Source: an optimization exercise on an open RTL-to-GDS flow (aim: small area, a short achievable clock period and few clock cycles). Production flows keep margins and buffers that such runs may drop. At most, simulation tests tie the RTL to the original design; equivalence was not proved. The series may have gaps, and a smaller design here may also do less where the tests do not look. Only the layout flow was run in runs 2 to 7; the RTL was not checked for function there. Power is estimated from default activity; no workload was simulated.

## flow/design.v

```verilog
module FAdd(
    input rst,
    input clk,
    input  [31:0]               a,
    input  [31:0]               b,
    output reg [31:0]           c,
    output reg [2:0]           state
);
    parameter NAN = 32'b01111111100000000000000000000001;  
    parameter ZERO = 32'b0;  
    wire a_s = a[31];
    wire b_s = b[31];
    wire [7:0] a_e = a[30:23];
    wire [7:0] b_e = b[30:23];
    wire [22:0] a_m = a[22:0];
    wire [22:0] b_m = b[22:0];
    wire a_e_max = a_e == 8'b11111111;
    wire b_e_max = b_e == 8'b11111111;
    wire a_e_min = a_e == 8'b0;
    wire b_e_min = b_e == 8'b0;
    wire a_m_min = a_m == 23'b0;
    wire b_m_min = b_m == 23'b0;
    wire a_inf = a_e_max & a_m_min;
    wire b_inf = b_e_max & b_m_min;
    wire a_nan = a_e_max & ~a_m_min;
    wire b_nan = b_e_max & ~b_m_min;
    wire a_zero = a_e_min & a_m_min;
    wire b_zero = b_e_min & b_m_min;
    wire a_denorm = a_e_min & ~a_m_min;
    wire b_denorm = b_e_min & ~b_m_min;
    wire inverse = (a_s ^ b_s) & (a_e == b_e) & (a_m == b_m);
    wire special_case = a_nan | b_nan | a_inf | b_inf | a_zero | b_zero | inverse;
    wire [31:0] special_output = (a_nan | b_nan) ? NAN :
    a_inf ? ((b_inf & (a_s ^ b_s)) ? NAN : a) :
    b_inf ? b :
    a_zero ? ((b_zero & (a_s ^ b_s) ? ZERO : b)) :
    b_zero ? a :
    inverse ? ZERO : 32'hffffffff;
    reg a_sign;
    reg b_sign;
    reg [26:0] a_add;
    reg [26:0] b_add;
    reg [7:0] a_exp;
    reg [7:0] b_exp;
    parameter READ = 3'd0,
    ALIGN = 3'd1,
    ADD = 3'd2,
    NORM = 3'd3,
    DENORM = 3'd4,
    ROUND = 3'd5,
    PACK = 3'd6,
    OUTPUT = 3'd7;
    reg c_sign;
    reg[27:0] c_add;
    reg[7:0] c_exp;
always @(posedge clk) begin
if (!rst) begin
    state <= READ;
end
else begin
case (state)
READ: begin
    a_sign <= a_s;
    b_sign <= b_s;
    a_add <= {~a_denorm, a_m, 3'b0};
    b_add <= {~b_denorm, b_m, 3'b0};
    a_exp <= a_denorm ? 8'b1 : a_e;
    b_exp <= b_denorm ? 8'b1 : b_e;
    c <= special_output;
    state <= special_case ? OUTPUT : ALIGN;
end
ALIGN: begin
    if (a_exp > b_exp) begin
        b_exp <= b_exp + 1;
        b_add <= b_add >> 1;
        b_add[0] <= b_add[0] | b_add[1];  
    end else if (a_exp < b_exp) begin
        a_exp <= a_exp + 1;
        a_add <= a_add >> 1;
        a_add[0] <= a_add[0] | a_add[1];
    end else begin
        state <= ADD;
    end
end
ADD: begin
    c_exp <= a_exp;
    if (a_sign == b_sign) begin
        c_add <= a_add + b_add;
        c_sign <= a_sign;
    end else if (a_add > b_add) begin
        c_add <= a_add - b_add;
        c_sign <= a_sign;
    end else begin
        c_add <= b_add - a_add;
        c_sign <= b_sign;
    end
    state <= NORM;
end
NORM: begin
    if (c_add[27]) begin  
        c_exp <= c_exp + 1;
        c_add <= c_add >> 1;
        c_add[0] <= c_add[0] | c_add[1];
    end else if (~c_add[26] & c_exp != 8'b0) begin  
        c_exp <= c_exp - 1;
        c_add <= c_add << 1;
    end else begin
        state <= DENORM;
    end
end
DENORM: begin
    if (c_exp == 8'b0) begin  
        c_exp <= c_exp + 1;
        c_add <= c_add >> 1;
        c_add[0] <= c_add[0] | c_add[1];
    end
    state <= ROUND;
end
ROUND: begin
    if (c_add[2] & (c_add[1] | c_add[0] | c_add[3])) begin
        c_add <= c_add + 4'b1000;
    end
    state <= PACK;
end
PACK: begin
    c[31] <= c_sign;
    c[22:0] <= c_add[25:3];
    if (c_exp == 8'b11111111) begin  
        c[30:0] <= {8'b11111111, 23'b0};
    end else if (c_add[27]) begin  
        c[30:23] <= c_exp + 1;
    end else if (~c_add[26]) begin  
        c[30:23] <= c_exp - 1;
    end else begin
        c[30:23] <= c_exp;
    end
    state <= OUTPUT;
end
OUTPUT: begin
end
endcase
end
end
endmodule
```

## flow/config.mk

```make
export PLATFORM = sky130hd
export DESIGN_NAME = FAdd
export DESIGN_NICKNAME = FAdd
export VERILOG_FILES = /design/flow/design.v
export SDC_FILE = /design/flow/constraint.sdc
export NUM_CORES = 4
export LEC_CHECK = 0
export CAP_MARGIN = 20
export CORE_MARGIN = 2
export CORE_UTILIZATION = 40
export SLEW_MARGIN = 20
```

## flow/run.sh

```bash
#!/bin/bash
# synth_recipe.tcl (not shown) runs the flow's synth.tcl, then flattens the netlist and writes it again
# the make line also repeats each setting of config.mk as NAME=value (left out here)
make -C /OpenROAD-flow-scripts/flow DESIGN_CONFIG=/design/flow/config.mk WORK_HOME=/design/flow/orfs CLKGATE_MAP_FILE= SYNTH_SCRIPT=/design/flow/synth_recipe.tcl finish
```

## flow/constraint.sdc

```tcl
create_clock -name core_clock -period 10.0 [get_ports {clk}]
set_input_delay 2.0000 -clock core_clock [delete_from_list [all_inputs] [get_ports {clk}]]
set_output_delay 2.0000 -clock core_clock [all_outputs]
set_load 0.01 [all_outputs]
```

**Run 1: placed cells, one colour a class**

Bar = 50 um.
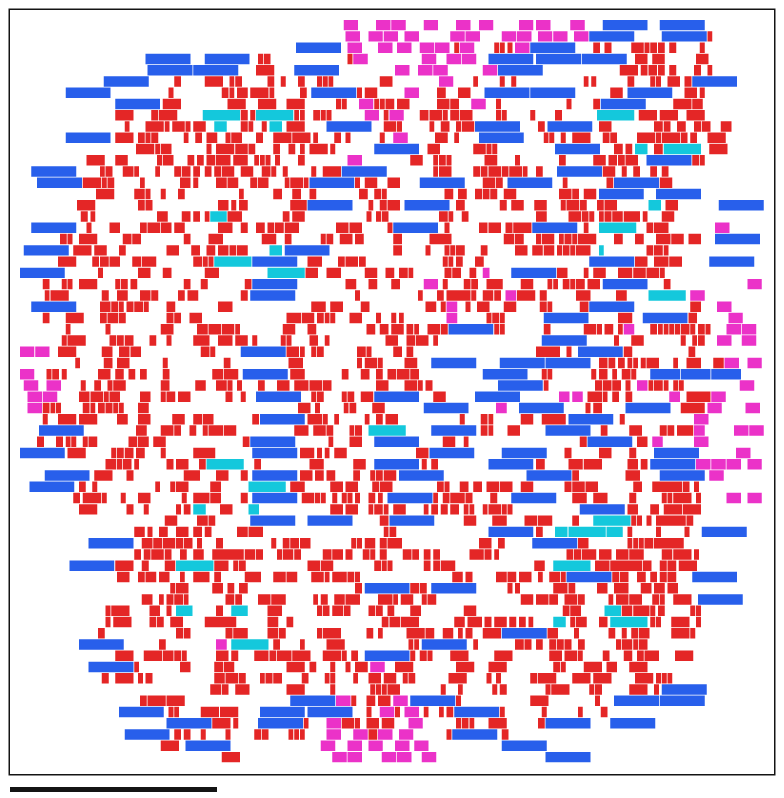
Key: remaining logic cells = red [cells 1,306]; remaining buffers and delay cells = magenta [cells 113]; clock drivers and dummy loads = cyan [cells 32]; registers = blue [cells 144]

**Run 1: routing congestion map**

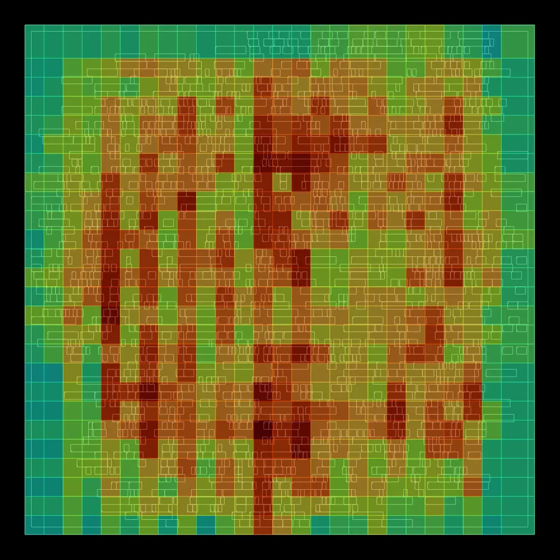
GR Layer Usage met2: 0.452
met3 Use GR: 0.0391
Final Util: 0.463
layer with the highest usage: met2
DR WL/cell: 23.9 um

==> results.py, run 1 <==
metrics = {
    "run_status": {
        "run_status": "complete, no violations",
    },
    "place": {
        "hpwl_um": 37400,
        "placed_area_um2": 14400,
        "dp_slack_ps": 4180,
        "gp_congestion": 1.03,
    },
    "worst_setup_path": {
        "end_kind": "flip-flop",
        "start_kind": "primary input",
        "crit_path_max_fanout": 35,
        "critPathKind": "primary input to flip-flop",
        "crit_required_ps": 10330,
        "worstPathArrival_ps": 5600,
    },
    "floorplan": {
        "die_x_um": 185,
        "start_util": 0.404,
        "core_um2": 32300,
        "fp.dieArea_um2": 34100,
        "row_count": 66,
        "ios": 101,
    },
    "yosys": {
        "synth-seq-cells": 144,
        "synth.top_cell.area_share": 0.325,
        "async_reset_ff_frac": 0,
        "synth_edf_count": 141,
        "synth_ff_type": "edfxtp_1",
        "yosysWarnings": 1,
        "synth_fa_ha_area_frac": 0.0967,
        "synth_area_leaders": "edfxtp_1 32%, ha_1 9.2%, o21ai_0 5.0%",
        "synth_compound_area_frac": 0.250,
        "yosys.area_share.simple": 0.184,
        "seq_area_frac_synth": 0.329,
        "synth_most_common_cell": "nand2_1",
        "synth_top_cell_by_area": "edfxtp_1",
        "synth.top_cells.by_count": "170 x nand2_1, 141 x edfxtp_1, 131 x o21ai_0, 124 x nor2_1, 97 x inv_1",
        "synthCells": 1542,
        "synth.distinct_cells": 80,
        "synth_area_um2": 13000,
        "synth_top_family_by_area": "compound AO/OA/AOI/OAI gates",
        "avgSynthCellArea_um2": 8.45,
    },
    "clocking": {
        "cts-hold-fix-buffers": 0,
        "cts_tree": "built",
        "cts_max_level": 4,
        "clk_pin_slew_ps": 80,
        "numClockSinks": 144,
        "clk_latency_ps": 470,
        "cts_root_buffer": "clkbuf_16",
        "clockBufferDepth": 2,
        "postCtsSetupBuffers": 0,
    },
    "timing": {
        "maxSlewViolCount": 0,
        "timing.final.ws_setup_ps": 4730,
        "finalSetupViolCount": 0,
        "finalCritPeriodShare": 0.527,
        "rsz0062_at_grt": "no",
        "maxSlewHeadroom": 0.166,
        "clock-skew-final_ps": 14.6,
        "fmax_ghz": 0.190,
        "worst_pin_slew_ps": 1250,
        "finalSetupTns_ps": 0,
        "layout_min_cycle_time_ps": 5270,
        "hold_violations": 0,
    },
    "finish": {
        "seqCellArea_um2": 4290,
        "drive_gt1_frac": 0.0502,
        "postLayoutCellArea_um2": 14900,
        "multiInputGateArea_um2": 8060,
        "fillCellCount": 3138,
        "nets": 1747,
        "synthToLayoutAreaGrowth_pct": 14.6,
    },
    "power": {
        "p_leak_nw": 5.78,
        "power.total_mw": 2.92,
        "ir_drop_v": 0.000130,
    },
    "route": {
        "vias": 12636,
        "viasPerCell": 6.20,
        "drt-initial-drc-count": 1532,
        "ant_nets": 0,
        "drt_pass1_iterations": 9,
        "drc": 0,
        "routed_wl_um": 48700,
    },
    "grt": {
        "antenna_found_initial": 2,
        "grt_usage": 0.288,
        "grt_start_max_net_pins": 74,
        "grt_pass1_wl_um": 73200,
    },
    "job": {
        "drv_cap": 0,
    },
    "hold_path": {
        "hp-class": "flip-flop to flip-flop",
    },
}
Testbench counts for the RTL of run 1, summed over its fixed seeds: cycles 116,666.
**Run 1: pin map**

Bar = 50 um. Pins as bars across the die edge, other pins in grey.
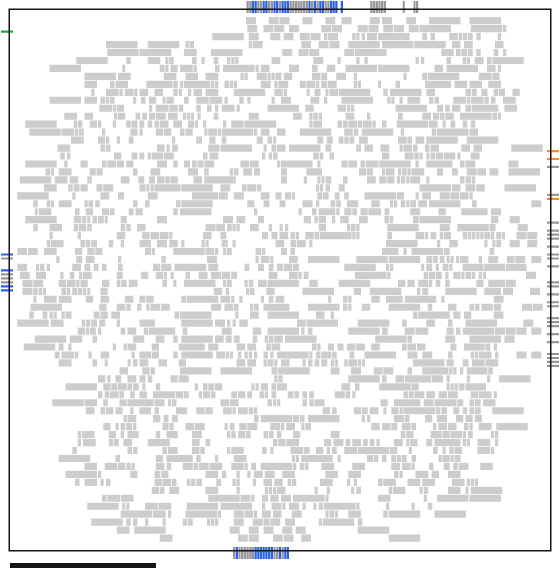
Key: clk = green [pins 1, direction input, edge west]; state = orange [pins 3, direction output, edge east]; a = blue [pins 32, direction input, edge 17 north, 11 south, 4 west]
All pins by edge: 44 north, 27 east, 21 south, 9 west.
PortBufs: 100
chip height: 185 um

==> run 1: cell type report <==
| cell class | count | share of cell area |
|---|---|---|
| clock buffer | 17 | 0.0285 |
| inverter | 99 | 0.0250 |
| sequential | 144 | 0.287 |
| tap | 442 | 0.0370 |
| multi-input combinational | 1207 | 0.539 |
| timing repair buffer | 113 | 0.0734 |
| clock inverter | 15 | 0.00921 |
| antenna | 1 | 0.000168 |
==> run 1: path summary, 6_finish.rpt <==
check | slack [ps] | startpoint | end | cells past startpoint
worst max-delay path | 4730 | b[17] | c[5]$_DFFE_PP_ | 8
worst min-delay path | 600 | c_sign$_DFFE_PP_ | c[31]$_DFFE_PP_ | 2
worst max register to register | 5560 | a_add[10]$_DFFE_PP_ | c_add[8]$_DFFE_PP_ | 12
worst min register to register | 600 | c_sign$_DFFE_PP_ | c[31]$_DFFE_PP_ | 2
==> run 1: power by group <==
group / total [mW] / switching [mW] / internal [mW]
Combinational: 1.36 / 0.872 / 0.489
Sequential: 0.910 / 0.102 / 0.808
Clock: 0.653 / 0.322 / 0.331
==> run 1: critical path, cell delays in order <==
cell and delay, ps:
clkdlybuf4s50_1 480, nor4_1 540, nand4_1 240, or3_2 820
a221oi_2 670, nor2_2 330, o21ai_0 330, a22o_1 170
==> run 1: cell usage in the layout (no fill, tap or decap), types with 11 or more instances in the layout <==
master           count
a31oi_1             11
o31ai_1             15
and3_1              17
o211ai_1            13
ha_1                96
o21ai_0            131
o21ai_1             16
or3_1               12
o21bai_1            17
a222oi_1            19
edfxtp_1           141
xor2_1              56
nor3_1              35
nand3_1             46
nand2b_1            14
nand4_1             22
inv_1               97
clkbuf_16           17
xnor2_1             34
nor2_1             122
nor4_1              28
a21o_1              26
buf_4               12
a22o_1              29
clkdlybuf4s50_1    100
nor2b_1             11
mux2i_1             18
a21oi_1             90
nand2_1            169
==> run 1: flip-flops by register name, indices dropped and copies added, names as in the netlist <==
name	count
state	3
a_exp	8
b_sign	1
a_add	27
c_exp	8
c	32
b_add	27
c_add	28
a_sign	1
c_sign	1
b_exp	8
==> run 1: metal layers <==
metal  track usage  up-vias  share of wire
met4         0.131        0          0.044
met5             0        -              0
met3        0.0391      105          0.068
li1              -     5800              -
met2         0.452      591           0.45
met1         0.393     6140           0.44
==> run 1: cells by family (layout without fill, tap and decap cells) <==
logic type | after synthesis | after routing
multiplexers | 23 | 23
other | 0 | 1
AND/OR/NAND/NOR | 512 | 512
flip-flops | 144 | 144
AO/OA/AOI/OAI | 481 | 481
buffers and inverters | 191 | 244
XOR/XNOR | 92 | 92
adder cells (fa/ha/maj) | 99 | 99
==> run 1: through the flow <==
step	hold slack [ps]	std cells
global route	626	2038
CTS	597	2036
floorplan	545	1542
global placement	585	2004
detailed placement	579	2004
finish	596	2038
**Run 1: sequential cells grouped by signal name**

Other sequential cells in the stronger grey, the rest of the logic in the fainter grey.
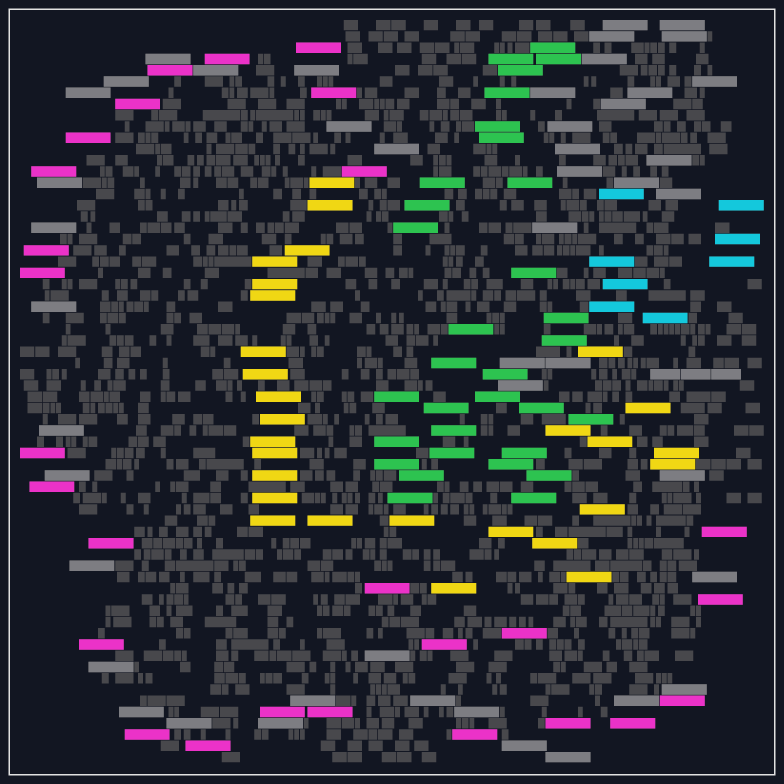

## Run 2: what changed since run 1
==> flow/design.v (replaced) <==
module FAdd(
    input rst,
    input clk,
    input  [31:0]               a,
    input  [31:0]               b,
    output reg [31:0]           c,
    output reg [2:0]            state
);
    wire a_s = a[31];
    wire b_s = b[31];
    wire [7:0] a_e = a[30:23];
    wire [7:0] b_e = b[30:23];
    wire a_h = |a_e;
    wire b_h = |b_e;
    wire a_max = &a_e;
    wire b_max = &b_e;
    wire a_mz = ~|a[22:0];
    wire b_mz = ~|b[22:0];
    wire a_inf = a_max & a_mz;
    wire b_inf = b_max & b_mz;
    wire any_nan = (a_max & ~a_mz) | (b_max & ~b_mz) | (a_inf & b_inf & (a_s ^ b_s));
    wire any_inf = a_inf | b_inf;
    wire swap = b[30:0] > a[30:0];
    wire [7:0] ea1 = {a_e[7:1], a_e[0] | ~a_h};    
    wire [7:0] eb1 = {b_e[7:1], b_e[0] | ~b_h};
    wire [7:0] dab = ea1 - eb1;
    wire [7:0] dba = eb1 - ea1;
    wire [7:0] d = swap ? dba : dab;
    wire [7:0] e_big = swap ? eb1 : ea1;
    wire s_big = swap ? b_s : a_s;
    wire [23:0] m_big = swap ? {b_h, b[22:0]} : {a_h, a[22:0]};
    wire [23:0] m_sml = swap ? {a_h, a[22:0]} : {b_h, b[22:0]};
    wire sub = a_s ^ b_s;
    wire big_shift = |d[7:5];
    wire [4:0] sh = d[4:0];
    wire [25:0] al = big_shift ? 26'd0 : ({m_sml, 2'b00} >> sh);
    wire [23:0] lost_mask = big_shift ? {24{1'b1}} : ~({24{1'b1}} << (sh > 5'd2 ? sh - 5'd2 : 5'd0));
    wire sticky = |(m_sml & lost_mask);
    wire [26:0] op_b = {m_big, 3'b000};
    wire [26:0] op_s = {al, sticky};
    wire [27:0] sum = sub ? {1'b0, op_b} - {1'b0, op_s} : {1'b0, op_b} + {1'b0, op_s};
    reg first_n;               
    reg [27:0] r_sum;
    reg [7:0]  r_e;
    reg        r_s;
    reg        r_sub;
    reg        r_nan;
    reg        r_inf;
    always @(posedge clk) begin
        first_n <= rst;
        if (!first_n) begin
            r_sum <= sum;
            r_e   <= e_big;
            r_s   <= s_big;
            r_sub <= sub;
            r_nan <= any_nan;
            r_inf <= any_inf;
        end
    end
    wire [7:0] em1 = r_e - 8'd1;
    reg [26:0] lim;
    integer i;
    always @* begin
        for (i = 0; i < 27; i = i + 1)
            lim[i] = (em1 == 26 - i);
    end
    wire [26:0] lz_in = r_sum[26:0] | lim;
    reg [4:0] lz;
    always @* begin
        lz = 5'd27;
        for (i = 0; i < 27; i = i + 1)
            if (lz_in[i]) lz = 26 - i;
    end
    wire [26:0] nl = r_sum[26:0] << lz;
    wire [7:0] el = r_e - {3'b0, lz};
    wire [26:0] nr = {r_sum[27:1], r_sum[0]} | 27'd0;
    wire [26:0] nrs = {r_sum[27:2], r_sum[1] | r_sum[0]};
    wire [26:0] n = r_sum[27] ? nrs : nl;
    wire [7:0] en = r_sum[27] ? r_e + 8'd1 : el;
    wire rnd = n[2] & (n[1] | n[0] | n[3]);
    wire [24:0] mr = {1'b0, n[26:3]} + {24'd0, rnd};
    wire [7:0] ef = mr[24] ? en + 8'd1 : (mr[23] ? en : 8'd0);
    wire ovf = (en == 8'hff) | (ef == 8'hff);
    wire zero = ~|r_sum;
    wire sgn = (zero & r_sub) ? 1'b0 : r_s;
    always @* begin
        state = {3{first_n}};
        if (r_nan)
            c = 32'h7f800001;
        else if (r_inf | ovf)
            c = {r_s, 8'hff, 23'd0};
        else
            c = {sgn, ef, mr[22:0]};
    end
endmodule
**Run 2: sequential cells grouped by signal name**

Other sequential cells in the stronger grey, the rest of the logic in the fainter grey.
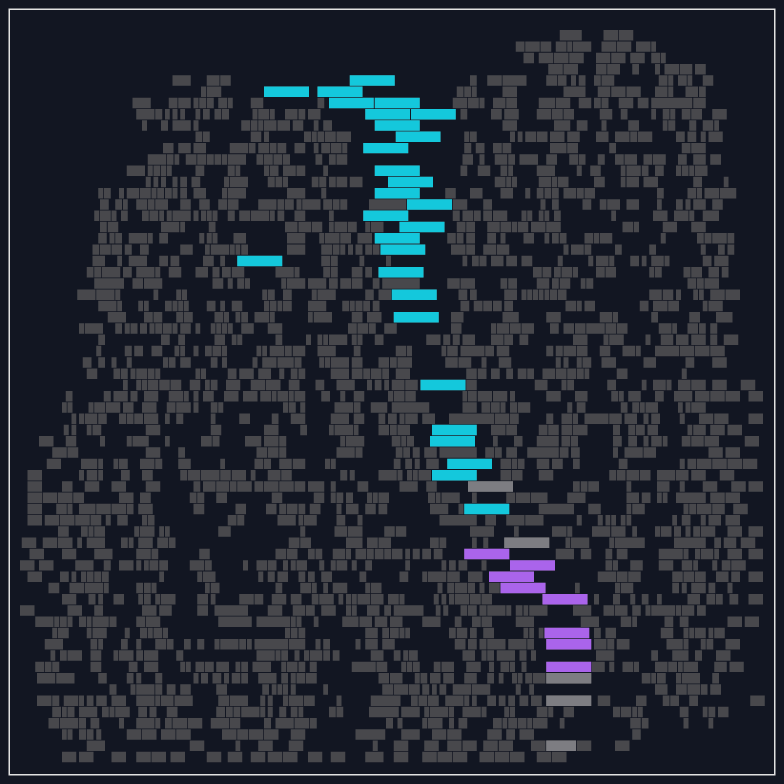
Key: r_e = purple [placed flops 8]; r_sum = cyan [placed flops 28]
Another 5 sequential cells are not coloured.
Flop+latch power: 343 uW
Final Util: 0.458
FF+latch area: 1220 um^2
Seq/total area: 0.0826

**Run 2: placed cells, one colour a class**

Bar = 50 um.
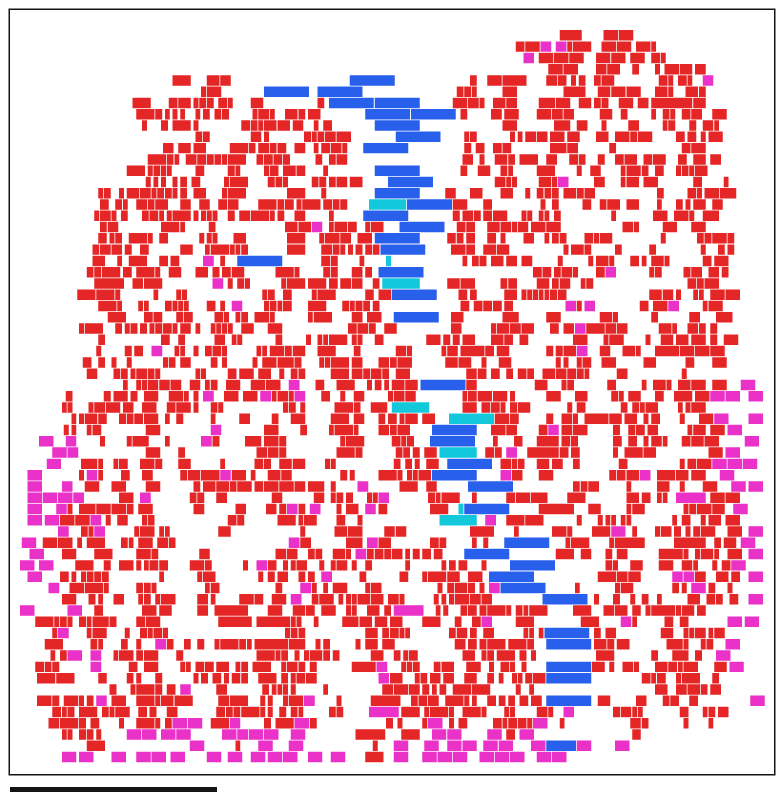
Key: remaining logic cells = red [cells 1,689]; remaining buffers and delay cells = magenta [cells 171]; clock drivers and dummy loads = cyan [cells 8]; registers = blue [cells 41]
row count: 66
Core Region: 32,300 um^2

==> run 2 against run 1 <==
Still clean; clock skew shrank 10 ps; sequential power shrank 62%; hold slack gained 330 ps; design area shrank 1.0%; sequential share of layout area shrank 20 points; non-clock buffer count grew 58; combinational power grew 42%.
==> results.py, run 2 <==
metrics = {
    "clocking": {
        "numClockSinks": 41,
        "cts_max_level": 2,
        "clk_pin_slew_ps": 60,
        "clockBufferDepth": 2,
        "cts_root_buffer": "clkbuf_16",
        "cts-hold-fix-buffers": 0,
        "clk_latency_ps": 280,
        "cts-buffers-inserted": 5,
        "cts_tree": "built",
    },
    "place": {
        "port_buffers": 100,
        "placed_area_um2": 14600,
        "hpwl_um": 43500,
        "dp_cells": 2340,
        "gp_congestion": 0.993,
    },
    "hold_path": {
        "hp-class": "flip-flop to flip-flop",
    },
    "grt": {
        "antenna_found_initial": 0,
        "overflow": 0,
        "grt_usage": 0.315,
        "grt_start_max_net_pins": 89,
        "grt_pass1_wl_um": 83400,
        "grt_pass1_vias": 14408,
    },
    "yosys": {
        "synthMuxAreaShare": 0.0975,
        "yosysWarnings": 1,
        "synth.top_cells.by_count": "228 x nand2_1, 131 x nor2_1, 124 x a21oi_1, 120 x inv_1, 105 x o21ai_0",
        "synth_area_leaders": "ha_1 9.5%, edfxtp_1 9.2%, mux2i_1 7.7%",
        "seq_area_frac_synth": 0.0939,
        "avgSynthCellArea_um2": 7.04,
        "synth_compound_area_frac": 0.315,
        "synth_fa_ha_area_frac": 0.101,
        "synth_area_um2": 13000,
        "syn_nets": 2016,
        "synth_xor_area_frac": 0.0391,
        "synth_ff_type": "edfxtp_1",
        "yosys.area_share.simple": 0.276,
        "synth_top_family_by_area": "compound AO/OA/AOI/OAI gates",
        "synthCells": 1847,
        "synth_top_cell_by_area": "ha_1",
        "synth-seq-cells": 41,
        "synth.distinct_cells": 105,
        "synth.top_cell.area_share": 0.0953,
        "synth_most_common_cell": "nand2_1",
        "synth_edf_count": 40,
        "async_reset_ff_frac": 0,
    },
    "floorplan": {
        "fp.dieArea_um2": 34000,
        "die_x_um": 184,
        "start_util": 0.403,
        "dieHeight_um": 184,
        "ios": 101,
    },
    "timing": {
        "clock-skew-final_ps": 4.34,
        "finalSetupViolCount": 0,
        "hold_violations": 0,
        "fmax_ghz": 0.105,
        "finalCritPeriodShare": 0.957,
        "finalSetupTns_ps": 0,
        "layout_min_cycle_time_ps": 9570,
        "maxSlewHeadroom": 0.313,
        "maxSlewViolCount": 0,
        "rsz0062_at_grt": "no",
        "worst_pin_slew_ps": 1030,
    },
    "worst_setup_path": {
        "crit_cells": 20,
        "crit_top_cell": "a21oi_4",
        "reg2reg_depth": 2,
        "critPathKind": "flip-flop to output pin",
        "worstPathArrival_ps": 7570,
        "ff2ff_setup_slack_ps": 8790,
        "rr_endpoint": "r_sum[9]$_DFFE_PN_",
        "path_cells": "nor4_2 > a31oi_1 > a221o_1 > nor2_2 > a21o_1 > a21oi_4 > inv_4 > mux2i_1 > o311a_1 > o31ai_1 > ha_1 > nand2_1 > or4_1 > nor3_4 > a41oi_1 > or3_4 > a21oi_4 > buf_4 > nor4_1 > clkdlybuf4s50_1",
        "crit_required_ps": 8000,
        "crit_path_max_fanout": 21,
        "max_stage_delay_ps": 730,
        "r2r-start": "first_n$_DFF_P_",
        "start_kind": "flip-flop",
        "critPathTopFamily": "simple AND/OR/NAND/NOR gates",
        "cp-startpoint": "r_e[5]$_DFFE_PN_",
        "end_kind": "output pin",
        "slowest_stage": "or4_1",
        "cp.buffers_inverters": 3,
        "cp-endpoint": "c[16]",
    },
    "power": {
        "p_leak_nw": 6.23,
        "power.total_mw": 2.45,
        "power.density_nw_per_um2": 166,
        "ir_drop_v": 0.0000740,
    },
    "finish": {
        "drive_gt1_frac": 0.0880,
        "final_cell_mix": "228 x nand2_1, 131 x nor2_1, 124 x a21oi_1",
        "layout_commonest_cell": "nand2_1",
        "largest_reg_flops": 28,
        "postLayoutCellArea_um2": 14800,
        "synthToLayoutAreaGrowth_pct": 13.7,
        "largestRegisters": "r_sum: 28 flops, r_e: 8 flops",
        "antenna_cells": 0,
        "largest-register": "r_sum",
        "nets": 2077,
    },
    "route": {
        "drt-initial-drc-count": 1383,
        "ant_nets": 0,
        "routed_wl_um": 54100,
        "wl_per_cell_um": 23.0,
        "drt_pass1_iterations": 6,
        "vias": 14976,
        "viasPerCell": 6.37,
        "drc": 0,
    },
    "run_status": {
        "run_status": "complete, no violations",
    },
    "job": {
        "drv_cap": 0,
    },
}
**Run 2: cell placement**

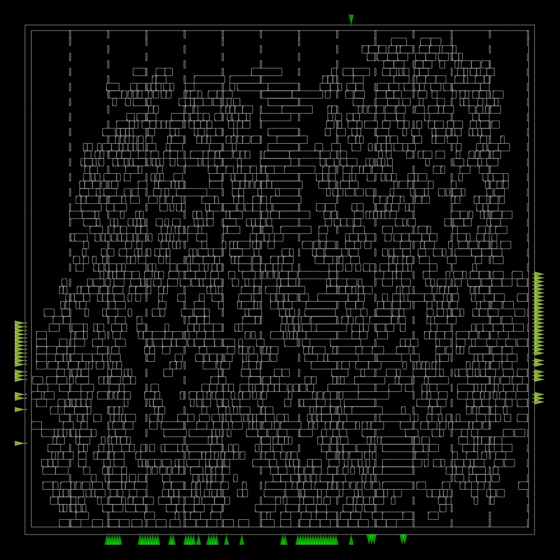
Taps Inserted: 442
post-layout instance count excluding filler cells: 2,351
# fillers: 3,289

**Run 2: pin map**

Bar = 50 um. Pins as bars across the die edge, other pins in grey.
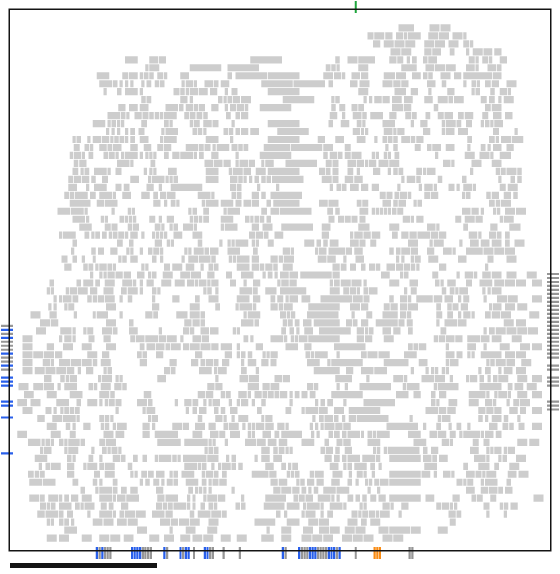
Key: state = orange [pins 3, direction output, edge south]; clk = green [pins 1, direction input, edge north]; a = blue [pins 32, direction input, edge 21 south, 11 west]
All pins by edge: 51 south, 30 east, 19 west, 1 north.

## run 2: cell families (layout without fill, tap and decap cells)
kind of cell               count (synthesis)  in the layout
AOI/OAI and AO/OA                        584            585
xor gates and xnor gates                  58             58
adders and majority gates                103            103
buffers and inverters                    243            304
DFF                                       41             41
muxes                                    119            119
and+or+nand+nor                          699            699
## run 2: repair_timing
| action | CTS | global route |
|---|---|---|
| buffers inserted | 0 | 2 |
| endpoints found under the setup margin | 0 | 5 |
| hold endpoints to repair | 0 | 0 |
| gates resized for setup | 0 | 1 |
## run 2: per-stage QoR
step,hold slack (ps),setup slack (ps)
after global placement,909,299
after global routing,993,48.7
after CTS,943,518
after floorplan,1150,1500
after detailed placement,923,264
final,928,434
## run 2: final cells by class
type	count	area (um^2)
Clock buffer	6	129
Clock inverter	2	33.8
Fill cell	3289	17500
Inverter	125	475
Multi-Input combinational cell	1564	10800
Sequential cell	41	1220
Tap cell	442	553
Timing Repair Buffer	171	1570
## run 2: worst min-delay path by stage
stage	endpoint	cells after the start	start	slack, ps
after floorplan	r_e[0]$_DFFE_PN_	1	first_n$_DFF_P_	1150
after global placement	r_nan$_DFFE_PN_	2	first_n$_DFF_P_	910
after detailed placement	r_nan$_DFFE_PN_	2	first_n$_DFF_P_	920
after CTS	r_nan$_DFFE_PN_	2	first_n$_DFF_P_	940
after global routing	r_nan$_DFFE_PN_	2	first_n$_DFF_P_	990
final	r_nan$_DFFE_PN_	2	first_n$_DFF_P_	930
## run 2: where the power goes
part / switching, mW / leakage [nW] / internal [mW]
clock: 0.0610 / 0.0785 / 0.117
combinational: 1.17 / 5.74 / 0.759
sequential: 0.107 / 0.408 / 0.236
## run 2: worst reg2reg max path: stages, from the launching register on
cell,delay [ps]
dfxtp_1,330
inv_1,60
buf_4,420
## run 2: routing by layer
metal | wire [um] | vias to the layer above | global-route usage
li1 | - | 7050 | -
met1 | 21300 | 6997 | 0.377
met2 | 25400 | 740 | 0.545
met3 | 3610 | 189 | 0.0271
met4 | 3780 | 0 | 0.197
met5 | 0 | - | 0
**Run 2: cell density map**

Bar = 50 um. 18 x 18 tiles, from dark blue (low) to red (high), 0 to 100% covered.
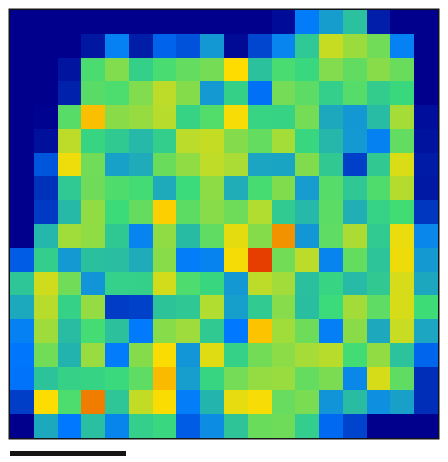

## Run 3: what changed since run 2
--- a/flow/config.mk
+++ b/flow/config.mk
@@ -5,6 +5,7 @@
 export SDC_FILE = /design/flow/constraint.sdc
 export NUM_CORES = 4
 export LEC_CHECK = 0
+export ABC_AREA = 1
 export CAP_MARGIN = 20
 export CORE_MARGIN = 2
 export CORE_UTILIZATION = 40
**Run 3: cell density map**

Bar = 50 um. 17 x 17 tiles, from dark blue (low) to red (high), 0 to 100% covered.
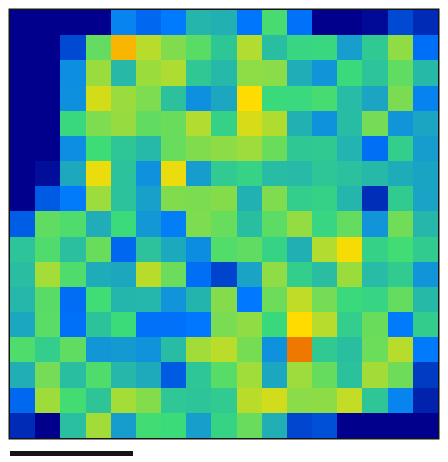
The emptiest ninth of the die: north-west. The mean over all tiles is 42%. The fullest tile reaches 86%. 8.0% of the tiles are nearly empty. 1.0% of the tiles are over 75% full.
Final Util: 0.459
Core Region: 28,500 um^2

**Run 3: sequential cells grouped by signal name**

Other sequential cells in the stronger grey, the rest of the logic in the fainter grey.
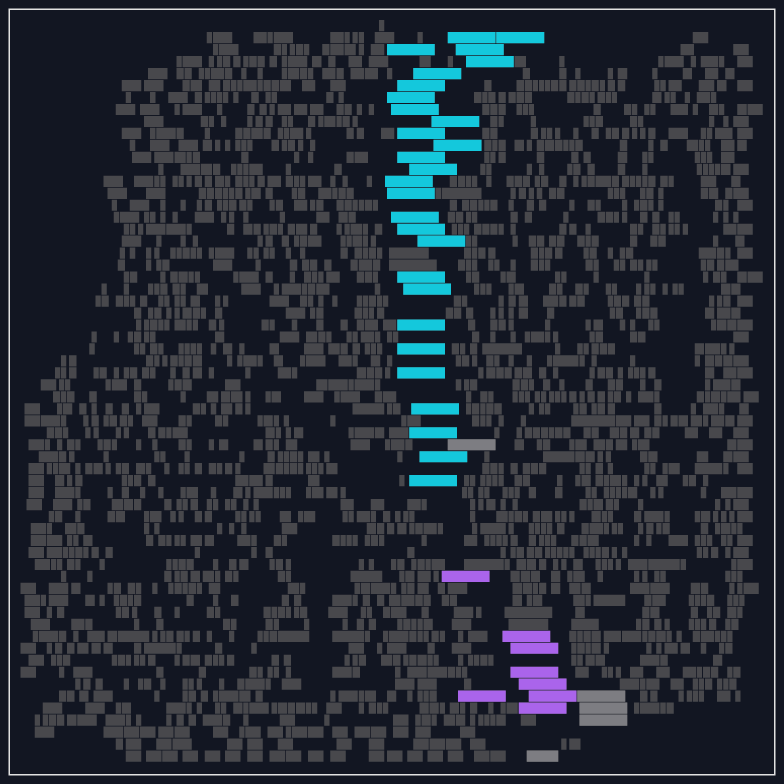
Flop+latch power: 295 uW
Seq/total area: 0.0935

==> run 3 against run 2 <==
Critical endpoint is now r_sum[23]$_DFFE_PN_; routed wire length fell by 21%; global-route usage fell by 3.7 points; die area fell by 11%; clock power rose by 18%; combinational power fell by 5%; design area fell by 12%; worst setup slack improved by 360 ps; critical path depth rose by 25; power fell by 4.4%; sequential share of layout area rose by 1.1 points; sequential power fell by 14%; highest routed layer unchanged; fmax rose by 3.9%.
==> results.py, run 3 <==
metrics = {
    "timing": {
        "rsz0062_at_grt": "no",
        "maxSlewHeadroom": 0.354,
        "fmax_ghz": 0.109,
        "maxSlewViolCount": 0,
        "hold_violations": 0,
        "worst_pin_slew_ps": 958,
        "finalSetupTns_ps": 0,
        "clock-skew-final_ps": 3.86,
        "finalSetupViolCount": 0,
        "layout_min_cycle_time_ps": 9200,
        "finalCritPeriodShare": 0.920,
    },
    "power": {
        "ir_drop_v": 0.0000681,
        "p_leak_nw": 6.44,
        "power.density_nw_per_um2": 179,
        "power.total_mw": 2.34,
    },
    "clocking": {
        "cts_root_buffer": "clkbuf_16",
        "clk_latency_ps": 290,
        "cts_max_level": 2,
        "clockBufferDepth": 2,
        "cts-hold-fix-buffers": 0,
        "cts-buffers-inserted": 5,
        "cts_tree": "built",
        "clk_pin_slew_ps": 60,
        "numClockSinks": 41,
    },
    "worst_setup_path": {
        "rr_endpoint": "r_sum[16]$_DFFE_PN_",
        "cp.buffers_inverters": 10,
        "max_stage_delay_ps": 670,
        "r2r-start": "first_n$_DFF_P_",
        "crit_path_max_fanout": 39,
        "critPathTopFamily": "simple AND/OR/NAND/NOR gates",
        "ff2ff_setup_slack_ps": 8810,
        "worstPathArrival_ps": 9250,
        "reg2reg_depth": 2,
        "crit_top_cell": "nand2_1",
        "start_kind": "primary input",
        "end_kind": "flip-flop",
        "crit_required_ps": 10050,
        "critPathKind": "primary input to flip-flop",
        "slowest_stage": "clkdlybuf4s50_1",
    },
    "yosys": {
        "synth.top_cells.by_count": "519 x nand2_1, 303 x inv_1, 217 x nand3_1, 208 x o21ai_0, 148 x nor2_1",
        "synth_ff_type": "edfxtp_1",
        "synth_area_um2": 11500,
        "synth_most_common_cell": "nand2_1",
        "synth_edf_count": 40,
        "synth_area_leaders": "nand2_1 17%, ha_1 11%, edfxtp_1 10%",
        "yosysWarnings": 1,
        "syn_nets": 2185,
        "async_reset_ff_frac": 0,
        "synth_top_cell_by_area": "nand2_1",
        "synthCells": 2016,
        "synth.top_cell.area_share": 0.169,
        "synth-seq-cells": 41,
        "avgSynthCellArea_um2": 5.70,
        "synth.distinct_cells": 65,
        "seq_area_frac_synth": 0.106,
    },
    "hold_path": {
        "hold_start": "first_n$_DFF_P_",
        "hp-class": "flip-flop to flip-flop",
        "whs_endpoint": "r_s$_DFFE_PN_",
        "hold_depth": 2,
    },
    "finish": {
        "seqCellArea_um2": 1220,
        "final_cell_mix": "518 x nand2_1, 303 x inv_1, 217 x nand3_1",
        "antenna_cells": 0,
        "largestRegisters": "r_sum: 28 flops, r_e: 8 flops",
        "final_cells": 2467,
        "multiInputGateArea_um2": 8690,
        "drive_gt1_frac": 0.0590,
        "synthToLayoutAreaGrowth_pct": 13.6,
        "nets": 2251,
        "largest-register": "r_sum",
        "layout_commonest_cell": "nand2_1",
        "postLayoutCellArea_um2": 13100,
        "largest_reg_flops": 28,
        "fillCellCount": 3099,
    },
    "route": {
        "viasPerCell": 5.51,
        "drc": 0,
        "routed_wl_um": 42800,
        "drt-initial-drc-count": 1239,
        "ant_nets": 0,
        "drt_pass1_iterations": 6,
        "vias": 13600,
    },
    "floorplan": {
        "start_util": 0.404,
        "row_count": 62,
        "fp.dieArea_um2": 30100,
        "ios": 101,
    },
    "grt": {
        "grt_start_max_net_pins": 42,
        "busiest_layer": "met2",
        "grt_pass1_vias": 12654,
        "antenna_found_initial": 0,
        "overflow": 0,
        "grt_pass1_wl_um": 67500,
    },
    "place": {
        "gp_congestion": 0.975,
        "placed_area_um2": 12800,
        "port_buffers": 100,
        "hpwl_um": 35600,
        "dp_cells": 2455,
    },
    "run_status": {
        "run_status": "complete, no violations",
    },
    "job": {
        "drv_cap": 0,
    },
}
**Run 3: routing congestion map**

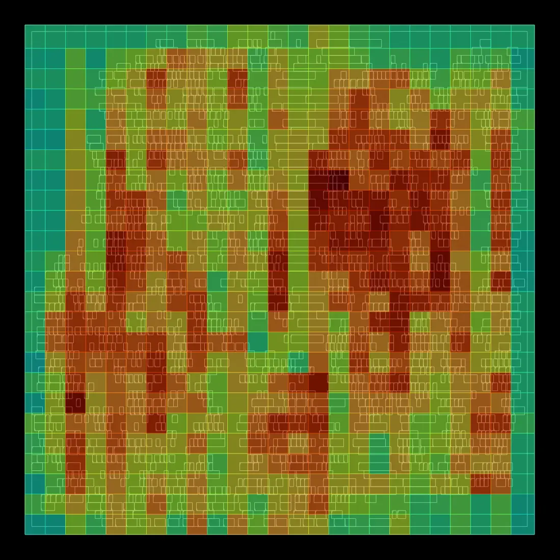
DR WL/cell: 17.3 um
gr usage total: 0.278
met1 usage: 0.344
GR Layer Usage met2: 0.484
met3 Use GR: 0.0162

**Run 3: pin map**

Bar = 50 um. Pins as bars across the die edge, other pins in grey.
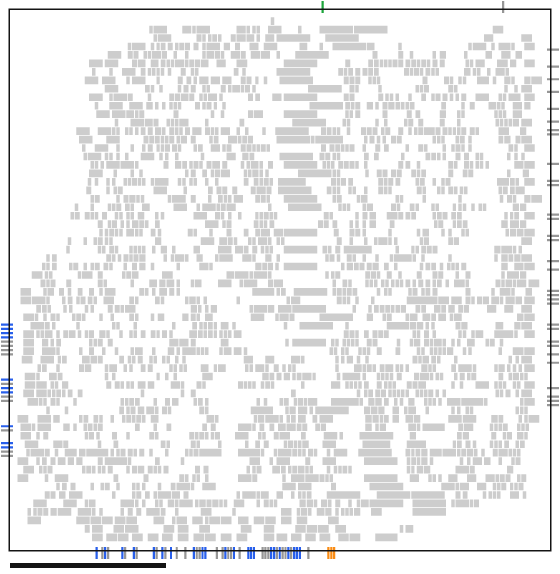
Die W: 174 um
chip height: 174 um

run 3: changes by cell type in the layout (fill, tap and decap cells not counted), moves of 31 or more:
cell      previous run  this run
inv_1              120       303
mux2i_1            100         6
buf_4               68        30
a211oi_1            38         6
nand2b_1            31         0
o21ai_0            105       208
nor3_1              54        13
nand2_1            228       518
a21oi_1            124        93
nand3_1             60       217
run 3: layout make-up:
| class | count | share of cell area |
|---|---|---|
| Multi-Input combinational cell | 1592 | 0.666 |
| Inverter | 308 | 0.0885 |
| Sequential cell | 41 | 0.0935 |
| Clock buffer | 5 | 0.00958 |
| Tap cell | 384 | 0.0368 |
| Timing Repair Buffer | 134 | 0.101 |
| Clock inverter | 3 | 0.00527 |
run 3: worst max-delay path by stage:
stage | start | endpoint | depth (start not counted)
floorplan | a[24] | r_sum[26]$_DFFE_PN_ | 40
global placement | a[24] | r_sum[26]$_DFFE_PN_ | 39
detailed placement | a[24] | r_sum[25]$_DFFE_PN_ | 46
CTS | r_e[1]$_DFFE_PN_ | c[1] | 54
global route | a[24] | r_sum[25]$_DFFE_PN_ | 46
finish | a[24] | r_sum[23]$_DFFE_PN_ | 45
run 3: cells by family after synthesis:
kind of cell / share of synthesized area
XOR/XNOR: 0.0426
multiplexers: 0.00522
flip-flops: 0.106
AO/OA/AOI/OAI: 0.186
adder cells (fa/ha/maj): 0.115
buffers and inverters: 0.140
AND/OR/NAND/NOR: 0.405
run 3: through the flow:
step	setup slack [ps]	hold WS, ps
3_3_place_gp	543	902
6_report	797	925
2_1_floorplan	1900	1150
5_1_grt	18.6	1020
4_1_cts	690	960
3_5_place_dp	484	938
run 3: worst min-delay path: cells and delay by family, from the launching register on:
kind                   cells  cell delay [ps]
buffers and inverters      2              310
flip-flops                 1              380
run 3: power by group:
part | internal, mW | switching, mW | total, mW | leakage, nW
clock network | 0.144 | 0.0665 | 0.210 | 0.0944
logic | 0.669 | 1.16 | 1.83 | 5.93
registers | 0.238 | 0.0574 | 0.295 | 0.409
total | 1.05 | 1.29 | 2.34 | 6.44
run 3: repair_timing:
| item | in CTS | in global routing |
|---|---|---|
| endpoints found under the setup margin | 0 | 14 |
| gates resized for setup | 0 | 4 |
| buffers inserted | 0 | 3 |
run 3: layer usage:
metal,part of all wire,vias to the layer above,wire (um)
li1,-,6812,-
met1,0.41,6143,17700
met2,0.47,536,20200
met5,0,-,0
met3,0.054,109,2330
met4,0.059,0,2530
**Run 3: placed cells, one colour a class**

Bar = 50 um.
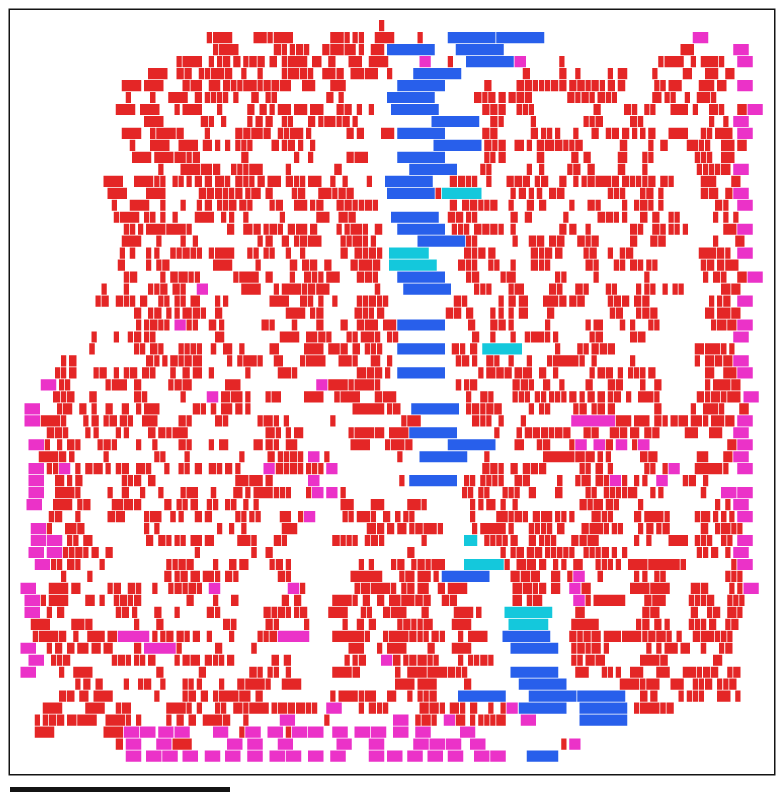

## Run 4: what changed since run 3
--- a/flow/config.mk
+++ b/flow/config.mk
@@ -8,5 +8,6 @@
 export ABC_AREA = 1
 export CAP_MARGIN = 20
 export CORE_MARGIN = 2
-export CORE_UTILIZATION = 40
+export CORE_UTILIZATION = 65
+export PLACE_DENSITY = 0.75
 export SLEW_MARGIN = 20
**Run 4: placed cells, one colour a class**

Bar = 50 um.
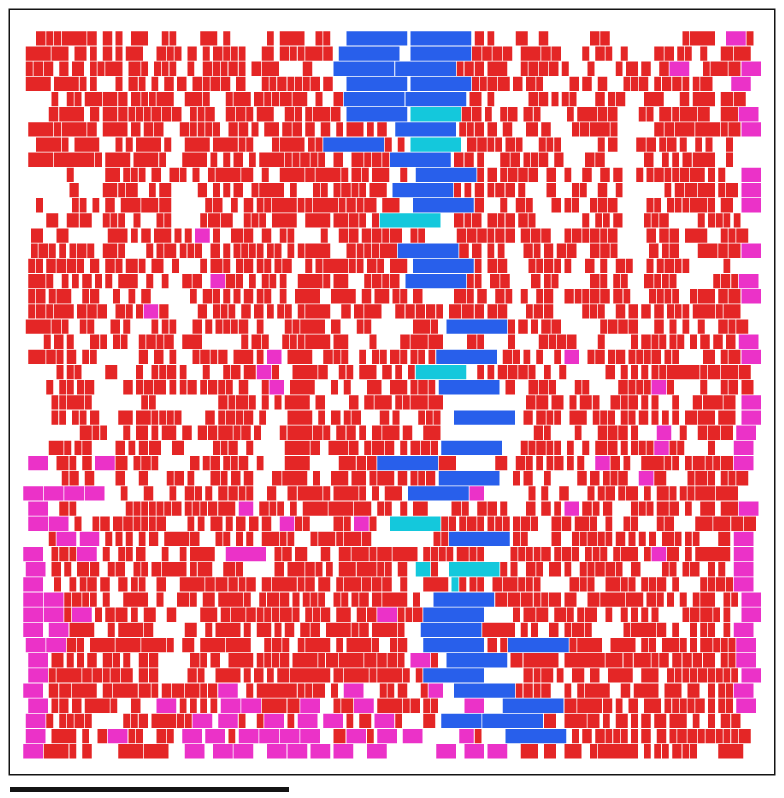
Key: clock drivers and dummy loads = cyan [cells 8]; remaining buffers and delay cells = magenta [cells 121]; remaining logic cells = red [cells 1,900]; registers = blue [cells 41]

**Run 4: routing congestion map**

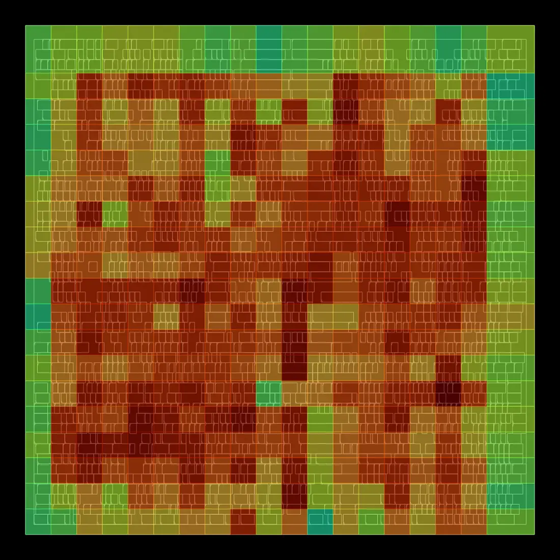
GR Layer Usage met2: 0.697
met1 usage: 0.484
DR WL/cell: 17.0 um
gr usage total: 0.418

==> run 4 against run 3 <==
Still clean on timing, DRC and antenna; routed wire length shrank 8.6%; critical path depth is 6 lower; clock skew increased by 2.4 ps; clock-buffer cell count stayed put; die area down 38%; sequential share of layout area is 0.29 points higher; flip-flop and latch count is the same; non-clock buffer count down 13; synthesized area unchanged; fmax fell by 1.1%; worst setup slack lost 100 ps; largest cell class unchanged; largest power group unchanged.
==> results.py, run 4 <==
metrics = {
    "yosys": {
        "seq_area_frac_synth": 0.106,
        "synth_most_common_cell": "nand2_1",
        "syn_nets": 2185,
        "synth_area_um2": 11500,
        "synth_top_cell_by_area": "nand2_1",
        "yosysWarnings": 1,
        "synth-seq-cells": 41,
        "async_reset_ff_frac": 0,
        "synth_edf_count": 40,
        "synth.top_cell.area_share": 0.169,
        "synth_area_leaders": "nand2_1 17%, ha_1 11%, edfxtp_1 10%",
        "synth.top_cells.by_count": "519 x nand2_1, 303 x inv_1, 217 x nand3_1, 208 x o21ai_0, 148 x nor2_1",
        "avgSynthCellArea_um2": 5.70,
        "synthCells": 2016,
    },
    "floorplan": {
        "fp.dieArea_um2": 18800,
        "ios": 101,
        "die_x_um": 137,
        "core_um2": 17300,
        "start_util": 0.665,
        "dieHeight_um": 137,
    },
    "clocking": {
        "cts_max_level": 2,
        "clockBufferDepth": 2,
        "cts-buffers-inserted": 5,
        "cts_root_buffer": "clkbuf_16",
        "cts-hold-fix-buffers": 0,
        "clk_latency_ps": 290,
        "cts_tree": "built",
        "clk_pin_slew_ps": 60,
        "numClockSinks": 41,
    },
    "finish": {
        "seqCellArea_um2": 1220,
        "final_cell_mix": "518 x nand2_1, 303 x inv_1, 217 x nand3_1",
        "largest_reg_flops": 28,
        "largest-register": "r_sum",
        "layout_commonest_cell": "nand2_1",
        "nets": 2238,
        "multiInputGateArea_um2": 8680,
        "largestRegisters": "r_sum: 28 flops, r_e: 8 flops",
        "postLayoutCellArea_um2": 12700,
        "fillCellCount": 1570,
        "synthToLayoutAreaGrowth_pct": 10.2,
        "drive_gt1_frac": 0.0522,
    },
    "power": {
        "seq_power_share": 0.129,
        "pwr-share-comb": 0.791,
        "p_clk_frac": 0.080,
        "p_sw_frac": 0.555,
        "ir_drop_v": 0.000159,
        "power.density_nw_per_um2": 179,
        "switching_power_mw": 1.26,
    },
    "timing": {
        "worst_pin_slew_ps": 1020,
        "finalSetupViolCount": 0,
        "rsz0062_at_grt": "no",
        "fmax_ghz": 0.107,
        "finalSetupTns_ps": 0,
        "layout_min_cycle_time_ps": 9310,
        "clock-skew-final_ps": 6.24,
        "hold_violations": 0,
        "whs_ps": 920,
        "maxSlewHeadroom": 0.322,
    },
    "grt": {
        "grt_pass1_vias": 12766,
        "overflow": 0,
        "grt_start_max_net_pins": 59,
        "antenna_found_initial": 2,
    },
    "worst_setup_path": {
        "crit_required_ps": 10040,
        "r2r-start": "first_n$_DFF_P_",
        "start_kind": "primary input",
        "end_kind": "flip-flop",
        "cp-endpoint": "r_sum[24]$_DFFE_PN_",
        "crit_path_max_fanout": 19,
        "max_stage_delay_ps": 620,
        "cp-startpoint": "a[24]",
        "reg2reg_depth": 2,
        "critPathKind": "primary input to flip-flop",
        "ff2ff_setup_slack_ps": 8810,
        "crit_top_cell": "nand2_1",
        "slowest_stage": "clkdlybuf4s50_1",
        "rr_endpoint": "r_sum[10]$_DFFE_PN_",
        "worstPathArrival_ps": 9340,
    },
    "route": {
        "routed_wl_um": 39100,
        "drt_pass1_iterations": 8,
        "drc": 0,
        "vias": 14011,
        "ant_nets": 0,
        "drt-initial-drc-count": 1795,
        "viasPerCell": 6.11,
    },
    "job": {
        "drv_cap": 0,
    },
    "place": {
        "hpwl_um": 31900,
        "port_buffers": 100,
        "placed_area_um2": 12500,
        "gp_congestion": 1.02,
    },
    "run_status": {
        "run_status": "complete, no violations",
    },
    "hold_path": {
        "hp-class": "flip-flop to flip-flop",
    },
}
**Run 4: cell placement**

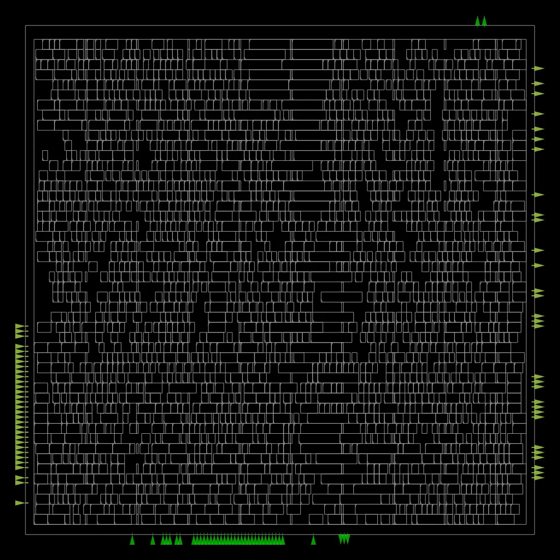
row count: 48
Taps Inserted: 225
Seq/total area: 0.0964
Final Util: 0.733
FFs & Latches: 41

**Run 4: cell density map**

Bar = 50 um. 14 x 14 tiles, from dark blue (low) to red (high), 0 to 100% covered.
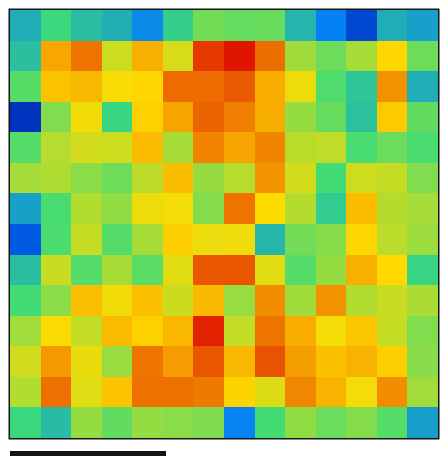
The fullest tile reaches 98%. 34% of the tiles are over 75% full. The mean over all tiles is 66%.

==> run 4: repair_timing <==
item	4_1_cts	5_1_grt
endpoints found under the setup margin	0	1
resized for setup	0	1
buffers inserted	0	0
==> run 4: worst min path at each step <==
| stage | endpoint | cells past startpoint |
|---|---|---|
| after detailed placement | r_e[7]$_DFFE_PN_ | 2 |
| after floorplan | r_e[0]$_DFFE_PN_ | 1 |
| after global routing | r_e[7]$_DFFE_PN_ | 2 |
| after global placement | r_e[7]$_DFFE_PN_ | 2 |
| after CTS | r_e[7]$_DFFE_PN_ | 2 |
| final | r_s$_DFFE_PN_ | 2 |
==> run 4: kinds of logic (layout without fill, tap and decap cells) <==
kind of cell	after synthesis	count (layout)	share of synthesized area
DFF	41	41	0.106
xor gates and xnor gates	56	56	0.0426
and+or+nand+nor	1039	1039	0.405
muxes	6	6	0.00522
AOI/OAI and AO/OA	388	388	0.186
buffers and inverters	383	437	0.140
adders and majority gates	103	103	0.115
==> run 4: layout make-up <==
class                      count  area share
multi-input combinational   1592       0.685
sequential                    41      0.0964
timing repair buffer         121      0.0924
inverter                     308      0.0912
tap                          225      0.0222
clock buffer                   5     0.00987
clock inverter                 3     0.00326
==> run 4: routing by layer <==
| metal | global-route usage | wire [um] | part of all wire |
|---|---|---|---|
| met1 | 0.484 | 14300 | 0.37 |
| met2 | 0.697 | 17800 | 0.46 |
| met3 | 0.0593 | 3610 | 0.092 |
| met4 | 0.312 | 3320 | 0.085 |
| met5 | 0 | 20 | 0.00051 |
==> run 4: power by group through the flow <==
| stage | sequential (mW) | clock [mW] | combinational [mW] |
|---|---|---|---|
| CTS | 0.288 | 0.183 | 1.75 |
| floorplan | 0.263 | 0 | 1.26 |
| global placement | 0.290 | 0 | 1.70 |
| global route | 0.292 | 0.188 | 2.00 |
| finish | 0.292 | 0.182 | 1.79 |
| detailed placement | 0.291 | 0 | 1.74 |
==> run 4: worst max-delay path: cells and delay by family <==
family	cells	cell delay, ps
and+or+nand+nor	23	3680
buffers and inverters	7	1570
xor gates and xnor gates	2	310
AOI/OAI and AO/OA	5	1200
adders and majority gates	2	570
==> run 4: through the flow <==
stage                     total power [mW]  setup slack, ps  cells
after floorplan                       1.52             1900   2016
after global placement                1.99              725   2287
after detailed placement              2.03              607   2287
after CTS                             2.22              895   2295
after global routing                  2.48             52.9   2295
final                                 2.27              694   2295
**Run 4: pin map**

Bar = 50 um. Pins as bars across the die edge, other pins in grey.
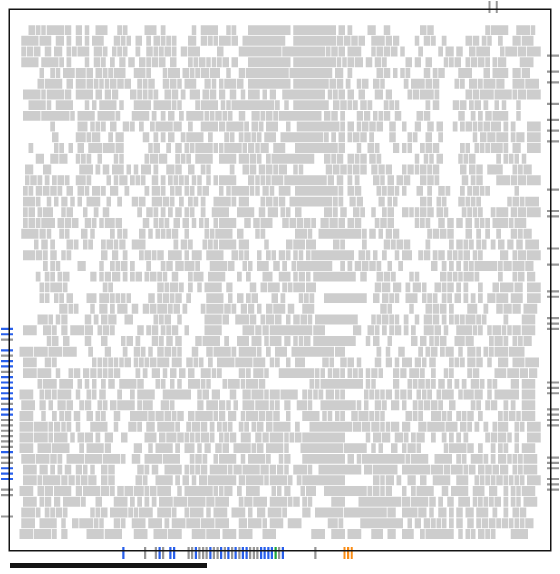

## Run 5: what changed since run 4
==> flow/design.v (replaced) <==
module FAdd(
    input rst,
    input clk,
    input  [31:0]               a,
    input  [31:0]               b,
    output reg [31:0]           c,
    output reg [2:0]            state
);
    wire a_s = a[31];
    wire b_s = b[31];
    wire [7:0] a_e = a[30:23];
    wire [7:0] b_e = b[30:23];
    wire a_h = |a_e;
    wire b_h = |b_e;
    wire a_max = &a_e;
    wire b_max = &b_e;
    wire a_mz = ~|a[22:0];
    wire b_mz = ~|b[22:0];
    wire a_inf = a_max & a_mz;
    wire b_inf = b_max & b_mz;
    wire any_nan = (a_max & ~a_mz) | (b_max & ~b_mz) | (a_inf & b_inf & (a_s ^ b_s));
    wire any_inf = a_inf | b_inf;
    wire swap = b[30:0] > a[30:0];
    wire [7:0] ea1 = {a_e[7:1], a_e[0] | ~a_h};    
    wire [7:0] eb1 = {b_e[7:1], b_e[0] | ~b_h};
    wire [7:0] d = swap ? eb1 - ea1 : ea1 - eb1;
    wire [7:0] e_big = swap ? eb1 : ea1;
    wire s_big = swap ? b_s : a_s;
    wire [23:0] m_big = swap ? {b_h, b[22:0]} : {a_h, a[22:0]};
    wire [23:0] m_sml = swap ? {a_h, a[22:0]} : {b_h, b[22:0]};
    wire sub = a_s ^ b_s;
    wire big_shift = |d[7:5];
    wire [4:0] sh = d[4:0];
    wire [25:0] al = big_shift ? 26'd0 : ({m_sml, 2'b00} >> sh);
    wire [23:0] lost_mask = big_shift ? {24{1'b1}} : ~({24{1'b1}} << (sh > 5'd2 ? sh - 5'd2 : 5'd0));
    wire sticky = |(m_sml & lost_mask);
    wire [27:0] op_s = {1'b0, al, sticky};
    wire [27:0] sum = {1'b0, m_big, 3'b000} + (op_s ^ {28{sub}}) + {27'd0, sub};
    reg first_n;               
    reg [27:0] r_sum;
    reg [7:0]  r_e;
    reg        r_s;
    reg        r_sub;
    reg        r_nan;
    reg        r_inf;
    always @(posedge clk) begin
        first_n <= rst;
        if (!first_n) begin
            r_sum <= sum;
            r_e   <= e_big;
            r_s   <= s_big;
            r_sub <= sub;
            r_nan <= any_nan;
            r_inf <= any_inf;
        end
    end
    reg [27:0] lim;
    integer i;
    always @* begin
        for (i = 0; i < 28; i = i + 1)
            lim[i] = (r_e == 27 - i);
    end
    wire [27:0] lz_in = r_sum | lim;
    reg [4:0] lz;
    always @* begin
        lz = 5'd28;
        for (i = 0; i < 28; i = i + 1)
            if (lz_in[i]) lz = 27 - i;
    end
    wire zero = ~|lz_in;               
    wire [27:0] n = r_sum << lz;
    wire [7:0] ex = zero ? 8'd0 : r_e - {3'b0, lz} + {7'd0, n[27]};
    wire rnd = n[3] & (n[2] | n[1] | n[0] | n[4]);
    wire [30:0] pk = {ex, n[26:4]} + {30'd0, rnd};
    wire ovf = (r_e == 8'd254) & r_sum[27];
    wire sgn = (~|r_sum & r_sub) ? 1'b0 : r_s;
    always @* begin
        state = {3{first_n}};
        if (r_nan)
            c = 32'h7f800001;
        else if (r_inf | ovf)
            c = {r_s, 8'hff, 23'd0};
        else
            c = {sgn, pk};
    end
endmodule
--- a/flow/config.mk
+++ b/flow/config.mk
@@ -8,6 +8,5 @@
 export ABC_AREA = 1
 export CAP_MARGIN = 20
 export CORE_MARGIN = 2
-export CORE_UTILIZATION = 65
-export PLACE_DENSITY = 0.75
+export CORE_UTILIZATION = 40
 export SLEW_MARGIN = 20
**Run 5: pin map**

Bar = 50 um. Pins as bars across the die edge, other pins in grey.
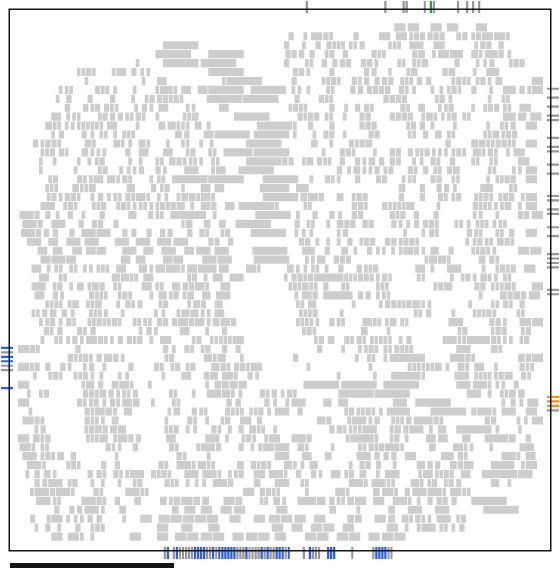
Key: state = orange [pins 3, direction output, edge east]; clk = green [pins 1, direction input, edge north]; a = blue [pins 32, direction input, edge 28 south, 4 west]
All pins by edge: 57 south, 26 east, 11 north, 7 west.
Die W: 164 um
chip height: 164 um

**Run 5: placed cells, one colour a class**

Bar = 50 um.
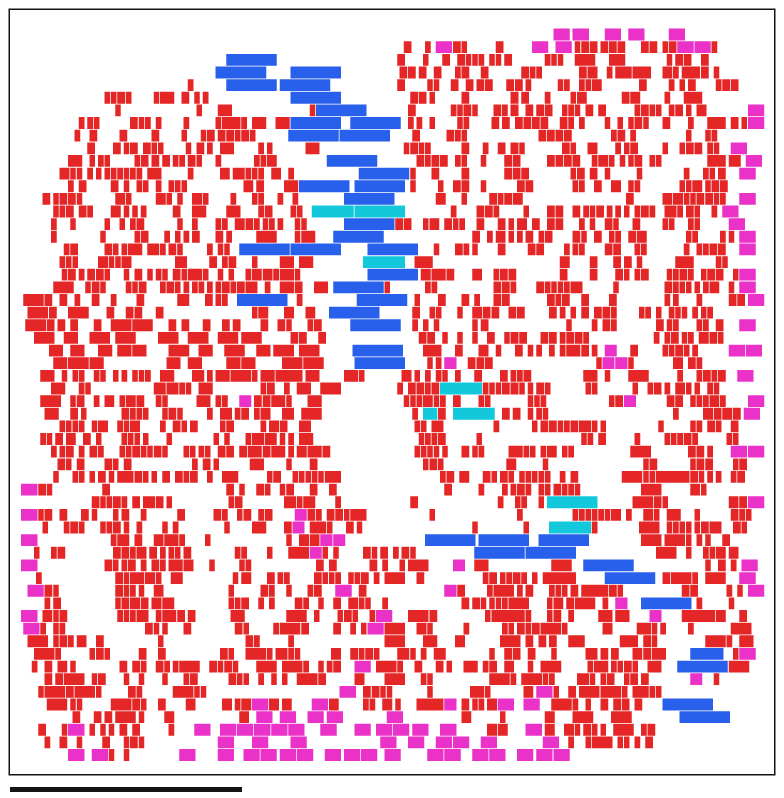
Key: remaining logic cells = red [cells 1,723]; clock drivers and dummy loads = cyan [cells 8]; registers = blue [cells 41]; remaining buffers and delay cells = magenta [cells 117]
design area: 11,800 um^2
Core Region: 25,300 um^2
Final Util: 0.466

**Run 5: cell density map**

Bar = 50 um. 16 x 16 tiles, from dark blue (low) to red (high), 0 to 100% covered.
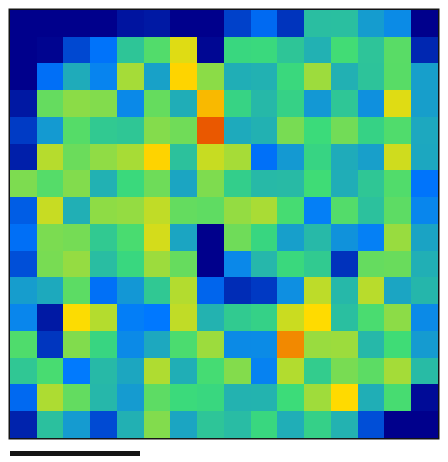
starting density of the core: 0.408

**Run 5: sequential cells grouped by signal name**

Other sequential cells in the stronger grey, the rest of the logic in the fainter grey.
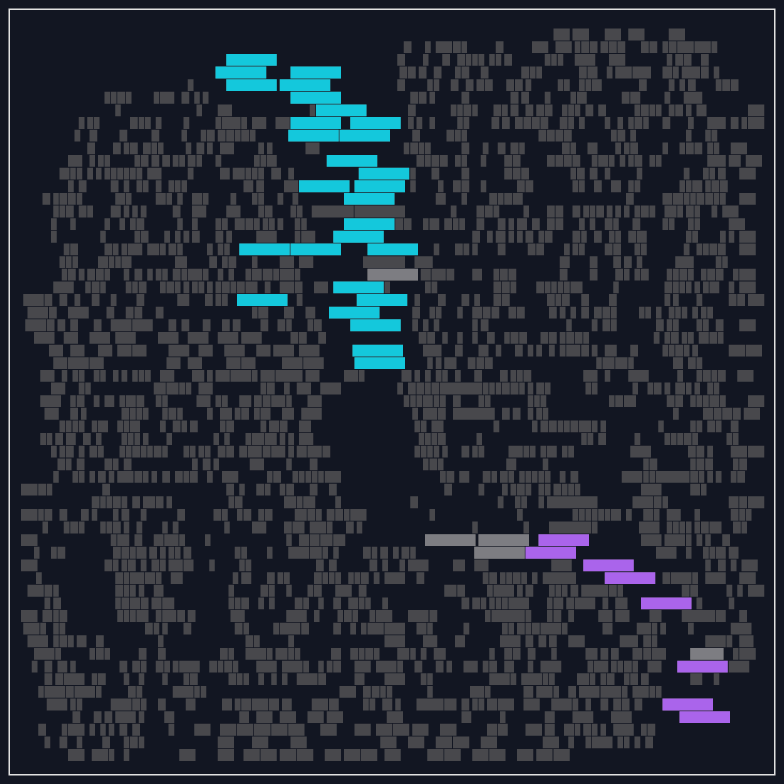
Key: r_sum = cyan [placed flops 28, where north]; r_e = purple [placed flops 8, where south-east]
Another 5 sequential cells are not coloured.
Seq/total area: 0.104
Flop+latch power: 316 uW

==> run 5 against run 4 <==
Fmax up 2.2%; largest cell class unchanged; sequential share of layout area up 0.75 points; still clean on timing, DRC and antenna; critical endpoint is now c[29]; synthesized cell count down 9.4%; design area down 7.2%.
==> results.py, run 5 <==
metrics = {
    "run_status": {
        "run_status": "complete, no violations",
    },
    "power": {
        "switching_power_mw": 1.37,
        "power.total_mw": 2.43,
        "ir_drop_v": 0.000113,
        "power.density_nw_per_um2": 207,
        "pwr-share-comb": 0.783,
        "p_int_mw": 1.06,
        "seq_power_share": 0.130,
        "p_sw_frac": 0.563,
        "p_clk_frac": 0.088,
        "p_leak_nw": 5.67,
    },
    "worst_setup_path": {
        "end_kind": "output pin",
        "crit_top_cell": "nand2_1",
        "cp.buffers_inverters": 8,
        "slowest_stage": "clkdlybuf4s50_1",
        "crit_required_ps": 8000,
        "critPathTopFamily": "simple AND/OR/NAND/NOR gates",
        "ff2ff_setup_slack_ps": 8780,
        "reg2reg_depth": 2,
        "start_kind": "flip-flop",
        "rr_endpoint": "r_sum[15]$_DFFE_PN_",
        "worstPathArrival_ps": 7110,
        "critPathKind": "flip-flop to output pin",
        "crit_path_max_fanout": 30,
        "r2r-start": "first_n$_DFF_P_",
        "max_stage_delay_ps": 570,
        "crit_cells": 33,
    },
    "floorplan": {
        "fp.dieArea_um2": 27000,
        "ios": 101,
        "row_count": 58,
    },
    "hold_path": {
        "whs_endpoint": "r_e[7]$_DFFE_PN_",
        "hp-class": "flip-flop to flip-flop",
        "hold_depth": 2,
        "hold_start": "first_n$_DFF_P_",
    },
    "route": {
        "routed_wl_um": 39100,
        "vias": 12350,
        "viasPerCell": 5.57,
        "drt_pass1_iterations": 6,
        "wl_per_cell_um": 17.6,
        "ant_nets": 0,
        "drc": 0,
        "drt-initial-drc-count": 1259,
    },
    "yosys": {
        "synth_area_um2": 10300,
        "yosysWarnings": 1,
        "synth_area_leaders": "nand2_1 18%, edfxtp_1 12%, nand3_1 10%",
        "seq_area_frac_synth": 0.119,
        "synth.distinct_cells": 62,
        "synth_top_cell_by_area": "nand2_1",
        "synth.top_cell.area_share": 0.180,
        "synth_ff_type": "edfxtp_1",
        "synth.top_cells.by_count": "493 x nand2_1, 232 x inv_1, 206 x nand3_1, 174 x o21ai_0, 156 x nor2_1",
        "async_reset_ff_frac": 0,
        "synth-seq-cells": 41,
        "syn_nets": 1976,
        "synth_edf_count": 40,
        "synthCells": 1826,
        "synth_most_common_cell": "nand2_1",
        "avgSynthCellArea_um2": 5.64,
    },
    "finish": {
        "layout_commonest_cell": "nand2_1",
        "nets": 2038,
        "largestRegisters": "r_sum: 28 flops, r_e: 8 flops",
        "largest_reg_flops": 28,
        "largest-register": "r_sum",
        "antenna_cells": 0,
        "drive_gt1_frac": 0.0413,
        "final_cell_mix": "493 x nand2_1, 232 x inv_1, 206 x nand3_1",
        "synthToLayoutAreaGrowth_pct": 14.2,
        "fillCellCount": 2766,
    },
    "place": {
        "dp_slack_ps": 976,
        "hpwl_um": 32800,
        "placed_area_um2": 11600,
        "port_buffers": 100,
        "gp_congestion": 0.973,
    },
    "clocking": {
        "cts_max_level": 2,
        "clockBufferDepth": 2,
        "cts_tree": "built",
        "cts_root_buffer": "clkbuf_16",
        "clk_latency_ps": 290,
        "numClockSinks": 41,
        "cts-buffers-inserted": 5,
        "cts-hold-fix-buffers": 0,
        "clk_pin_slew_ps": 60,
    },
    "grt": {
        "grt_start_max_net_pins": 71,
        "grt_usage": 0.292,
        "overflow": 0,
        "antenna_found_initial": 0,
        "grt_pass1_wl_um": 62200,
        "grt_pass1_vias": 11664,
    },
    "timing": {
        "fmax_ghz": 0.110,
        "hold_violations": 0,
        "clock-skew-final_ps": 5.43,
        "timing.final.ws_setup_ps": 892,
        "maxSlewHeadroom": 0.392,
        "maxSlewViolCount": 0,
        "rsz0062_at_grt": "no",
        "finalSetupTns_ps": 0,
        "layout_min_cycle_time_ps": 9110,
        "finalSetupViolCount": 0,
        "finalCritPeriodShare": 0.911,
        "worst_pin_slew_ps": 902,
    },
    "job": {
        "drv_cap": 0,
    },
}
-- run 5: cell types whose count changed after synthesis, moves of 12 or more --
cell | previous run | this run
ha_1 | 99 | 81
inv_1 | 303 | 232
nand4_1 | 47 | 35
nor2_2 | 29 | 11
nand2_1 | 519 | 493
o21ai_0 | 208 | 174
-- run 5: layer usage --
| layer | track usage | part of all wire |
|---|---|---|
| met1 | 0.389 | 0.45 |
| met5 | 0 | 0 |
| met3 | 0.0216 | 0.052 |
| met2 | 0.495 | 0.46 |
| met4 | 0.106 | 0.038 |
-- run 5: timing repair --
action,in CTS,in global routing
gates resized for setup,0,2
endpoints found under the setup margin,0,3
buffers inserted,0,0
-- run 5: worst max-delay path by stage --
stage | end | slack (ps) | from
after floorplan | c[30] | 2750 | r_e[6]$_DFFE_PN_
after global placement | c[30] | 970 | r_e[6]$_DFFE_PN_
after detailed placement | c[29] | 980 | r_e[6]$_DFFE_PN_
after CTS | c[29] | 640 | r_e[6]$_DFFE_PN_
after global routing | c[29] | 1 | r_e[6]$_DFFE_PN_
final | c[29] | 890 | r_e[6]$_DFFE_PN_
-- run 5: layout make-up --
cell class	count	area (um^2)	area share
multi-input combinational	1479	7880	0.670
sequential	41	1220	0.104
clock inverter	3	68.8	0.00585
inverter	244	920	0.0782
clock buffer	5	125	0.0106
tap	330	413	0.0351
timing repair buffer	117	1130	0.0960
-- run 5: power by group through the flow --
stage / Sequential (mW) / Clock (mW) / Combinational [mW]
2_1_floorplan: 0.280 / 0 / 1.27
3_3_place_gp: 0.317 / 0 / 1.88
3_5_place_dp: 0.317 / 0 / 1.87
4_1_cts: 0.313 / 0.219 / 1.87
5_1_grt: 0.317 / 0.226 / 2.13
6_report: 0.316 / 0.213 / 1.90
-- run 5: logic make-up after synthesis --
kind of cell	synth area share
AOI/OAI and AO/OA	0.193
xor gates and xnor gates	0.0474
adders and majority gates	0.104
buffers and inverters	0.117
DFF	0.119
muxes	0.00596
and+or+nand+nor	0.413
-- run 5: worst reg2reg max path: cells and delay by family (launching register included) --
| kind | cells | cell delay, ps |
|---|---|---|
| flops | 1 | 330 |
| buf+inv | 2 | 480 |
-- run 5: stage by stage --
stage / std cells / util / hold slack, ps
2_1_floorplan: 1826 / - / 1150
3_3_place_gp: 2211 / 0.458 / 949
3_5_place_dp: 2211 / 0.458 / 943
4_1_cts: 2219 / 0.465 / 964
5_1_grt: 2219 / 0.466 / 1020
6_report: 2219 / 0.466 / 934
**Run 5: cell placement**

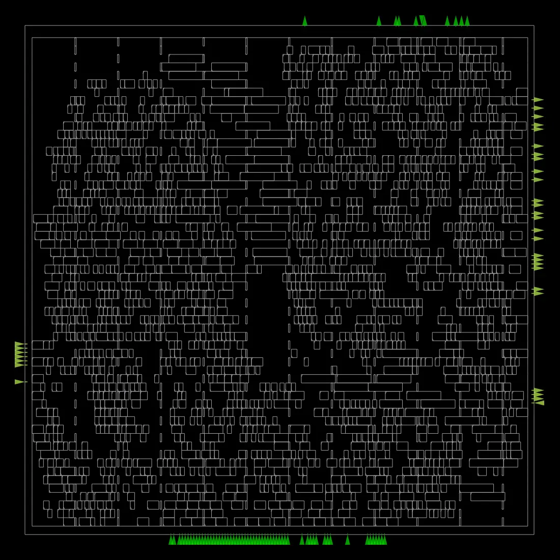

## Run 6: what changed since run 5
--- a/flow/config.mk
+++ b/flow/config.mk
@@ -9,4 +9,5 @@
 export CAP_MARGIN = 20
 export CORE_MARGIN = 2
 export CORE_UTILIZATION = 40
+export SETUP_SLACK_MARGIN = 1.5
 export SLEW_MARGIN = 20
**Run 6: cell placement**

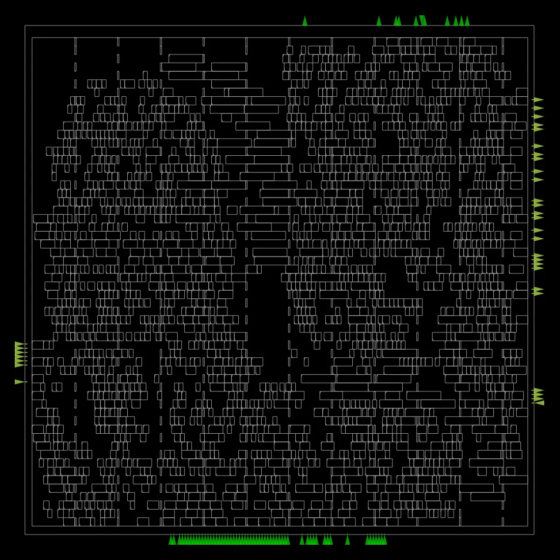
Final Util: 0.489
# fillers: 2,732

**Run 6: placed cells, one colour a class**

Bar = 50 um.
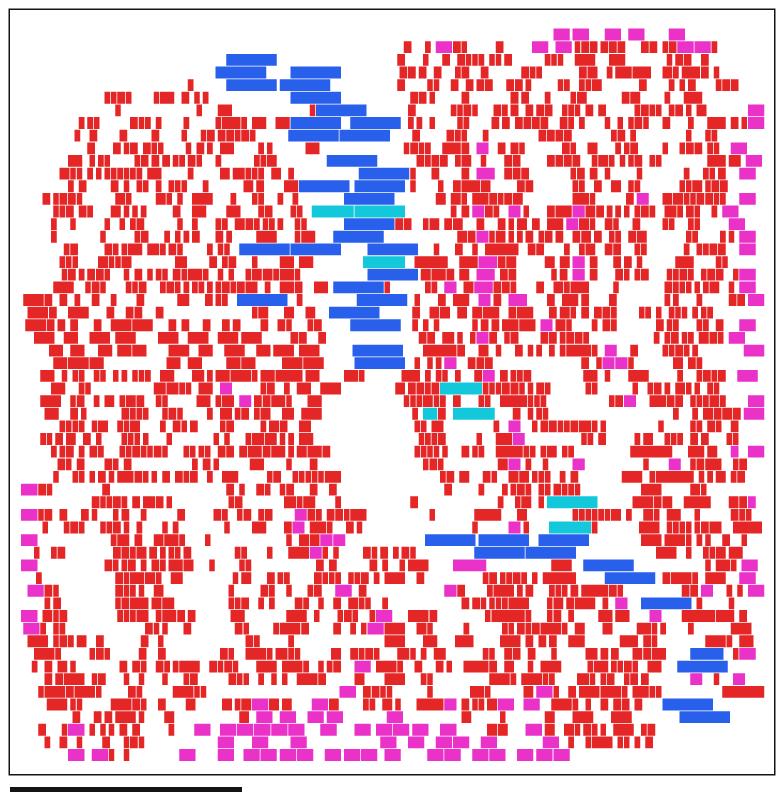
Key: remaining logic cells = red [cells 1,728]; remaining buffers and delay cells = magenta [cells 145]; clock drivers and dummy loads = cyan [cells 8]; registers = blue [cells 41]

**Run 6: cell density map**

Bar = 50 um. 16 x 16 tiles, from dark blue (low) to red (high), 0 to 100% covered.
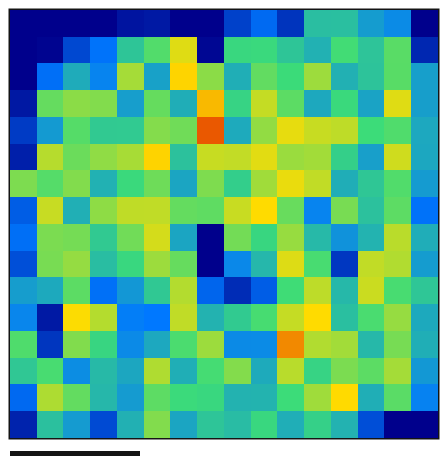
The fullest tile reaches 90%. 3.1% of the tiles are over 75% full. The emptiest ninth of the die: north-west. The mean over all tiles is 44%.

**Run 6: sequential cells grouped by signal name**

Other sequential cells in the stronger grey, the rest of the logic in the fainter grey.
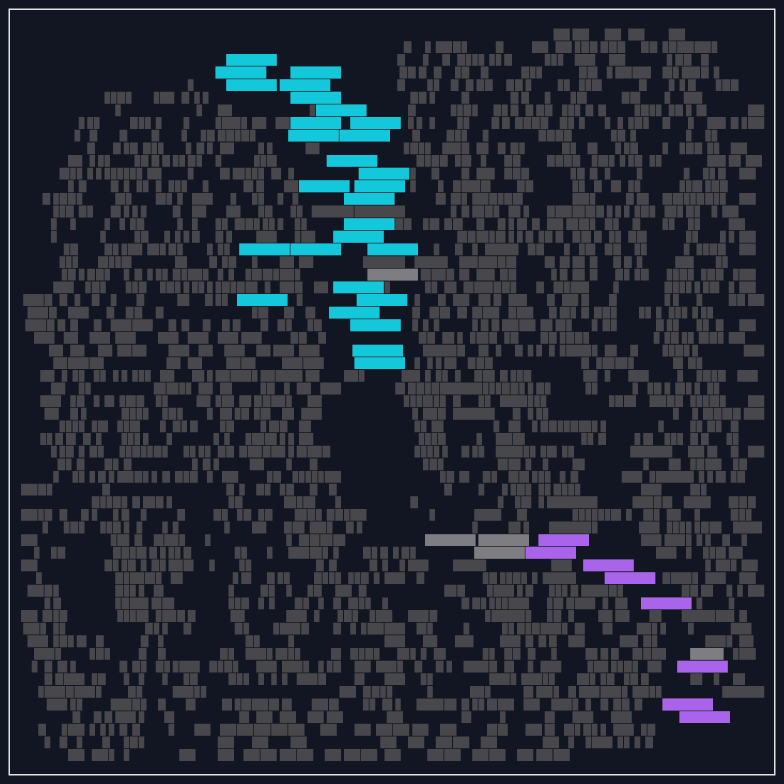
Seq/total area: 0.0989
Flop+latch power: 319 uW

==> run 6 against run 5 <==
Synthesized cell count did not move; hold slack got worse by 1.6 ps; sequential share of layout area fell by 0.49 points; register-to-register slack barely moved; die area did not move; sequential power barely moved.
==> results.py, run 6 <==
metrics = {
    "run_status": {
        "run_status": "complete, no violations",
    },
    "grt": {
        "grt_start_max_net_pins": 71,
        "grt_pass1_vias": 11734,
        "overflow": 0,
        "antenna_found_initial": 0,
        "grt_usage": 0.294,
        "grt_pass1_wl_um": 62700,
    },
    "worst_setup_path": {
        "worstPathArrival_ps": 6100,
        "slowest_stage": "inv_1",
        "rr_endpoint": "r_sum[15]$_DFFE_PN_",
        "r2r-start": "first_n$_DFF_P_",
        "critPathKind": "flip-flop to output pin",
        "end_kind": "output pin",
        "reg2reg_depth": 2,
        "ff2ff_setup_slack_ps": 8780,
        "crit_required_ps": 8000,
        "start_kind": "flip-flop",
        "max_stage_delay_ps": 520,
        "crit_path_max_fanout": 26,
    },
    "finish": {
        "synthToLayoutAreaGrowth_pct": 20.0,
        "largest-register": "r_sum",
        "drive_gt1_frac": 0.0890,
        "postLayoutCellArea_um2": 12300,
        "largest_reg_flops": 28,
        "nets": 2071,
        "final_cell_mix": "471 x nand2_1, 227 x inv_1, 193 x nand3_1",
        "antenna_cells": 0,
        "largestRegisters": "r_sum: 28 flops, r_e: 8 flops",
        "layout_commonest_cell": "nand2_1",
    },
    "floorplan": {
        "row_count": 58,
        "start_util": 0.408,
        "die_x_um": 164,
        "ios": 101,
        "fp.dieArea_um2": 27000,
        "core_um2": 25300,
        "dieHeight_um": 164,
    },
    "clocking": {
        "clk_pin_slew_ps": 60,
        "cts_root_buffer": "clkbuf_16",
        "clk_latency_ps": 290,
        "cts_max_level": 2,
        "clockBufferDepth": 2,
        "cts_tree": "built",
        "cts-buffers-inserted": 5,
        "numClockSinks": 41,
    },
    "yosys": {
        "synth_edf_count": 40,
        "yosysWarnings": 1,
        "avgSynthCellArea_um2": 5.64,
        "synth_area_um2": 10300,
        "synthCells": 1826,
        "async_reset_ff_frac": 0,
        "synth_ff_type": "edfxtp_1",
        "synth_most_common_cell": "nand2_1",
        "synth.distinct_cells": 62,
        "synth.top_cells.by_count": "493 x nand2_1, 232 x inv_1, 206 x nand3_1, 174 x o21ai_0, 156 x nor2_1",
        "syn_nets": 1976,
        "synth-seq-cells": 41,
        "synth_area_leaders": "nand2_1 18%, edfxtp_1 12%, nand3_1 10%",
        "synth.top_cell.area_share": 0.180,
        "synth_top_cell_by_area": "nand2_1",
        "seq_area_frac_synth": 0.119,
    },
    "power": {
        "pwr-share-comb": 0.793,
        "p_int_mw": 1.14,
        "ir_drop_v": 0.000112,
        "power.density_nw_per_um2": 209,
        "power.total_mw": 2.58,
        "seq_power_share": 0.124,
        "p_clk_frac": 0.083,
        "p_leak_nw": 5.91,
        "switching_power_mw": 1.44,
        "p_sw_frac": 0.560,
    },
    "timing": {
        "finalSetupTns_ps": 0,
        "fmax_ghz": 0.123,
        "worst_pin_slew_ps": 795,
        "rsz0062_at_grt": "yes",
        "hold_violations": 0,
        "finalSetupViolCount": 0,
        "maxSlewHeadroom": 0.469,
        "timing.final.ws_setup_ps": 1900,
        "layout_min_cycle_time_ps": 8100,
        "clock-skew-final_ps": 4.89,
        "finalCritPeriodShare": 0.810,
        "maxSlewViolCount": 0,
    },
    "place": {
        "port_buffers": 100,
        "placed_area_um2": 11600,
        "dp_slack_ps": 976,
        "hpwl_um": 32800,
        "gp_congestion": 0.973,
    },
    "hold_path": {
        "hold_depth": 2,
        "hold_start": "first_n$_DFF_P_",
        "whs_endpoint": "r_e[7]$_DFFE_PN_",
        "hp-class": "flip-flop to flip-flop",
    },
    "route": {
        "wl_per_cell_um": 17.7,
        "drt_pass1_iterations": 5,
        "ant_nets": 0,
        "viasPerCell": 5.63,
        "drt-initial-drc-count": 1375,
        "drc": 0,
        "vias": 12684,
        "routed_wl_um": 39900,
    },
    "job": {
        "drv_cap": 0,
    },
}
## run 6: cell types whose count changed in the layout (fill, tap and decap cells not counted), sizes merged
cell           previous run  this run
clkinvlp                  1         2
clkbuf                    5         6
buf                      17        46
dlymetal6s2s              0         3
clkinv                    2         1
nand2                   505       510
clkdlybuf4s50           100        95
## run 6: power groups by stage
stage | registers, mW | clock network (mW) | logic, mW
after detailed placement | 0.317 | 0 | 1.87
after global placement | 0.317 | 0 | 1.88
after CTS | 0.313 | 0.219 | 1.89
after global routing | 0.320 | 0.226 | 2.27
final | 0.319 | 0.213 | 2.05
after floorplan | 0.280 | 0 | 1.27
## run 6: cell families (layout without fill, tap and decap cells)
logic type / Yosys count / count (layout) / synth area share
flip-flops: 41 / 41 / 0.119
adder cells (fa/ha/maj): 84 / 84 / 0.104
AND/OR/NAND/NOR: 976 / 981 / 0.413
multiplexers: 6 / 6 / 0.00596
AO/OA/AOI/OAI: 359 / 359 / 0.193
buffers and inverters: 306 / 397 / 0.117
XOR/XNOR: 54 / 54 / 0.0474
## run 6: through the flow
| stage | hold WS (ps) | instances |
|---|---|---|
| 6_report | 932 | 2252 |
| 5_1_grt | 1020 | 2252 |
| 4_1_cts | 964 | 2222 |
| 3_5_place_dp | 943 | 2211 |
| 3_3_place_gp | 949 | 2211 |
| 2_1_floorplan | 1150 | 1826 |
## run 6: area by class of cell
cell class / count / area (um^2)
Tap cell: 330 / 413
Clock inverter: 3 / 68.8
Clock buffer: 5 / 125
Sequential cell: 41 / 1220
Fill cell: 2732 / 12900
Multi-Input combinational cell: 1484 / 8220
Inverter: 244 / 931
Timing Repair Buffer: 145 / 1370
## run 6: worst max-delay path, delay by kind of cell (launching register included)
family / cells / cell delay [ps]
compound gates: 4 / 540
fa+ha+maj: 3 / 800
buf+inv: 9 / 1630
flops: 1 / 490
simple gates: 17 / 2310
## run 6: timing repair
action	in CTS	in global routing
gates resized for setup	14	90
hold buffers	0	0
endpoints found under the setup margin	6	29
cloned	2	3
pin swaps	4	37
setup buffers	1	27
## run 6: worst max-delay path by stage
stage,from,to,slack [ps],cells after the start
2_1_floorplan,r_e[6]$_DFFE_PN_,c[30],2750,62
3_3_place_gp,r_e[6]$_DFFE_PN_,c[30],970,39
3_5_place_dp,r_e[6]$_DFFE_PN_,c[29],980,33
4_1_cts,r_e[6]$_DFFE_PN_,c[27],1530,55
5_1_grt,r_e[6]$_DFFE_PN_,c[30],1380,62
6_report,r_e[5]$_DFFE_PN_,c[29],1900,33
## run 6: routing by layer
layer | wire length [um] | up-vias | share of wire | track usage
met5 | 0 | - | 0 | 0
met4 | 1410 | 0 | 0.035 | 0.0949
met3 | 2260 | 86 | 0.057 | 0.0178
li1 | - | 6316 | - | -
met1 | 17700 | 5741 | 0.44 | 0.394
met2 | 18500 | 541 | 0.46 | 0.505
**Run 6: routing congestion map**

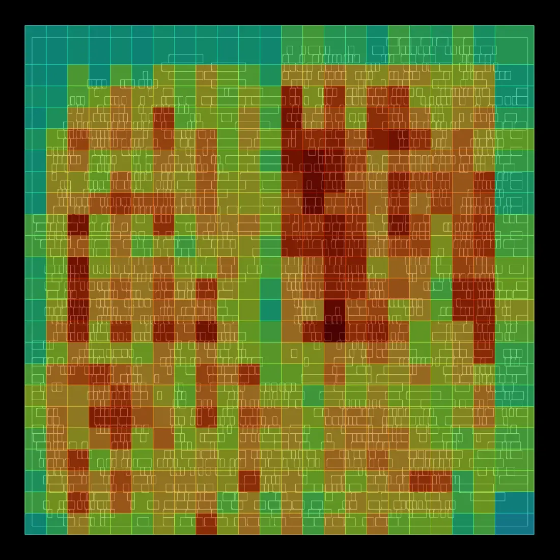

## Run 7: what changed since run 6
--- a/flow/config.mk
+++ b/flow/config.mk
@@ -9,5 +9,5 @@
 export CAP_MARGIN = 20
 export CORE_MARGIN = 2
 export CORE_UTILIZATION = 40
-export SETUP_SLACK_MARGIN = 1.5
+export SETUP_SLACK_MARGIN = 3
 export SLEW_MARGIN = 20
**Run 7: routing congestion map**

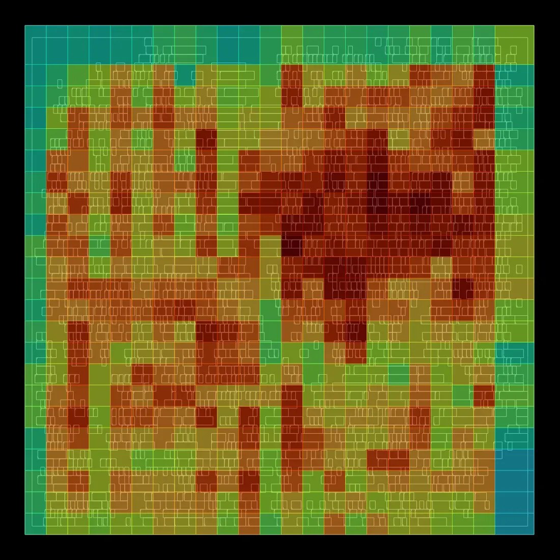
GR Layer Usage met2: 0.554
met1 usage: 0.430
met3 Use GR: 0.0274

**Run 7: placed cells, one colour a class**

Bar = 50 um.
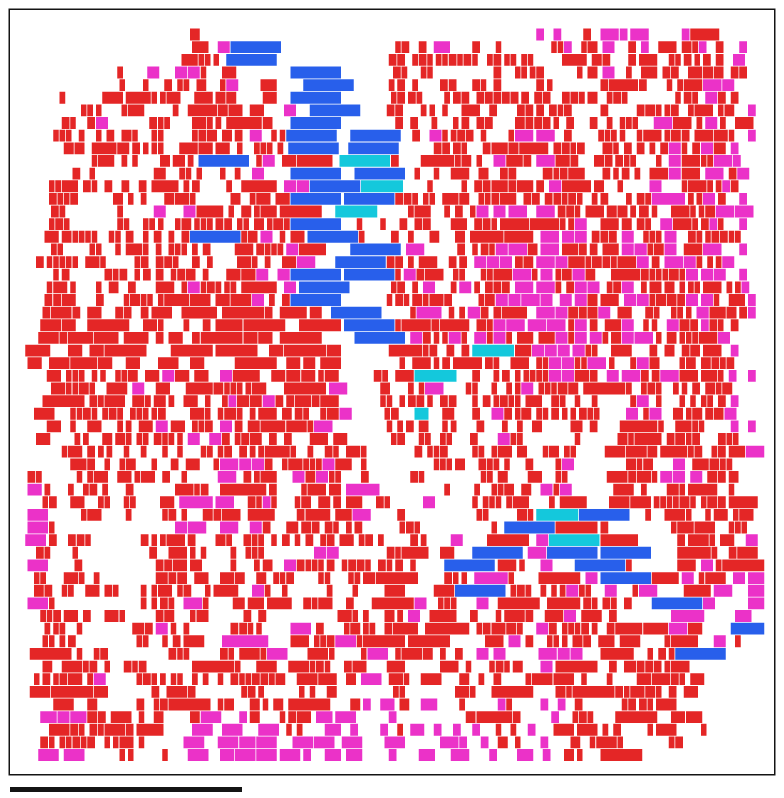
Key: remaining buffers and delay cells = magenta [cells 319]; registers = blue [cells 41]; remaining logic cells = red [cells 1,729]; clock drivers and dummy loads = cyan [cells 8]
design area: 15,300 um^2
Seq/total area: 0.0797
row count: 58
Final Util: 0.607

**Run 7: cell placement**

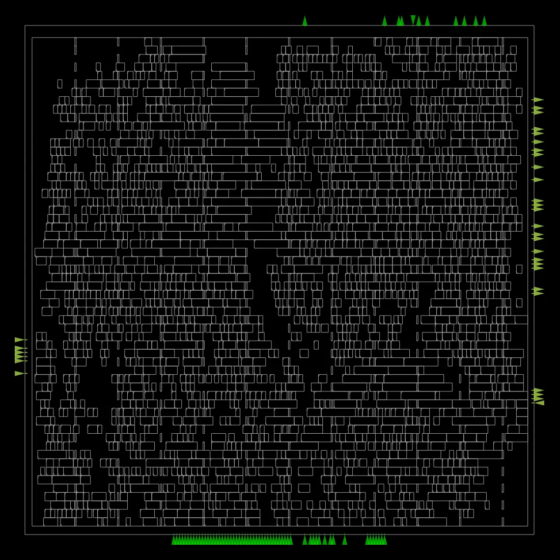
Taps Inserted: 330
post-layout instance count excluding filler cells: 2,427

**Run 7: pin map**

Bar = 50 um. Pins as bars across the die edge, other pins in grey.
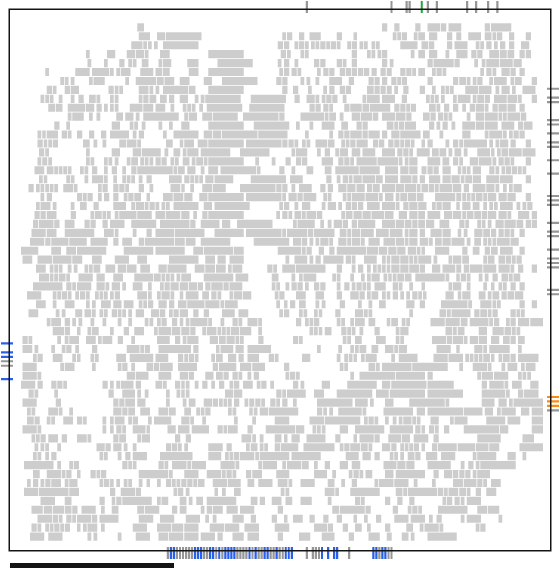
Key: state = orange [pins 3, direction output, edge east]; clk = green [pins 1, direction input, edge north]; a = blue [pins 32, direction input, edge 28 south, 4 west]

==> run 7 against run 6 <==
Still clean on timing, DRC and antenna; hold slack worse by 1.5 ps; clock-buffer cell count unchanged; first-iteration DRC count down 5.3%; synthesized area unchanged; sequential power up 2%; largest cell class unchanged; largest power group unchanged.
==> results.py, run 7 <==
metrics = {
    "worst_setup_path": {
        "crit_required_ps": 8000,
        "reg2reg_depth": 2,
        "ff2ff_setup_slack_ps": 8780,
        "critPathKind": "flip-flop to output pin",
        "rr_endpoint": "r_sum[16]$_DFFE_PN_",
        "max_stage_delay_ps": 430,
        "start_kind": "flip-flop",
        "slowest_stage": "edfxtp_1",
        "cp-endpoint": "c[30]",
        "r2r-start": "first_n$_DFF_P_",
        "worstPathArrival_ps": 6090,
        "crit_path_max_fanout": 6,
        "cp-startpoint": "r_e[7]$_DFFE_PN_",
        "end_kind": "output pin",
        "crit_top_cell": "nand2_1",
    },
    "clocking": {
        "cts-buffers-inserted": 5,
        "cts_root_buffer": "clkbuf_16",
        "cts_max_level": 2,
        "clockBufferDepth": 2,
        "clk_latency_ps": 300,
        "clk_pin_slew_ps": 60,
        "numClockSinks": 41,
        "cts_tree": "built",
    },
    "yosys": {
        "synth.distinct_cells": 62,
        "seq_area_frac_synth": 0.119,
        "synth_ff_type": "edfxtp_1",
        "async_reset_ff_frac": 0,
        "synth.top_cells.by_count": "493 x nand2_1, 232 x inv_1, 206 x nand3_1, 174 x o21ai_0, 156 x nor2_1",
        "synth.top_cell.area_share": 0.180,
        "synth-seq-cells": 41,
        "synth_edf_count": 40,
        "syn_nets": 1976,
        "synth_top_cell_by_area": "nand2_1",
        "yosysWarnings": 1,
        "synth_most_common_cell": "nand2_1",
        "synth_area_leaders": "nand2_1 18%, edfxtp_1 12%, nand3_1 10%",
        "synth_area_um2": 10300,
        "synthCells": 1826,
        "avgSynthCellArea_um2": 5.64,
    },
    "place": {
        "hpwl_um": 33200,
        "placed_area_um2": 11600,
        "gp_congestion": 0.952,
        "port_buffers": 100,
    },
    "timing": {
        "rsz0062_at_grt": "yes",
        "fmax_ghz": 0.124,
        "finalSetupTns_ps": 0,
        "whs_ps": 931,
        "hold_violations": 0,
        "finalSetupViolCount": 0,
        "maxSlewHeadroom": 0.396,
        "finalCritPeriodShare": 0.809,
        "maxSlewViolCount": 0,
        "clock-skew-final_ps": 2.79,
        "worst_pin_slew_ps": 897,
        "layout_min_cycle_time_ps": 8090,
    },
    "floorplan": {
        "core_um2": 25300,
        "fp.dieArea_um2": 27000,
        "die_x_um": 164,
        "dieHeight_um": 164,
        "ios": 101,
        "start_util": 0.408,
    },
    "finish": {
        "largestRegisters": "r_sum: 28 flops, r_e: 8 flops",
        "seqCellArea_um2": 1220,
        "multiInputGateArea_um2": 9810,
        "drive_gt1_frac": 0.318,
        "layout_commonest_cell": "nand2_1",
        "final_cell_mix": "437 x nand2_1, 185 x inv_1, 164 x nand3_1",
        "nets": 2246,
        "largest_reg_flops": 28,
        "synthToLayoutAreaGrowth_pct": 48.8,
        "largest-register": "r_sum",
        "antenna_cells": 0,
        "fillCellCount": 2422,
    },
    "grt": {
        "grt_pass1_vias": 12780,
        "grt_start_max_net_pins": 41,
        "grt_usage": 0.328,
        "overflow": 0,
        "antenna_found_initial": 1,
        "grt_pass1_wl_um": 69400,
    },
    "power": {
        "power.density_nw_per_um2": 218,
        "p_leak_nw": 7.28,
        "ir_drop_v": 0.000123,
        "power.total_mw": 3.34,
    },
    "run_status": {
        "run_status": "complete, no violations",
    },
    "route": {
        "viasPerCell": 5.81,
        "drt-initial-drc-count": 1302,
        "ant_nets": 0,
        "routed_wl_um": 47300,
        "wl_per_cell_um": 19.5,
        "drt_pass1_iterations": 5,
        "drc": 0,
        "vias": 14107,
    },
    "hold_path": {
        "hp-class": "flip-flop to flip-flop",
        "hold_depth": 2,
    },
    "job": {
        "drv_cap": 0,
    },
}
## run 7: repair_timing
item,4_1_cts,5_1_grt
resized for setup,446,358
cloned,8,1
pin swaps,94,133
endpoints found under the setup margin,59,56
setup buffers,129,70
hold buffers,0,0
## run 7: worst max-delay path, delay by kind of cell, from the launching register on
kind	cells	cell delay, ps
flip-flops	1	430
adder cells (fa/ha/maj)	4	960
AND/OR/NAND/NOR	48	3440
AO/OA/AOI/OAI	3	330
buffers and inverters	7	600
## run 7: layout make-up
cell class                 instances  area share
clock buffer                       5     0.00817
clock inverter                     3     0.00449
inverter                         244      0.0615
multi-input combinational       1484       0.640
sequential                        41      0.0797
tap                              330      0.0270
timing repair buffer             319       0.178
timing repair inverter             1    0.000490
## run 7: cell families after synthesis
family / count (synthesis) / share of synthesized area
and+or+nand+nor: 976 / 0.413
AOI/OAI and AO/OA: 359 / 0.193
buffers and inverters: 306 / 0.117
adders and majority gates: 84 / 0.104
xor gates and xnor gates: 54 / 0.0474
DFF: 41 / 0.119
muxes: 6 / 0.00596
## run 7: report_power, final
| part | internal, mW | total, mW | switching [mW] |
|---|---|---|---|
| clock | 0.144 | 0.221 | 0.0766 |
| combinational | 1.11 | 2.79 | 1.68 |
| sequential | 0.256 | 0.324 | 0.0689 |
## run 7: per-layer routing
layer | global-route usage | vias to the layer above | wire [um] | part of all wire
met5 | 0 | - | 13 | 0.00027
met4 | 0.139 | 2 | 2650 | 0.056
met3 | 0.0274 | 192 | 3250 | 0.069
met2 | 0.554 | 696 | 21800 | 0.46
met1 | 0.430 | 6530 | 19600 | 0.41
li1 | - | 6687 | - | -
## run 7: worst min-delay path by stage
stage / slack, ps / startpoint / end
after floorplan: 1150 / first_n$_DFF_P_ / r_e[0]$_DFFE_PN_
after global placement: 920 / first_n$_DFF_P_ / r_e[5]$_DFFE_PN_
after detailed placement: 930 / first_n$_DFF_P_ / r_e[5]$_DFFE_PN_
after CTS: 950 / first_n$_DFF_P_ / r_e[5]$_DFFE_PN_
after global routing: 1010 / first_n$_DFF_P_ / r_e[5]$_DFFE_PN_
final: 930 / first_n$_DFF_P_ / r_e[5]$_DFFE_PN_
## run 7: per-stage QoR
step | cells | utilization | worst slack, ps
after CTS | 2356 | 0.543 | 2070
after global placement | 2211 | 0.459 | 1130
after global routing | 2427 | 0.607 | 1350
after floorplan | 1826 | - | 2960
final | 2427 | 0.607 | 1910
after detailed placement | 2211 | 0.459 | 1200
**Run 7: cell density map**

Bar = 50 um. 16 x 16 tiles, from dark blue (low) to red (high), 0 to 100% covered.
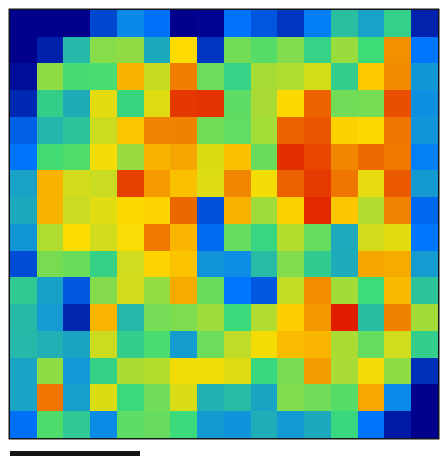

## Run 8: what changed since run 7
--- a/flow/design.v
+++ b/flow/design.v
@@ -20,7 +20,8 @@
     wire b_inf = b_max & b_mz;
     wire any_nan = (a_max & ~a_mz) | (b_max & ~b_mz) | (a_inf & b_inf & (a_s ^ b_s));
     wire any_inf = a_inf | b_inf;
-    wire swap = b[30:0] > a[30:0];
+    wire swap;
+    fa_gt #(31) u_cmp(.a(b[30:0]), .b(a[30:0]), .gt(swap));
     wire [7:0] ea1 = {a_e[7:1], a_e[0] | ~a_h};    
     wire [7:0] eb1 = {b_e[7:1], b_e[0] | ~b_h};
     wire [7:0] d = swap ? eb1 - ea1 : ea1 - eb1;
@@ -35,7 +36,8 @@
     wire [23:0] lost_mask = big_shift ? {24{1'b1}} : ~({24{1'b1}} << (sh > 5'd2 ? sh - 5'd2 : 5'd0));
     wire sticky = |(m_sml & lost_mask);
     wire [27:0] op_s = {1'b0, al, sticky};
-    wire [27:0] sum = {1'b0, m_big, 3'b000} + (op_s ^ {28{sub}}) + {27'd0, sub};
+    wire [27:0] sum;
+    fa_add #(28) u_add(.x({1'b0, m_big, 3'b000}), .y(op_s ^ {28{sub}}), .ci(sub), .s(sum));
     reg first_n;               
     reg [27:0] r_sum;
     reg [7:0]  r_e;
@@ -71,7 +73,8 @@
     wire [27:0] n = r_sum << lz;
     wire [7:0] ex = zero ? 8'd0 : r_e - {3'b0, lz} + {7'd0, n[27]};
     wire rnd = n[3] & (n[2] | n[1] | n[0] | n[4]);
-    wire [30:0] pk = {ex, n[26:4]} + {30'd0, rnd};
+    wire [30:0] pk;
+    fa_inc #(31) u_inc(.x({ex, n[26:4]}), .ci(rnd), .s(pk));
     wire ovf = (r_e == 8'd254) & r_sum[27];
     wire sgn = (~|r_sum & r_sub) ? 1'b0 : r_s;
     always @* begin
@@ -84,3 +87,67 @@
             c = {sgn, pk};
     end
 endmodule
+module fa_add #(parameter N = 28) (
+    input  [N-1:0] x,
+    input  [N-1:0] y,
+    input          ci,
+    output [N-1:0] s
+);
+    localparam M = N + 1;
+    reg [M-1:0] g, p, gn, pn;
+    integer l, i;
+    always @* begin
+        g = {x & y, ci};
+        p = {x ^ y, 1'b0};
+        for (l = 1; l < M; l = l * 2) begin
+            gn = g; pn = p;
+            for (i = 0; i < M; i = i + 1)
+                if ((i / l) % 2 == 1) begin
+                    gn[i] = g[i] | (p[i] & g[(i/l)*l - 1]);
+                    pn[i] = p[i] & p[(i/l)*l - 1];
+                end
+            g = gn; p = pn;
+        end
+    end
+    assign s = x ^ y ^ g[M-2:0];
+endmodule
+module fa_inc #(parameter N = 31) (
+    input  [N-1:0] x,
+    input          ci,
+    output [N-1:0] s
+);
+    reg [N-1:0] p, pn;
+    integer l, i;
+    always @* begin
+        p = x;
+        for (l = 1; l < N; l = l * 2) begin
+            pn = p;
+            for (i = 0; i < N; i = i + 1)
+                if ((i / l) % 2 == 1) pn[i] = p[i] & p[(i/l)*l - 1];
+            p = pn;
+        end
+    end
+    assign s = x ^ ({p[N-2:0], 1'b1} & {N{ci}});
+endmodule
+module fa_gt #(parameter N = 31) (
+    input  [N-1:0] a,
+    input  [N-1:0] b,
+    output         gt
+);
+    reg [N-1:0] g, e, gn, en;
+    integer l, i;
+    always @* begin
+        g = a & ~b;
+        e = ~(a ^ b);
+        for (l = 1; l < N; l = l * 2) begin
+            gn = g; en = e;
+            for (i = 0; i < N; i = i + 1)
+                if ((i / l) % 2 == 1) begin
+                    gn[i] = g[i] | (e[i] & g[(i/l)*l - 1]);
+                    en[i] = e[i] & e[(i/l)*l - 1];
+                end
+            g = gn; e = en;
+        end
+    end
+    assign gt = g[N-1];
+endmodule
--- a/flow/config.mk
+++ b/flow/config.mk
@@ -9,5 +9,5 @@
 export CAP_MARGIN = 20
 export CORE_MARGIN = 2
 export CORE_UTILIZATION = 40
-export SETUP_SLACK_MARGIN = 3
+export SETUP_SLACK_MARGIN = 1.5
 export SLEW_MARGIN = 20
**Run 8: cell density map**

Bar = 50 um. 16 x 16 tiles, from dark blue (low) to red (high), 0 to 100% covered.
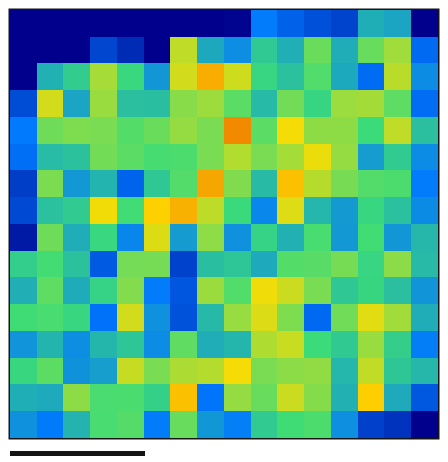
The fullest tile reaches 84%. 6.2% of the tiles are nearly empty. 3.1% of the tiles are over 75% full. The mean over all tiles is 44%. The emptiest ninth of the die: north-west.
Core Region: 23,500 um^2
Final Util: 0.493
starting density of the core: 0.408

**Run 8: routing congestion map**

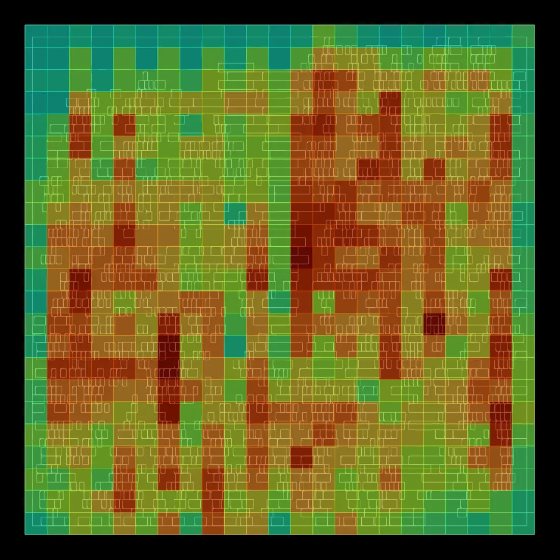
met1 usage: 0.342
gr usage total: 0.270

==> run 8 against run 7 <==
Hold slack lost 21 ps; critical endpoint is now r_sum[16]$_DFFE_PN_; largest cell class unchanged; still clean; cell count shrank 14%; die area shrank 6.7%.
==> results.py, run 8 <==
metrics = {
    "run_status": {
        "run_status": "complete, no violations",
    },
    "grt": {
        "grt_start_max_net_pins": 95,
        "grt_pass1_wl_um": 55500,
        "overflow": 0,
        "antenna_found_initial": 0,
        "grt_pass1_vias": 10528,
    },
    "yosys": {
        "syn_nets": 1811,
        "synthCells": 1660,
        "synth_top_cell_by_area": "nand2_1",
        "seq_area_frac_synth": 0.127,
        "synth_ff_type": "edfxtp_1",
        "synth_most_common_cell": "nand2_1",
        "synth.top_cells.by_count": "472 x nand2_1, 207 x nand3_1, 192 x inv_1, 153 x o21ai_0, 134 x nor2_1",
        "avgSynthCellArea_um2": 5.77,
        "yosysWarnings": 4,
        "synth-seq-cells": 41,
        "async_reset_ff_frac": 0,
        "synth.top_cell.area_share": 0.185,
        "synth.distinct_cells": 60,
        "synth_area_leaders": "nand2_1 18%, edfxtp_1 13%, nand3_1 11%",
        "synth_area_um2": 9580,
        "synth_edf_count": 40,
    },
    "timing": {
        "rsz0062_at_grt": "no",
        "maxSlewViolCount": 0,
        "finalSetupTns_ps": 0,
        "finalSetupViolCount": 0,
        "finalCritPeriodShare": 0.801,
        "clock-skew-final_ps": 4.49,
        "maxSlewHeadroom": 0.286,
        "fmax_ghz": 0.125,
        "layout_min_cycle_time_ps": 8010,
        "worst_pin_slew_ps": 1070,
        "hold_violations": 0,
        "timing.final.ws_setup_ps": 1990,
    },
    "worst_setup_path": {
        "critPathKind": "primary input to flip-flop",
        "ff2ff_setup_slack_ps": 8810,
        "crit_top_cell": "inv_1",
        "end_kind": "flip-flop",
        "max_stage_delay_ps": 500,
        "worstPathArrival_ps": 8050,
        "crit_path_max_fanout": 19,
        "slowest_stage": "clkdlybuf4s50_1",
        "start_kind": "primary input",
        "crit_required_ps": 10040,
    },
    "floorplan": {
        "die_x_um": 159,
        "ios": 101,
        "fp.dieArea_um2": 25200,
        "dieHeight_um": 159,
    },
    "place": {
        "port_buffers": 100,
        "dp_slack_ps": 1030,
        "gp_congestion": 0.952,
        "hpwl_um": 28500,
    },
    "clocking": {
        "cts-hold-fix-buffers": 0,
        "cts_max_level": 2,
        "numClockSinks": 41,
        "cts_root_buffer": "clkbuf_16",
        "cts-buffers-inserted": 5,
        "cts_tree": "built",
        "clk_latency_ps": 290,
        "clockBufferDepth": 2,
        "clk_pin_slew_ps": 70,
    },
    "finish": {
        "antenna_cells": 0,
        "final_cell_mix": "456 x nand2_1, 197 x nand3_1, 185 x inv_1",
        "synthToLayoutAreaGrowth_pct": 20.6,
        "nets": 1907,
        "largest_reg_flops": 28,
        "largestRegisters": "r_sum: 28 flops, r_e: 8 flops",
        "layout_commonest_cell": "nand2_1",
        "largest-register": "r_sum",
        "drive_gt1_frac": 0.0979,
    },
    "route": {
        "drt_pass1_iterations": 5,
        "vias": 11287,
        "routed_wl_um": 35100,
        "drc": 0,
        "drt-initial-drc-count": 947,
        "ant_nets": 0,
        "wl_per_cell_um": 16.9,
        "viasPerCell": 5.44,
    },
    "power": {
        "power.total_mw": 2.28,
        "ir_drop_v": 0.0000989,
        "p_leak_nw": 5.50,
        "power.density_nw_per_um2": 197,
    },
    "hold_path": {
        "hp-class": "flip-flop to flip-flop",
    },
    "job": {
        "drv_cap": 0,
    },
}
Testbench counts for the RTL of run 8, summed over its fixed seeds: cycles 24,000.
**Run 8: cell placement**

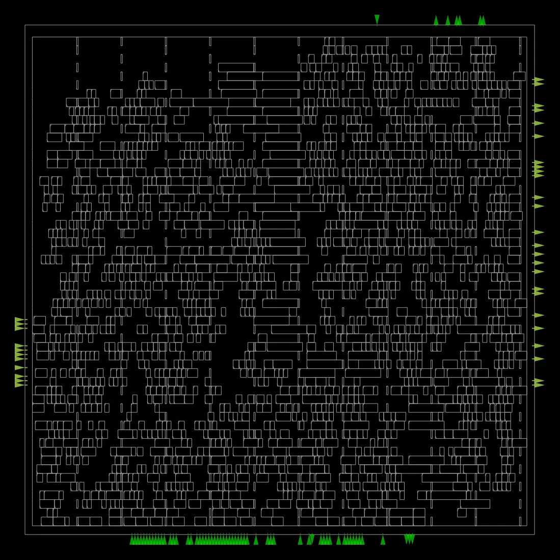
row count: 56
Seq/total area: 0.106
# fillers: 2,501

**Run 8: sequential cells grouped by signal name**

Other sequential cells in the stronger grey, the rest of the logic in the fainter grey.
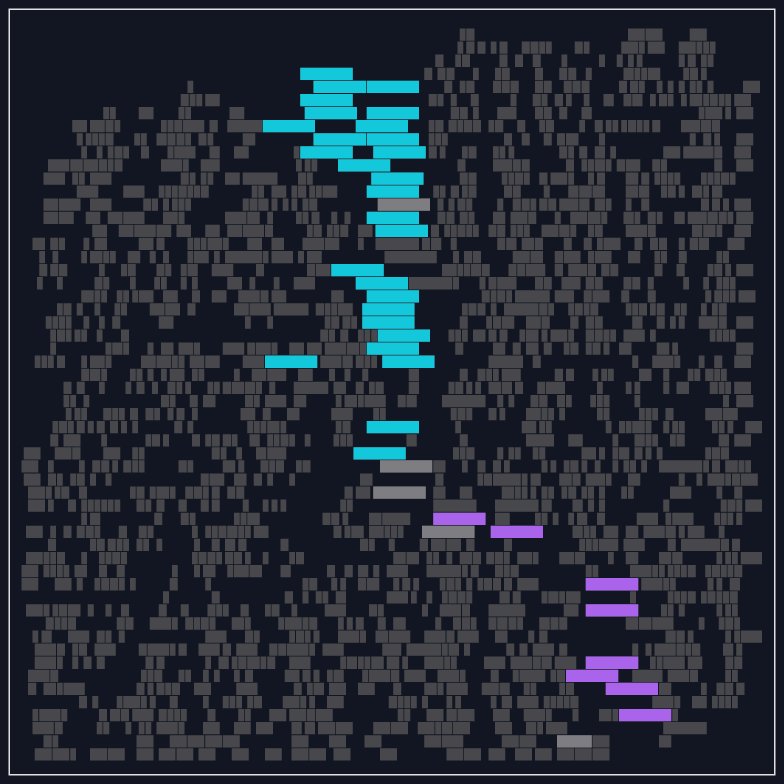
Key: r_sum = cyan [placed flops 28, where north]; r_e = purple [placed flops 8, where south-east]
Flop+latch power: 343 uW

[run 8: what timing repair did]
item,CTS,global route
endpoints found under the hold margin,0,0
buffers inserted,7,26
pin swaps,5,40
setup endpoints to repair,7,26
gates resized for setup,13,82
gates cloned,4,1
[run 8: kinds of logic after synthesis]
| family | count (synthesis) | synth area share |
|---|---|---|
| AOI/OAI and AO/OA | 298 | 0.176 |
| xor gates and xnor gates | 50 | 0.0457 |
| adders and majority gates | 85 | 0.116 |
| buffers and inverters | 271 | 0.116 |
| DFF | 41 | 0.127 |
| muxes | 3 | 0.00313 |
| and+or+nand+nor | 912 | 0.416 |
[run 8: power breakdown]
group,switching (mW),internal (mW),total [mW],leakage [nW]
clock,0.0684,0.118,0.187,0.0800
sequential,0.0878,0.255,0.343,0.407
combinational,1.08,0.668,1.75,5.02
total,1.24,1.04,2.28,5.50
[run 8: cell type report]
type                    instances  area (um^2)  area share
multi-input cells            1353         7600       0.657
repair buffers                149         1380       0.120
flip-flops and latches         41         1220       0.106
inverters                     206          788      0.0682
well taps                     319          399      0.0345
clock buffers                   5          125      0.0108
clock inverters                 3         46.3     0.00400
[run 8: routing by layer]
| layer | wire [um] | track usage | vias to the layer above |
|---|---|---|---|
| met2 | 17300 | 0.486 | 371 |
| met3 | 1690 | 0.0118 | 50 |
| met5 | 0 | 0 | - |
| li1 | - | - | 5728 |
| met4 | 1220 | 0.102 | 0 |
| met1 | 14900 | 0.342 | 5138 |
[run 8: final timing paths]
path                                             to  cells after the start             from
worst max-delay path            r_sum[16]$_DFFE_PN_                     34            a[27]
worst min-delay path               r_e[7]$_DFFE_PN_                      2  first_n$_DFF_P_
worst min register to register     r_e[7]$_DFFE_PN_                      2  first_n$_DFF_P_
worst max register to register   r_sum[9]$_DFFE_PN_                      2  first_n$_DFF_P_
[run 8: stage by stage]
step,area [um^2],std cells,hold slack (ps),utilization
6_report,11600,2076,910,0.493
5_1_grt,11600,2076,982,0.493
4_1_cts,11100,2049,929,0.473
3_5_place_dp,10800,2030,911,0.459
3_3_place_gp,10800,2030,891,0.459
2_1_floorplan,9580,1660,1150,-
[run 8: critical path: cells and delay by family]
kind                       cells  cell delay (ps)
xor gates and xnor gates       2              300
buffers and inverters          9             1480
AOI/OAI and AO/OA             10             1960
adders and majority gates      3              990
and+or+nand+nor               10             1320

==> what the ideal ports hide <==
In the flow no input, the clock included, has a driving cell. The finished layouts below were timed again as built, in two steps.
Step 1 (the two cells are an assumption about what drives the block):
set clk [get_ports {clk}]
set_driving_cell -lib_cell sky130_fd_sc_hd__clkbuf_16 $clk
set_driving_cell -lib_cell sky130_fd_sc_hd__buf_2 [delete_from_list [all_inputs] $clk]
Step 2 adds t to the input delays and takes it off the output delays; t is the mean of the earliest and latest rising clock arrival at the registers after step 1. Input paths then give back, and output paths get back, about the clock's delay inside the block.
a / b / c = no drivers / after step 1 / after step 2; a / b = the first two.
run | t (ns) | setup WS [ns] | hold WS [ns] | latest minus earliest clock arrival (ns)
run 1 | 0.510 | 4.733 / 4.751 / 4.241 | 0.596 / 0.596 / 0.596 | 0.015 / 0.015
run 2 | 0.327 | 0.434 / 0.390 / 0.179 | 0.928 / 0.928 / 0.928 | 0.008 / 0.009
run 3 | 0.328 | 0.797 / 0.809 / 0.483 | 0.925 / 0.925 / 0.925 | 0.006 / 0.006
run 4 | 0.323 | 0.694 / 0.708 / 0.386 | 0.920 / 0.920 / 0.920 | 0.007 / 0.007
run 5 | 0.337 | 0.892 / 0.846 / 1.068 | 0.934 / 0.934 / 0.934 | 0.007 / 0.007
run 6 | 0.335 | 1.900 / 1.854 / 1.648 | 0.932 / 0.932 / 0.932 | 0.007 / 0.007
run 7 | 0.341 | 1.906 / 1.860 / 2.201 | 0.931 / 0.931 / 0.931 | 0.005 / 0.005
run 8 | 0.325 | 1.989 / 1.973 / 1.680 | 0.910 / 0.910 / 0.910 | 0.008 / 0.008
After both steps setup and hold are still met in every run listed. For run 1, which loses most, drivers alone change the setup slack by +0.018 ns; drivers and shift together by -0.492 ns.
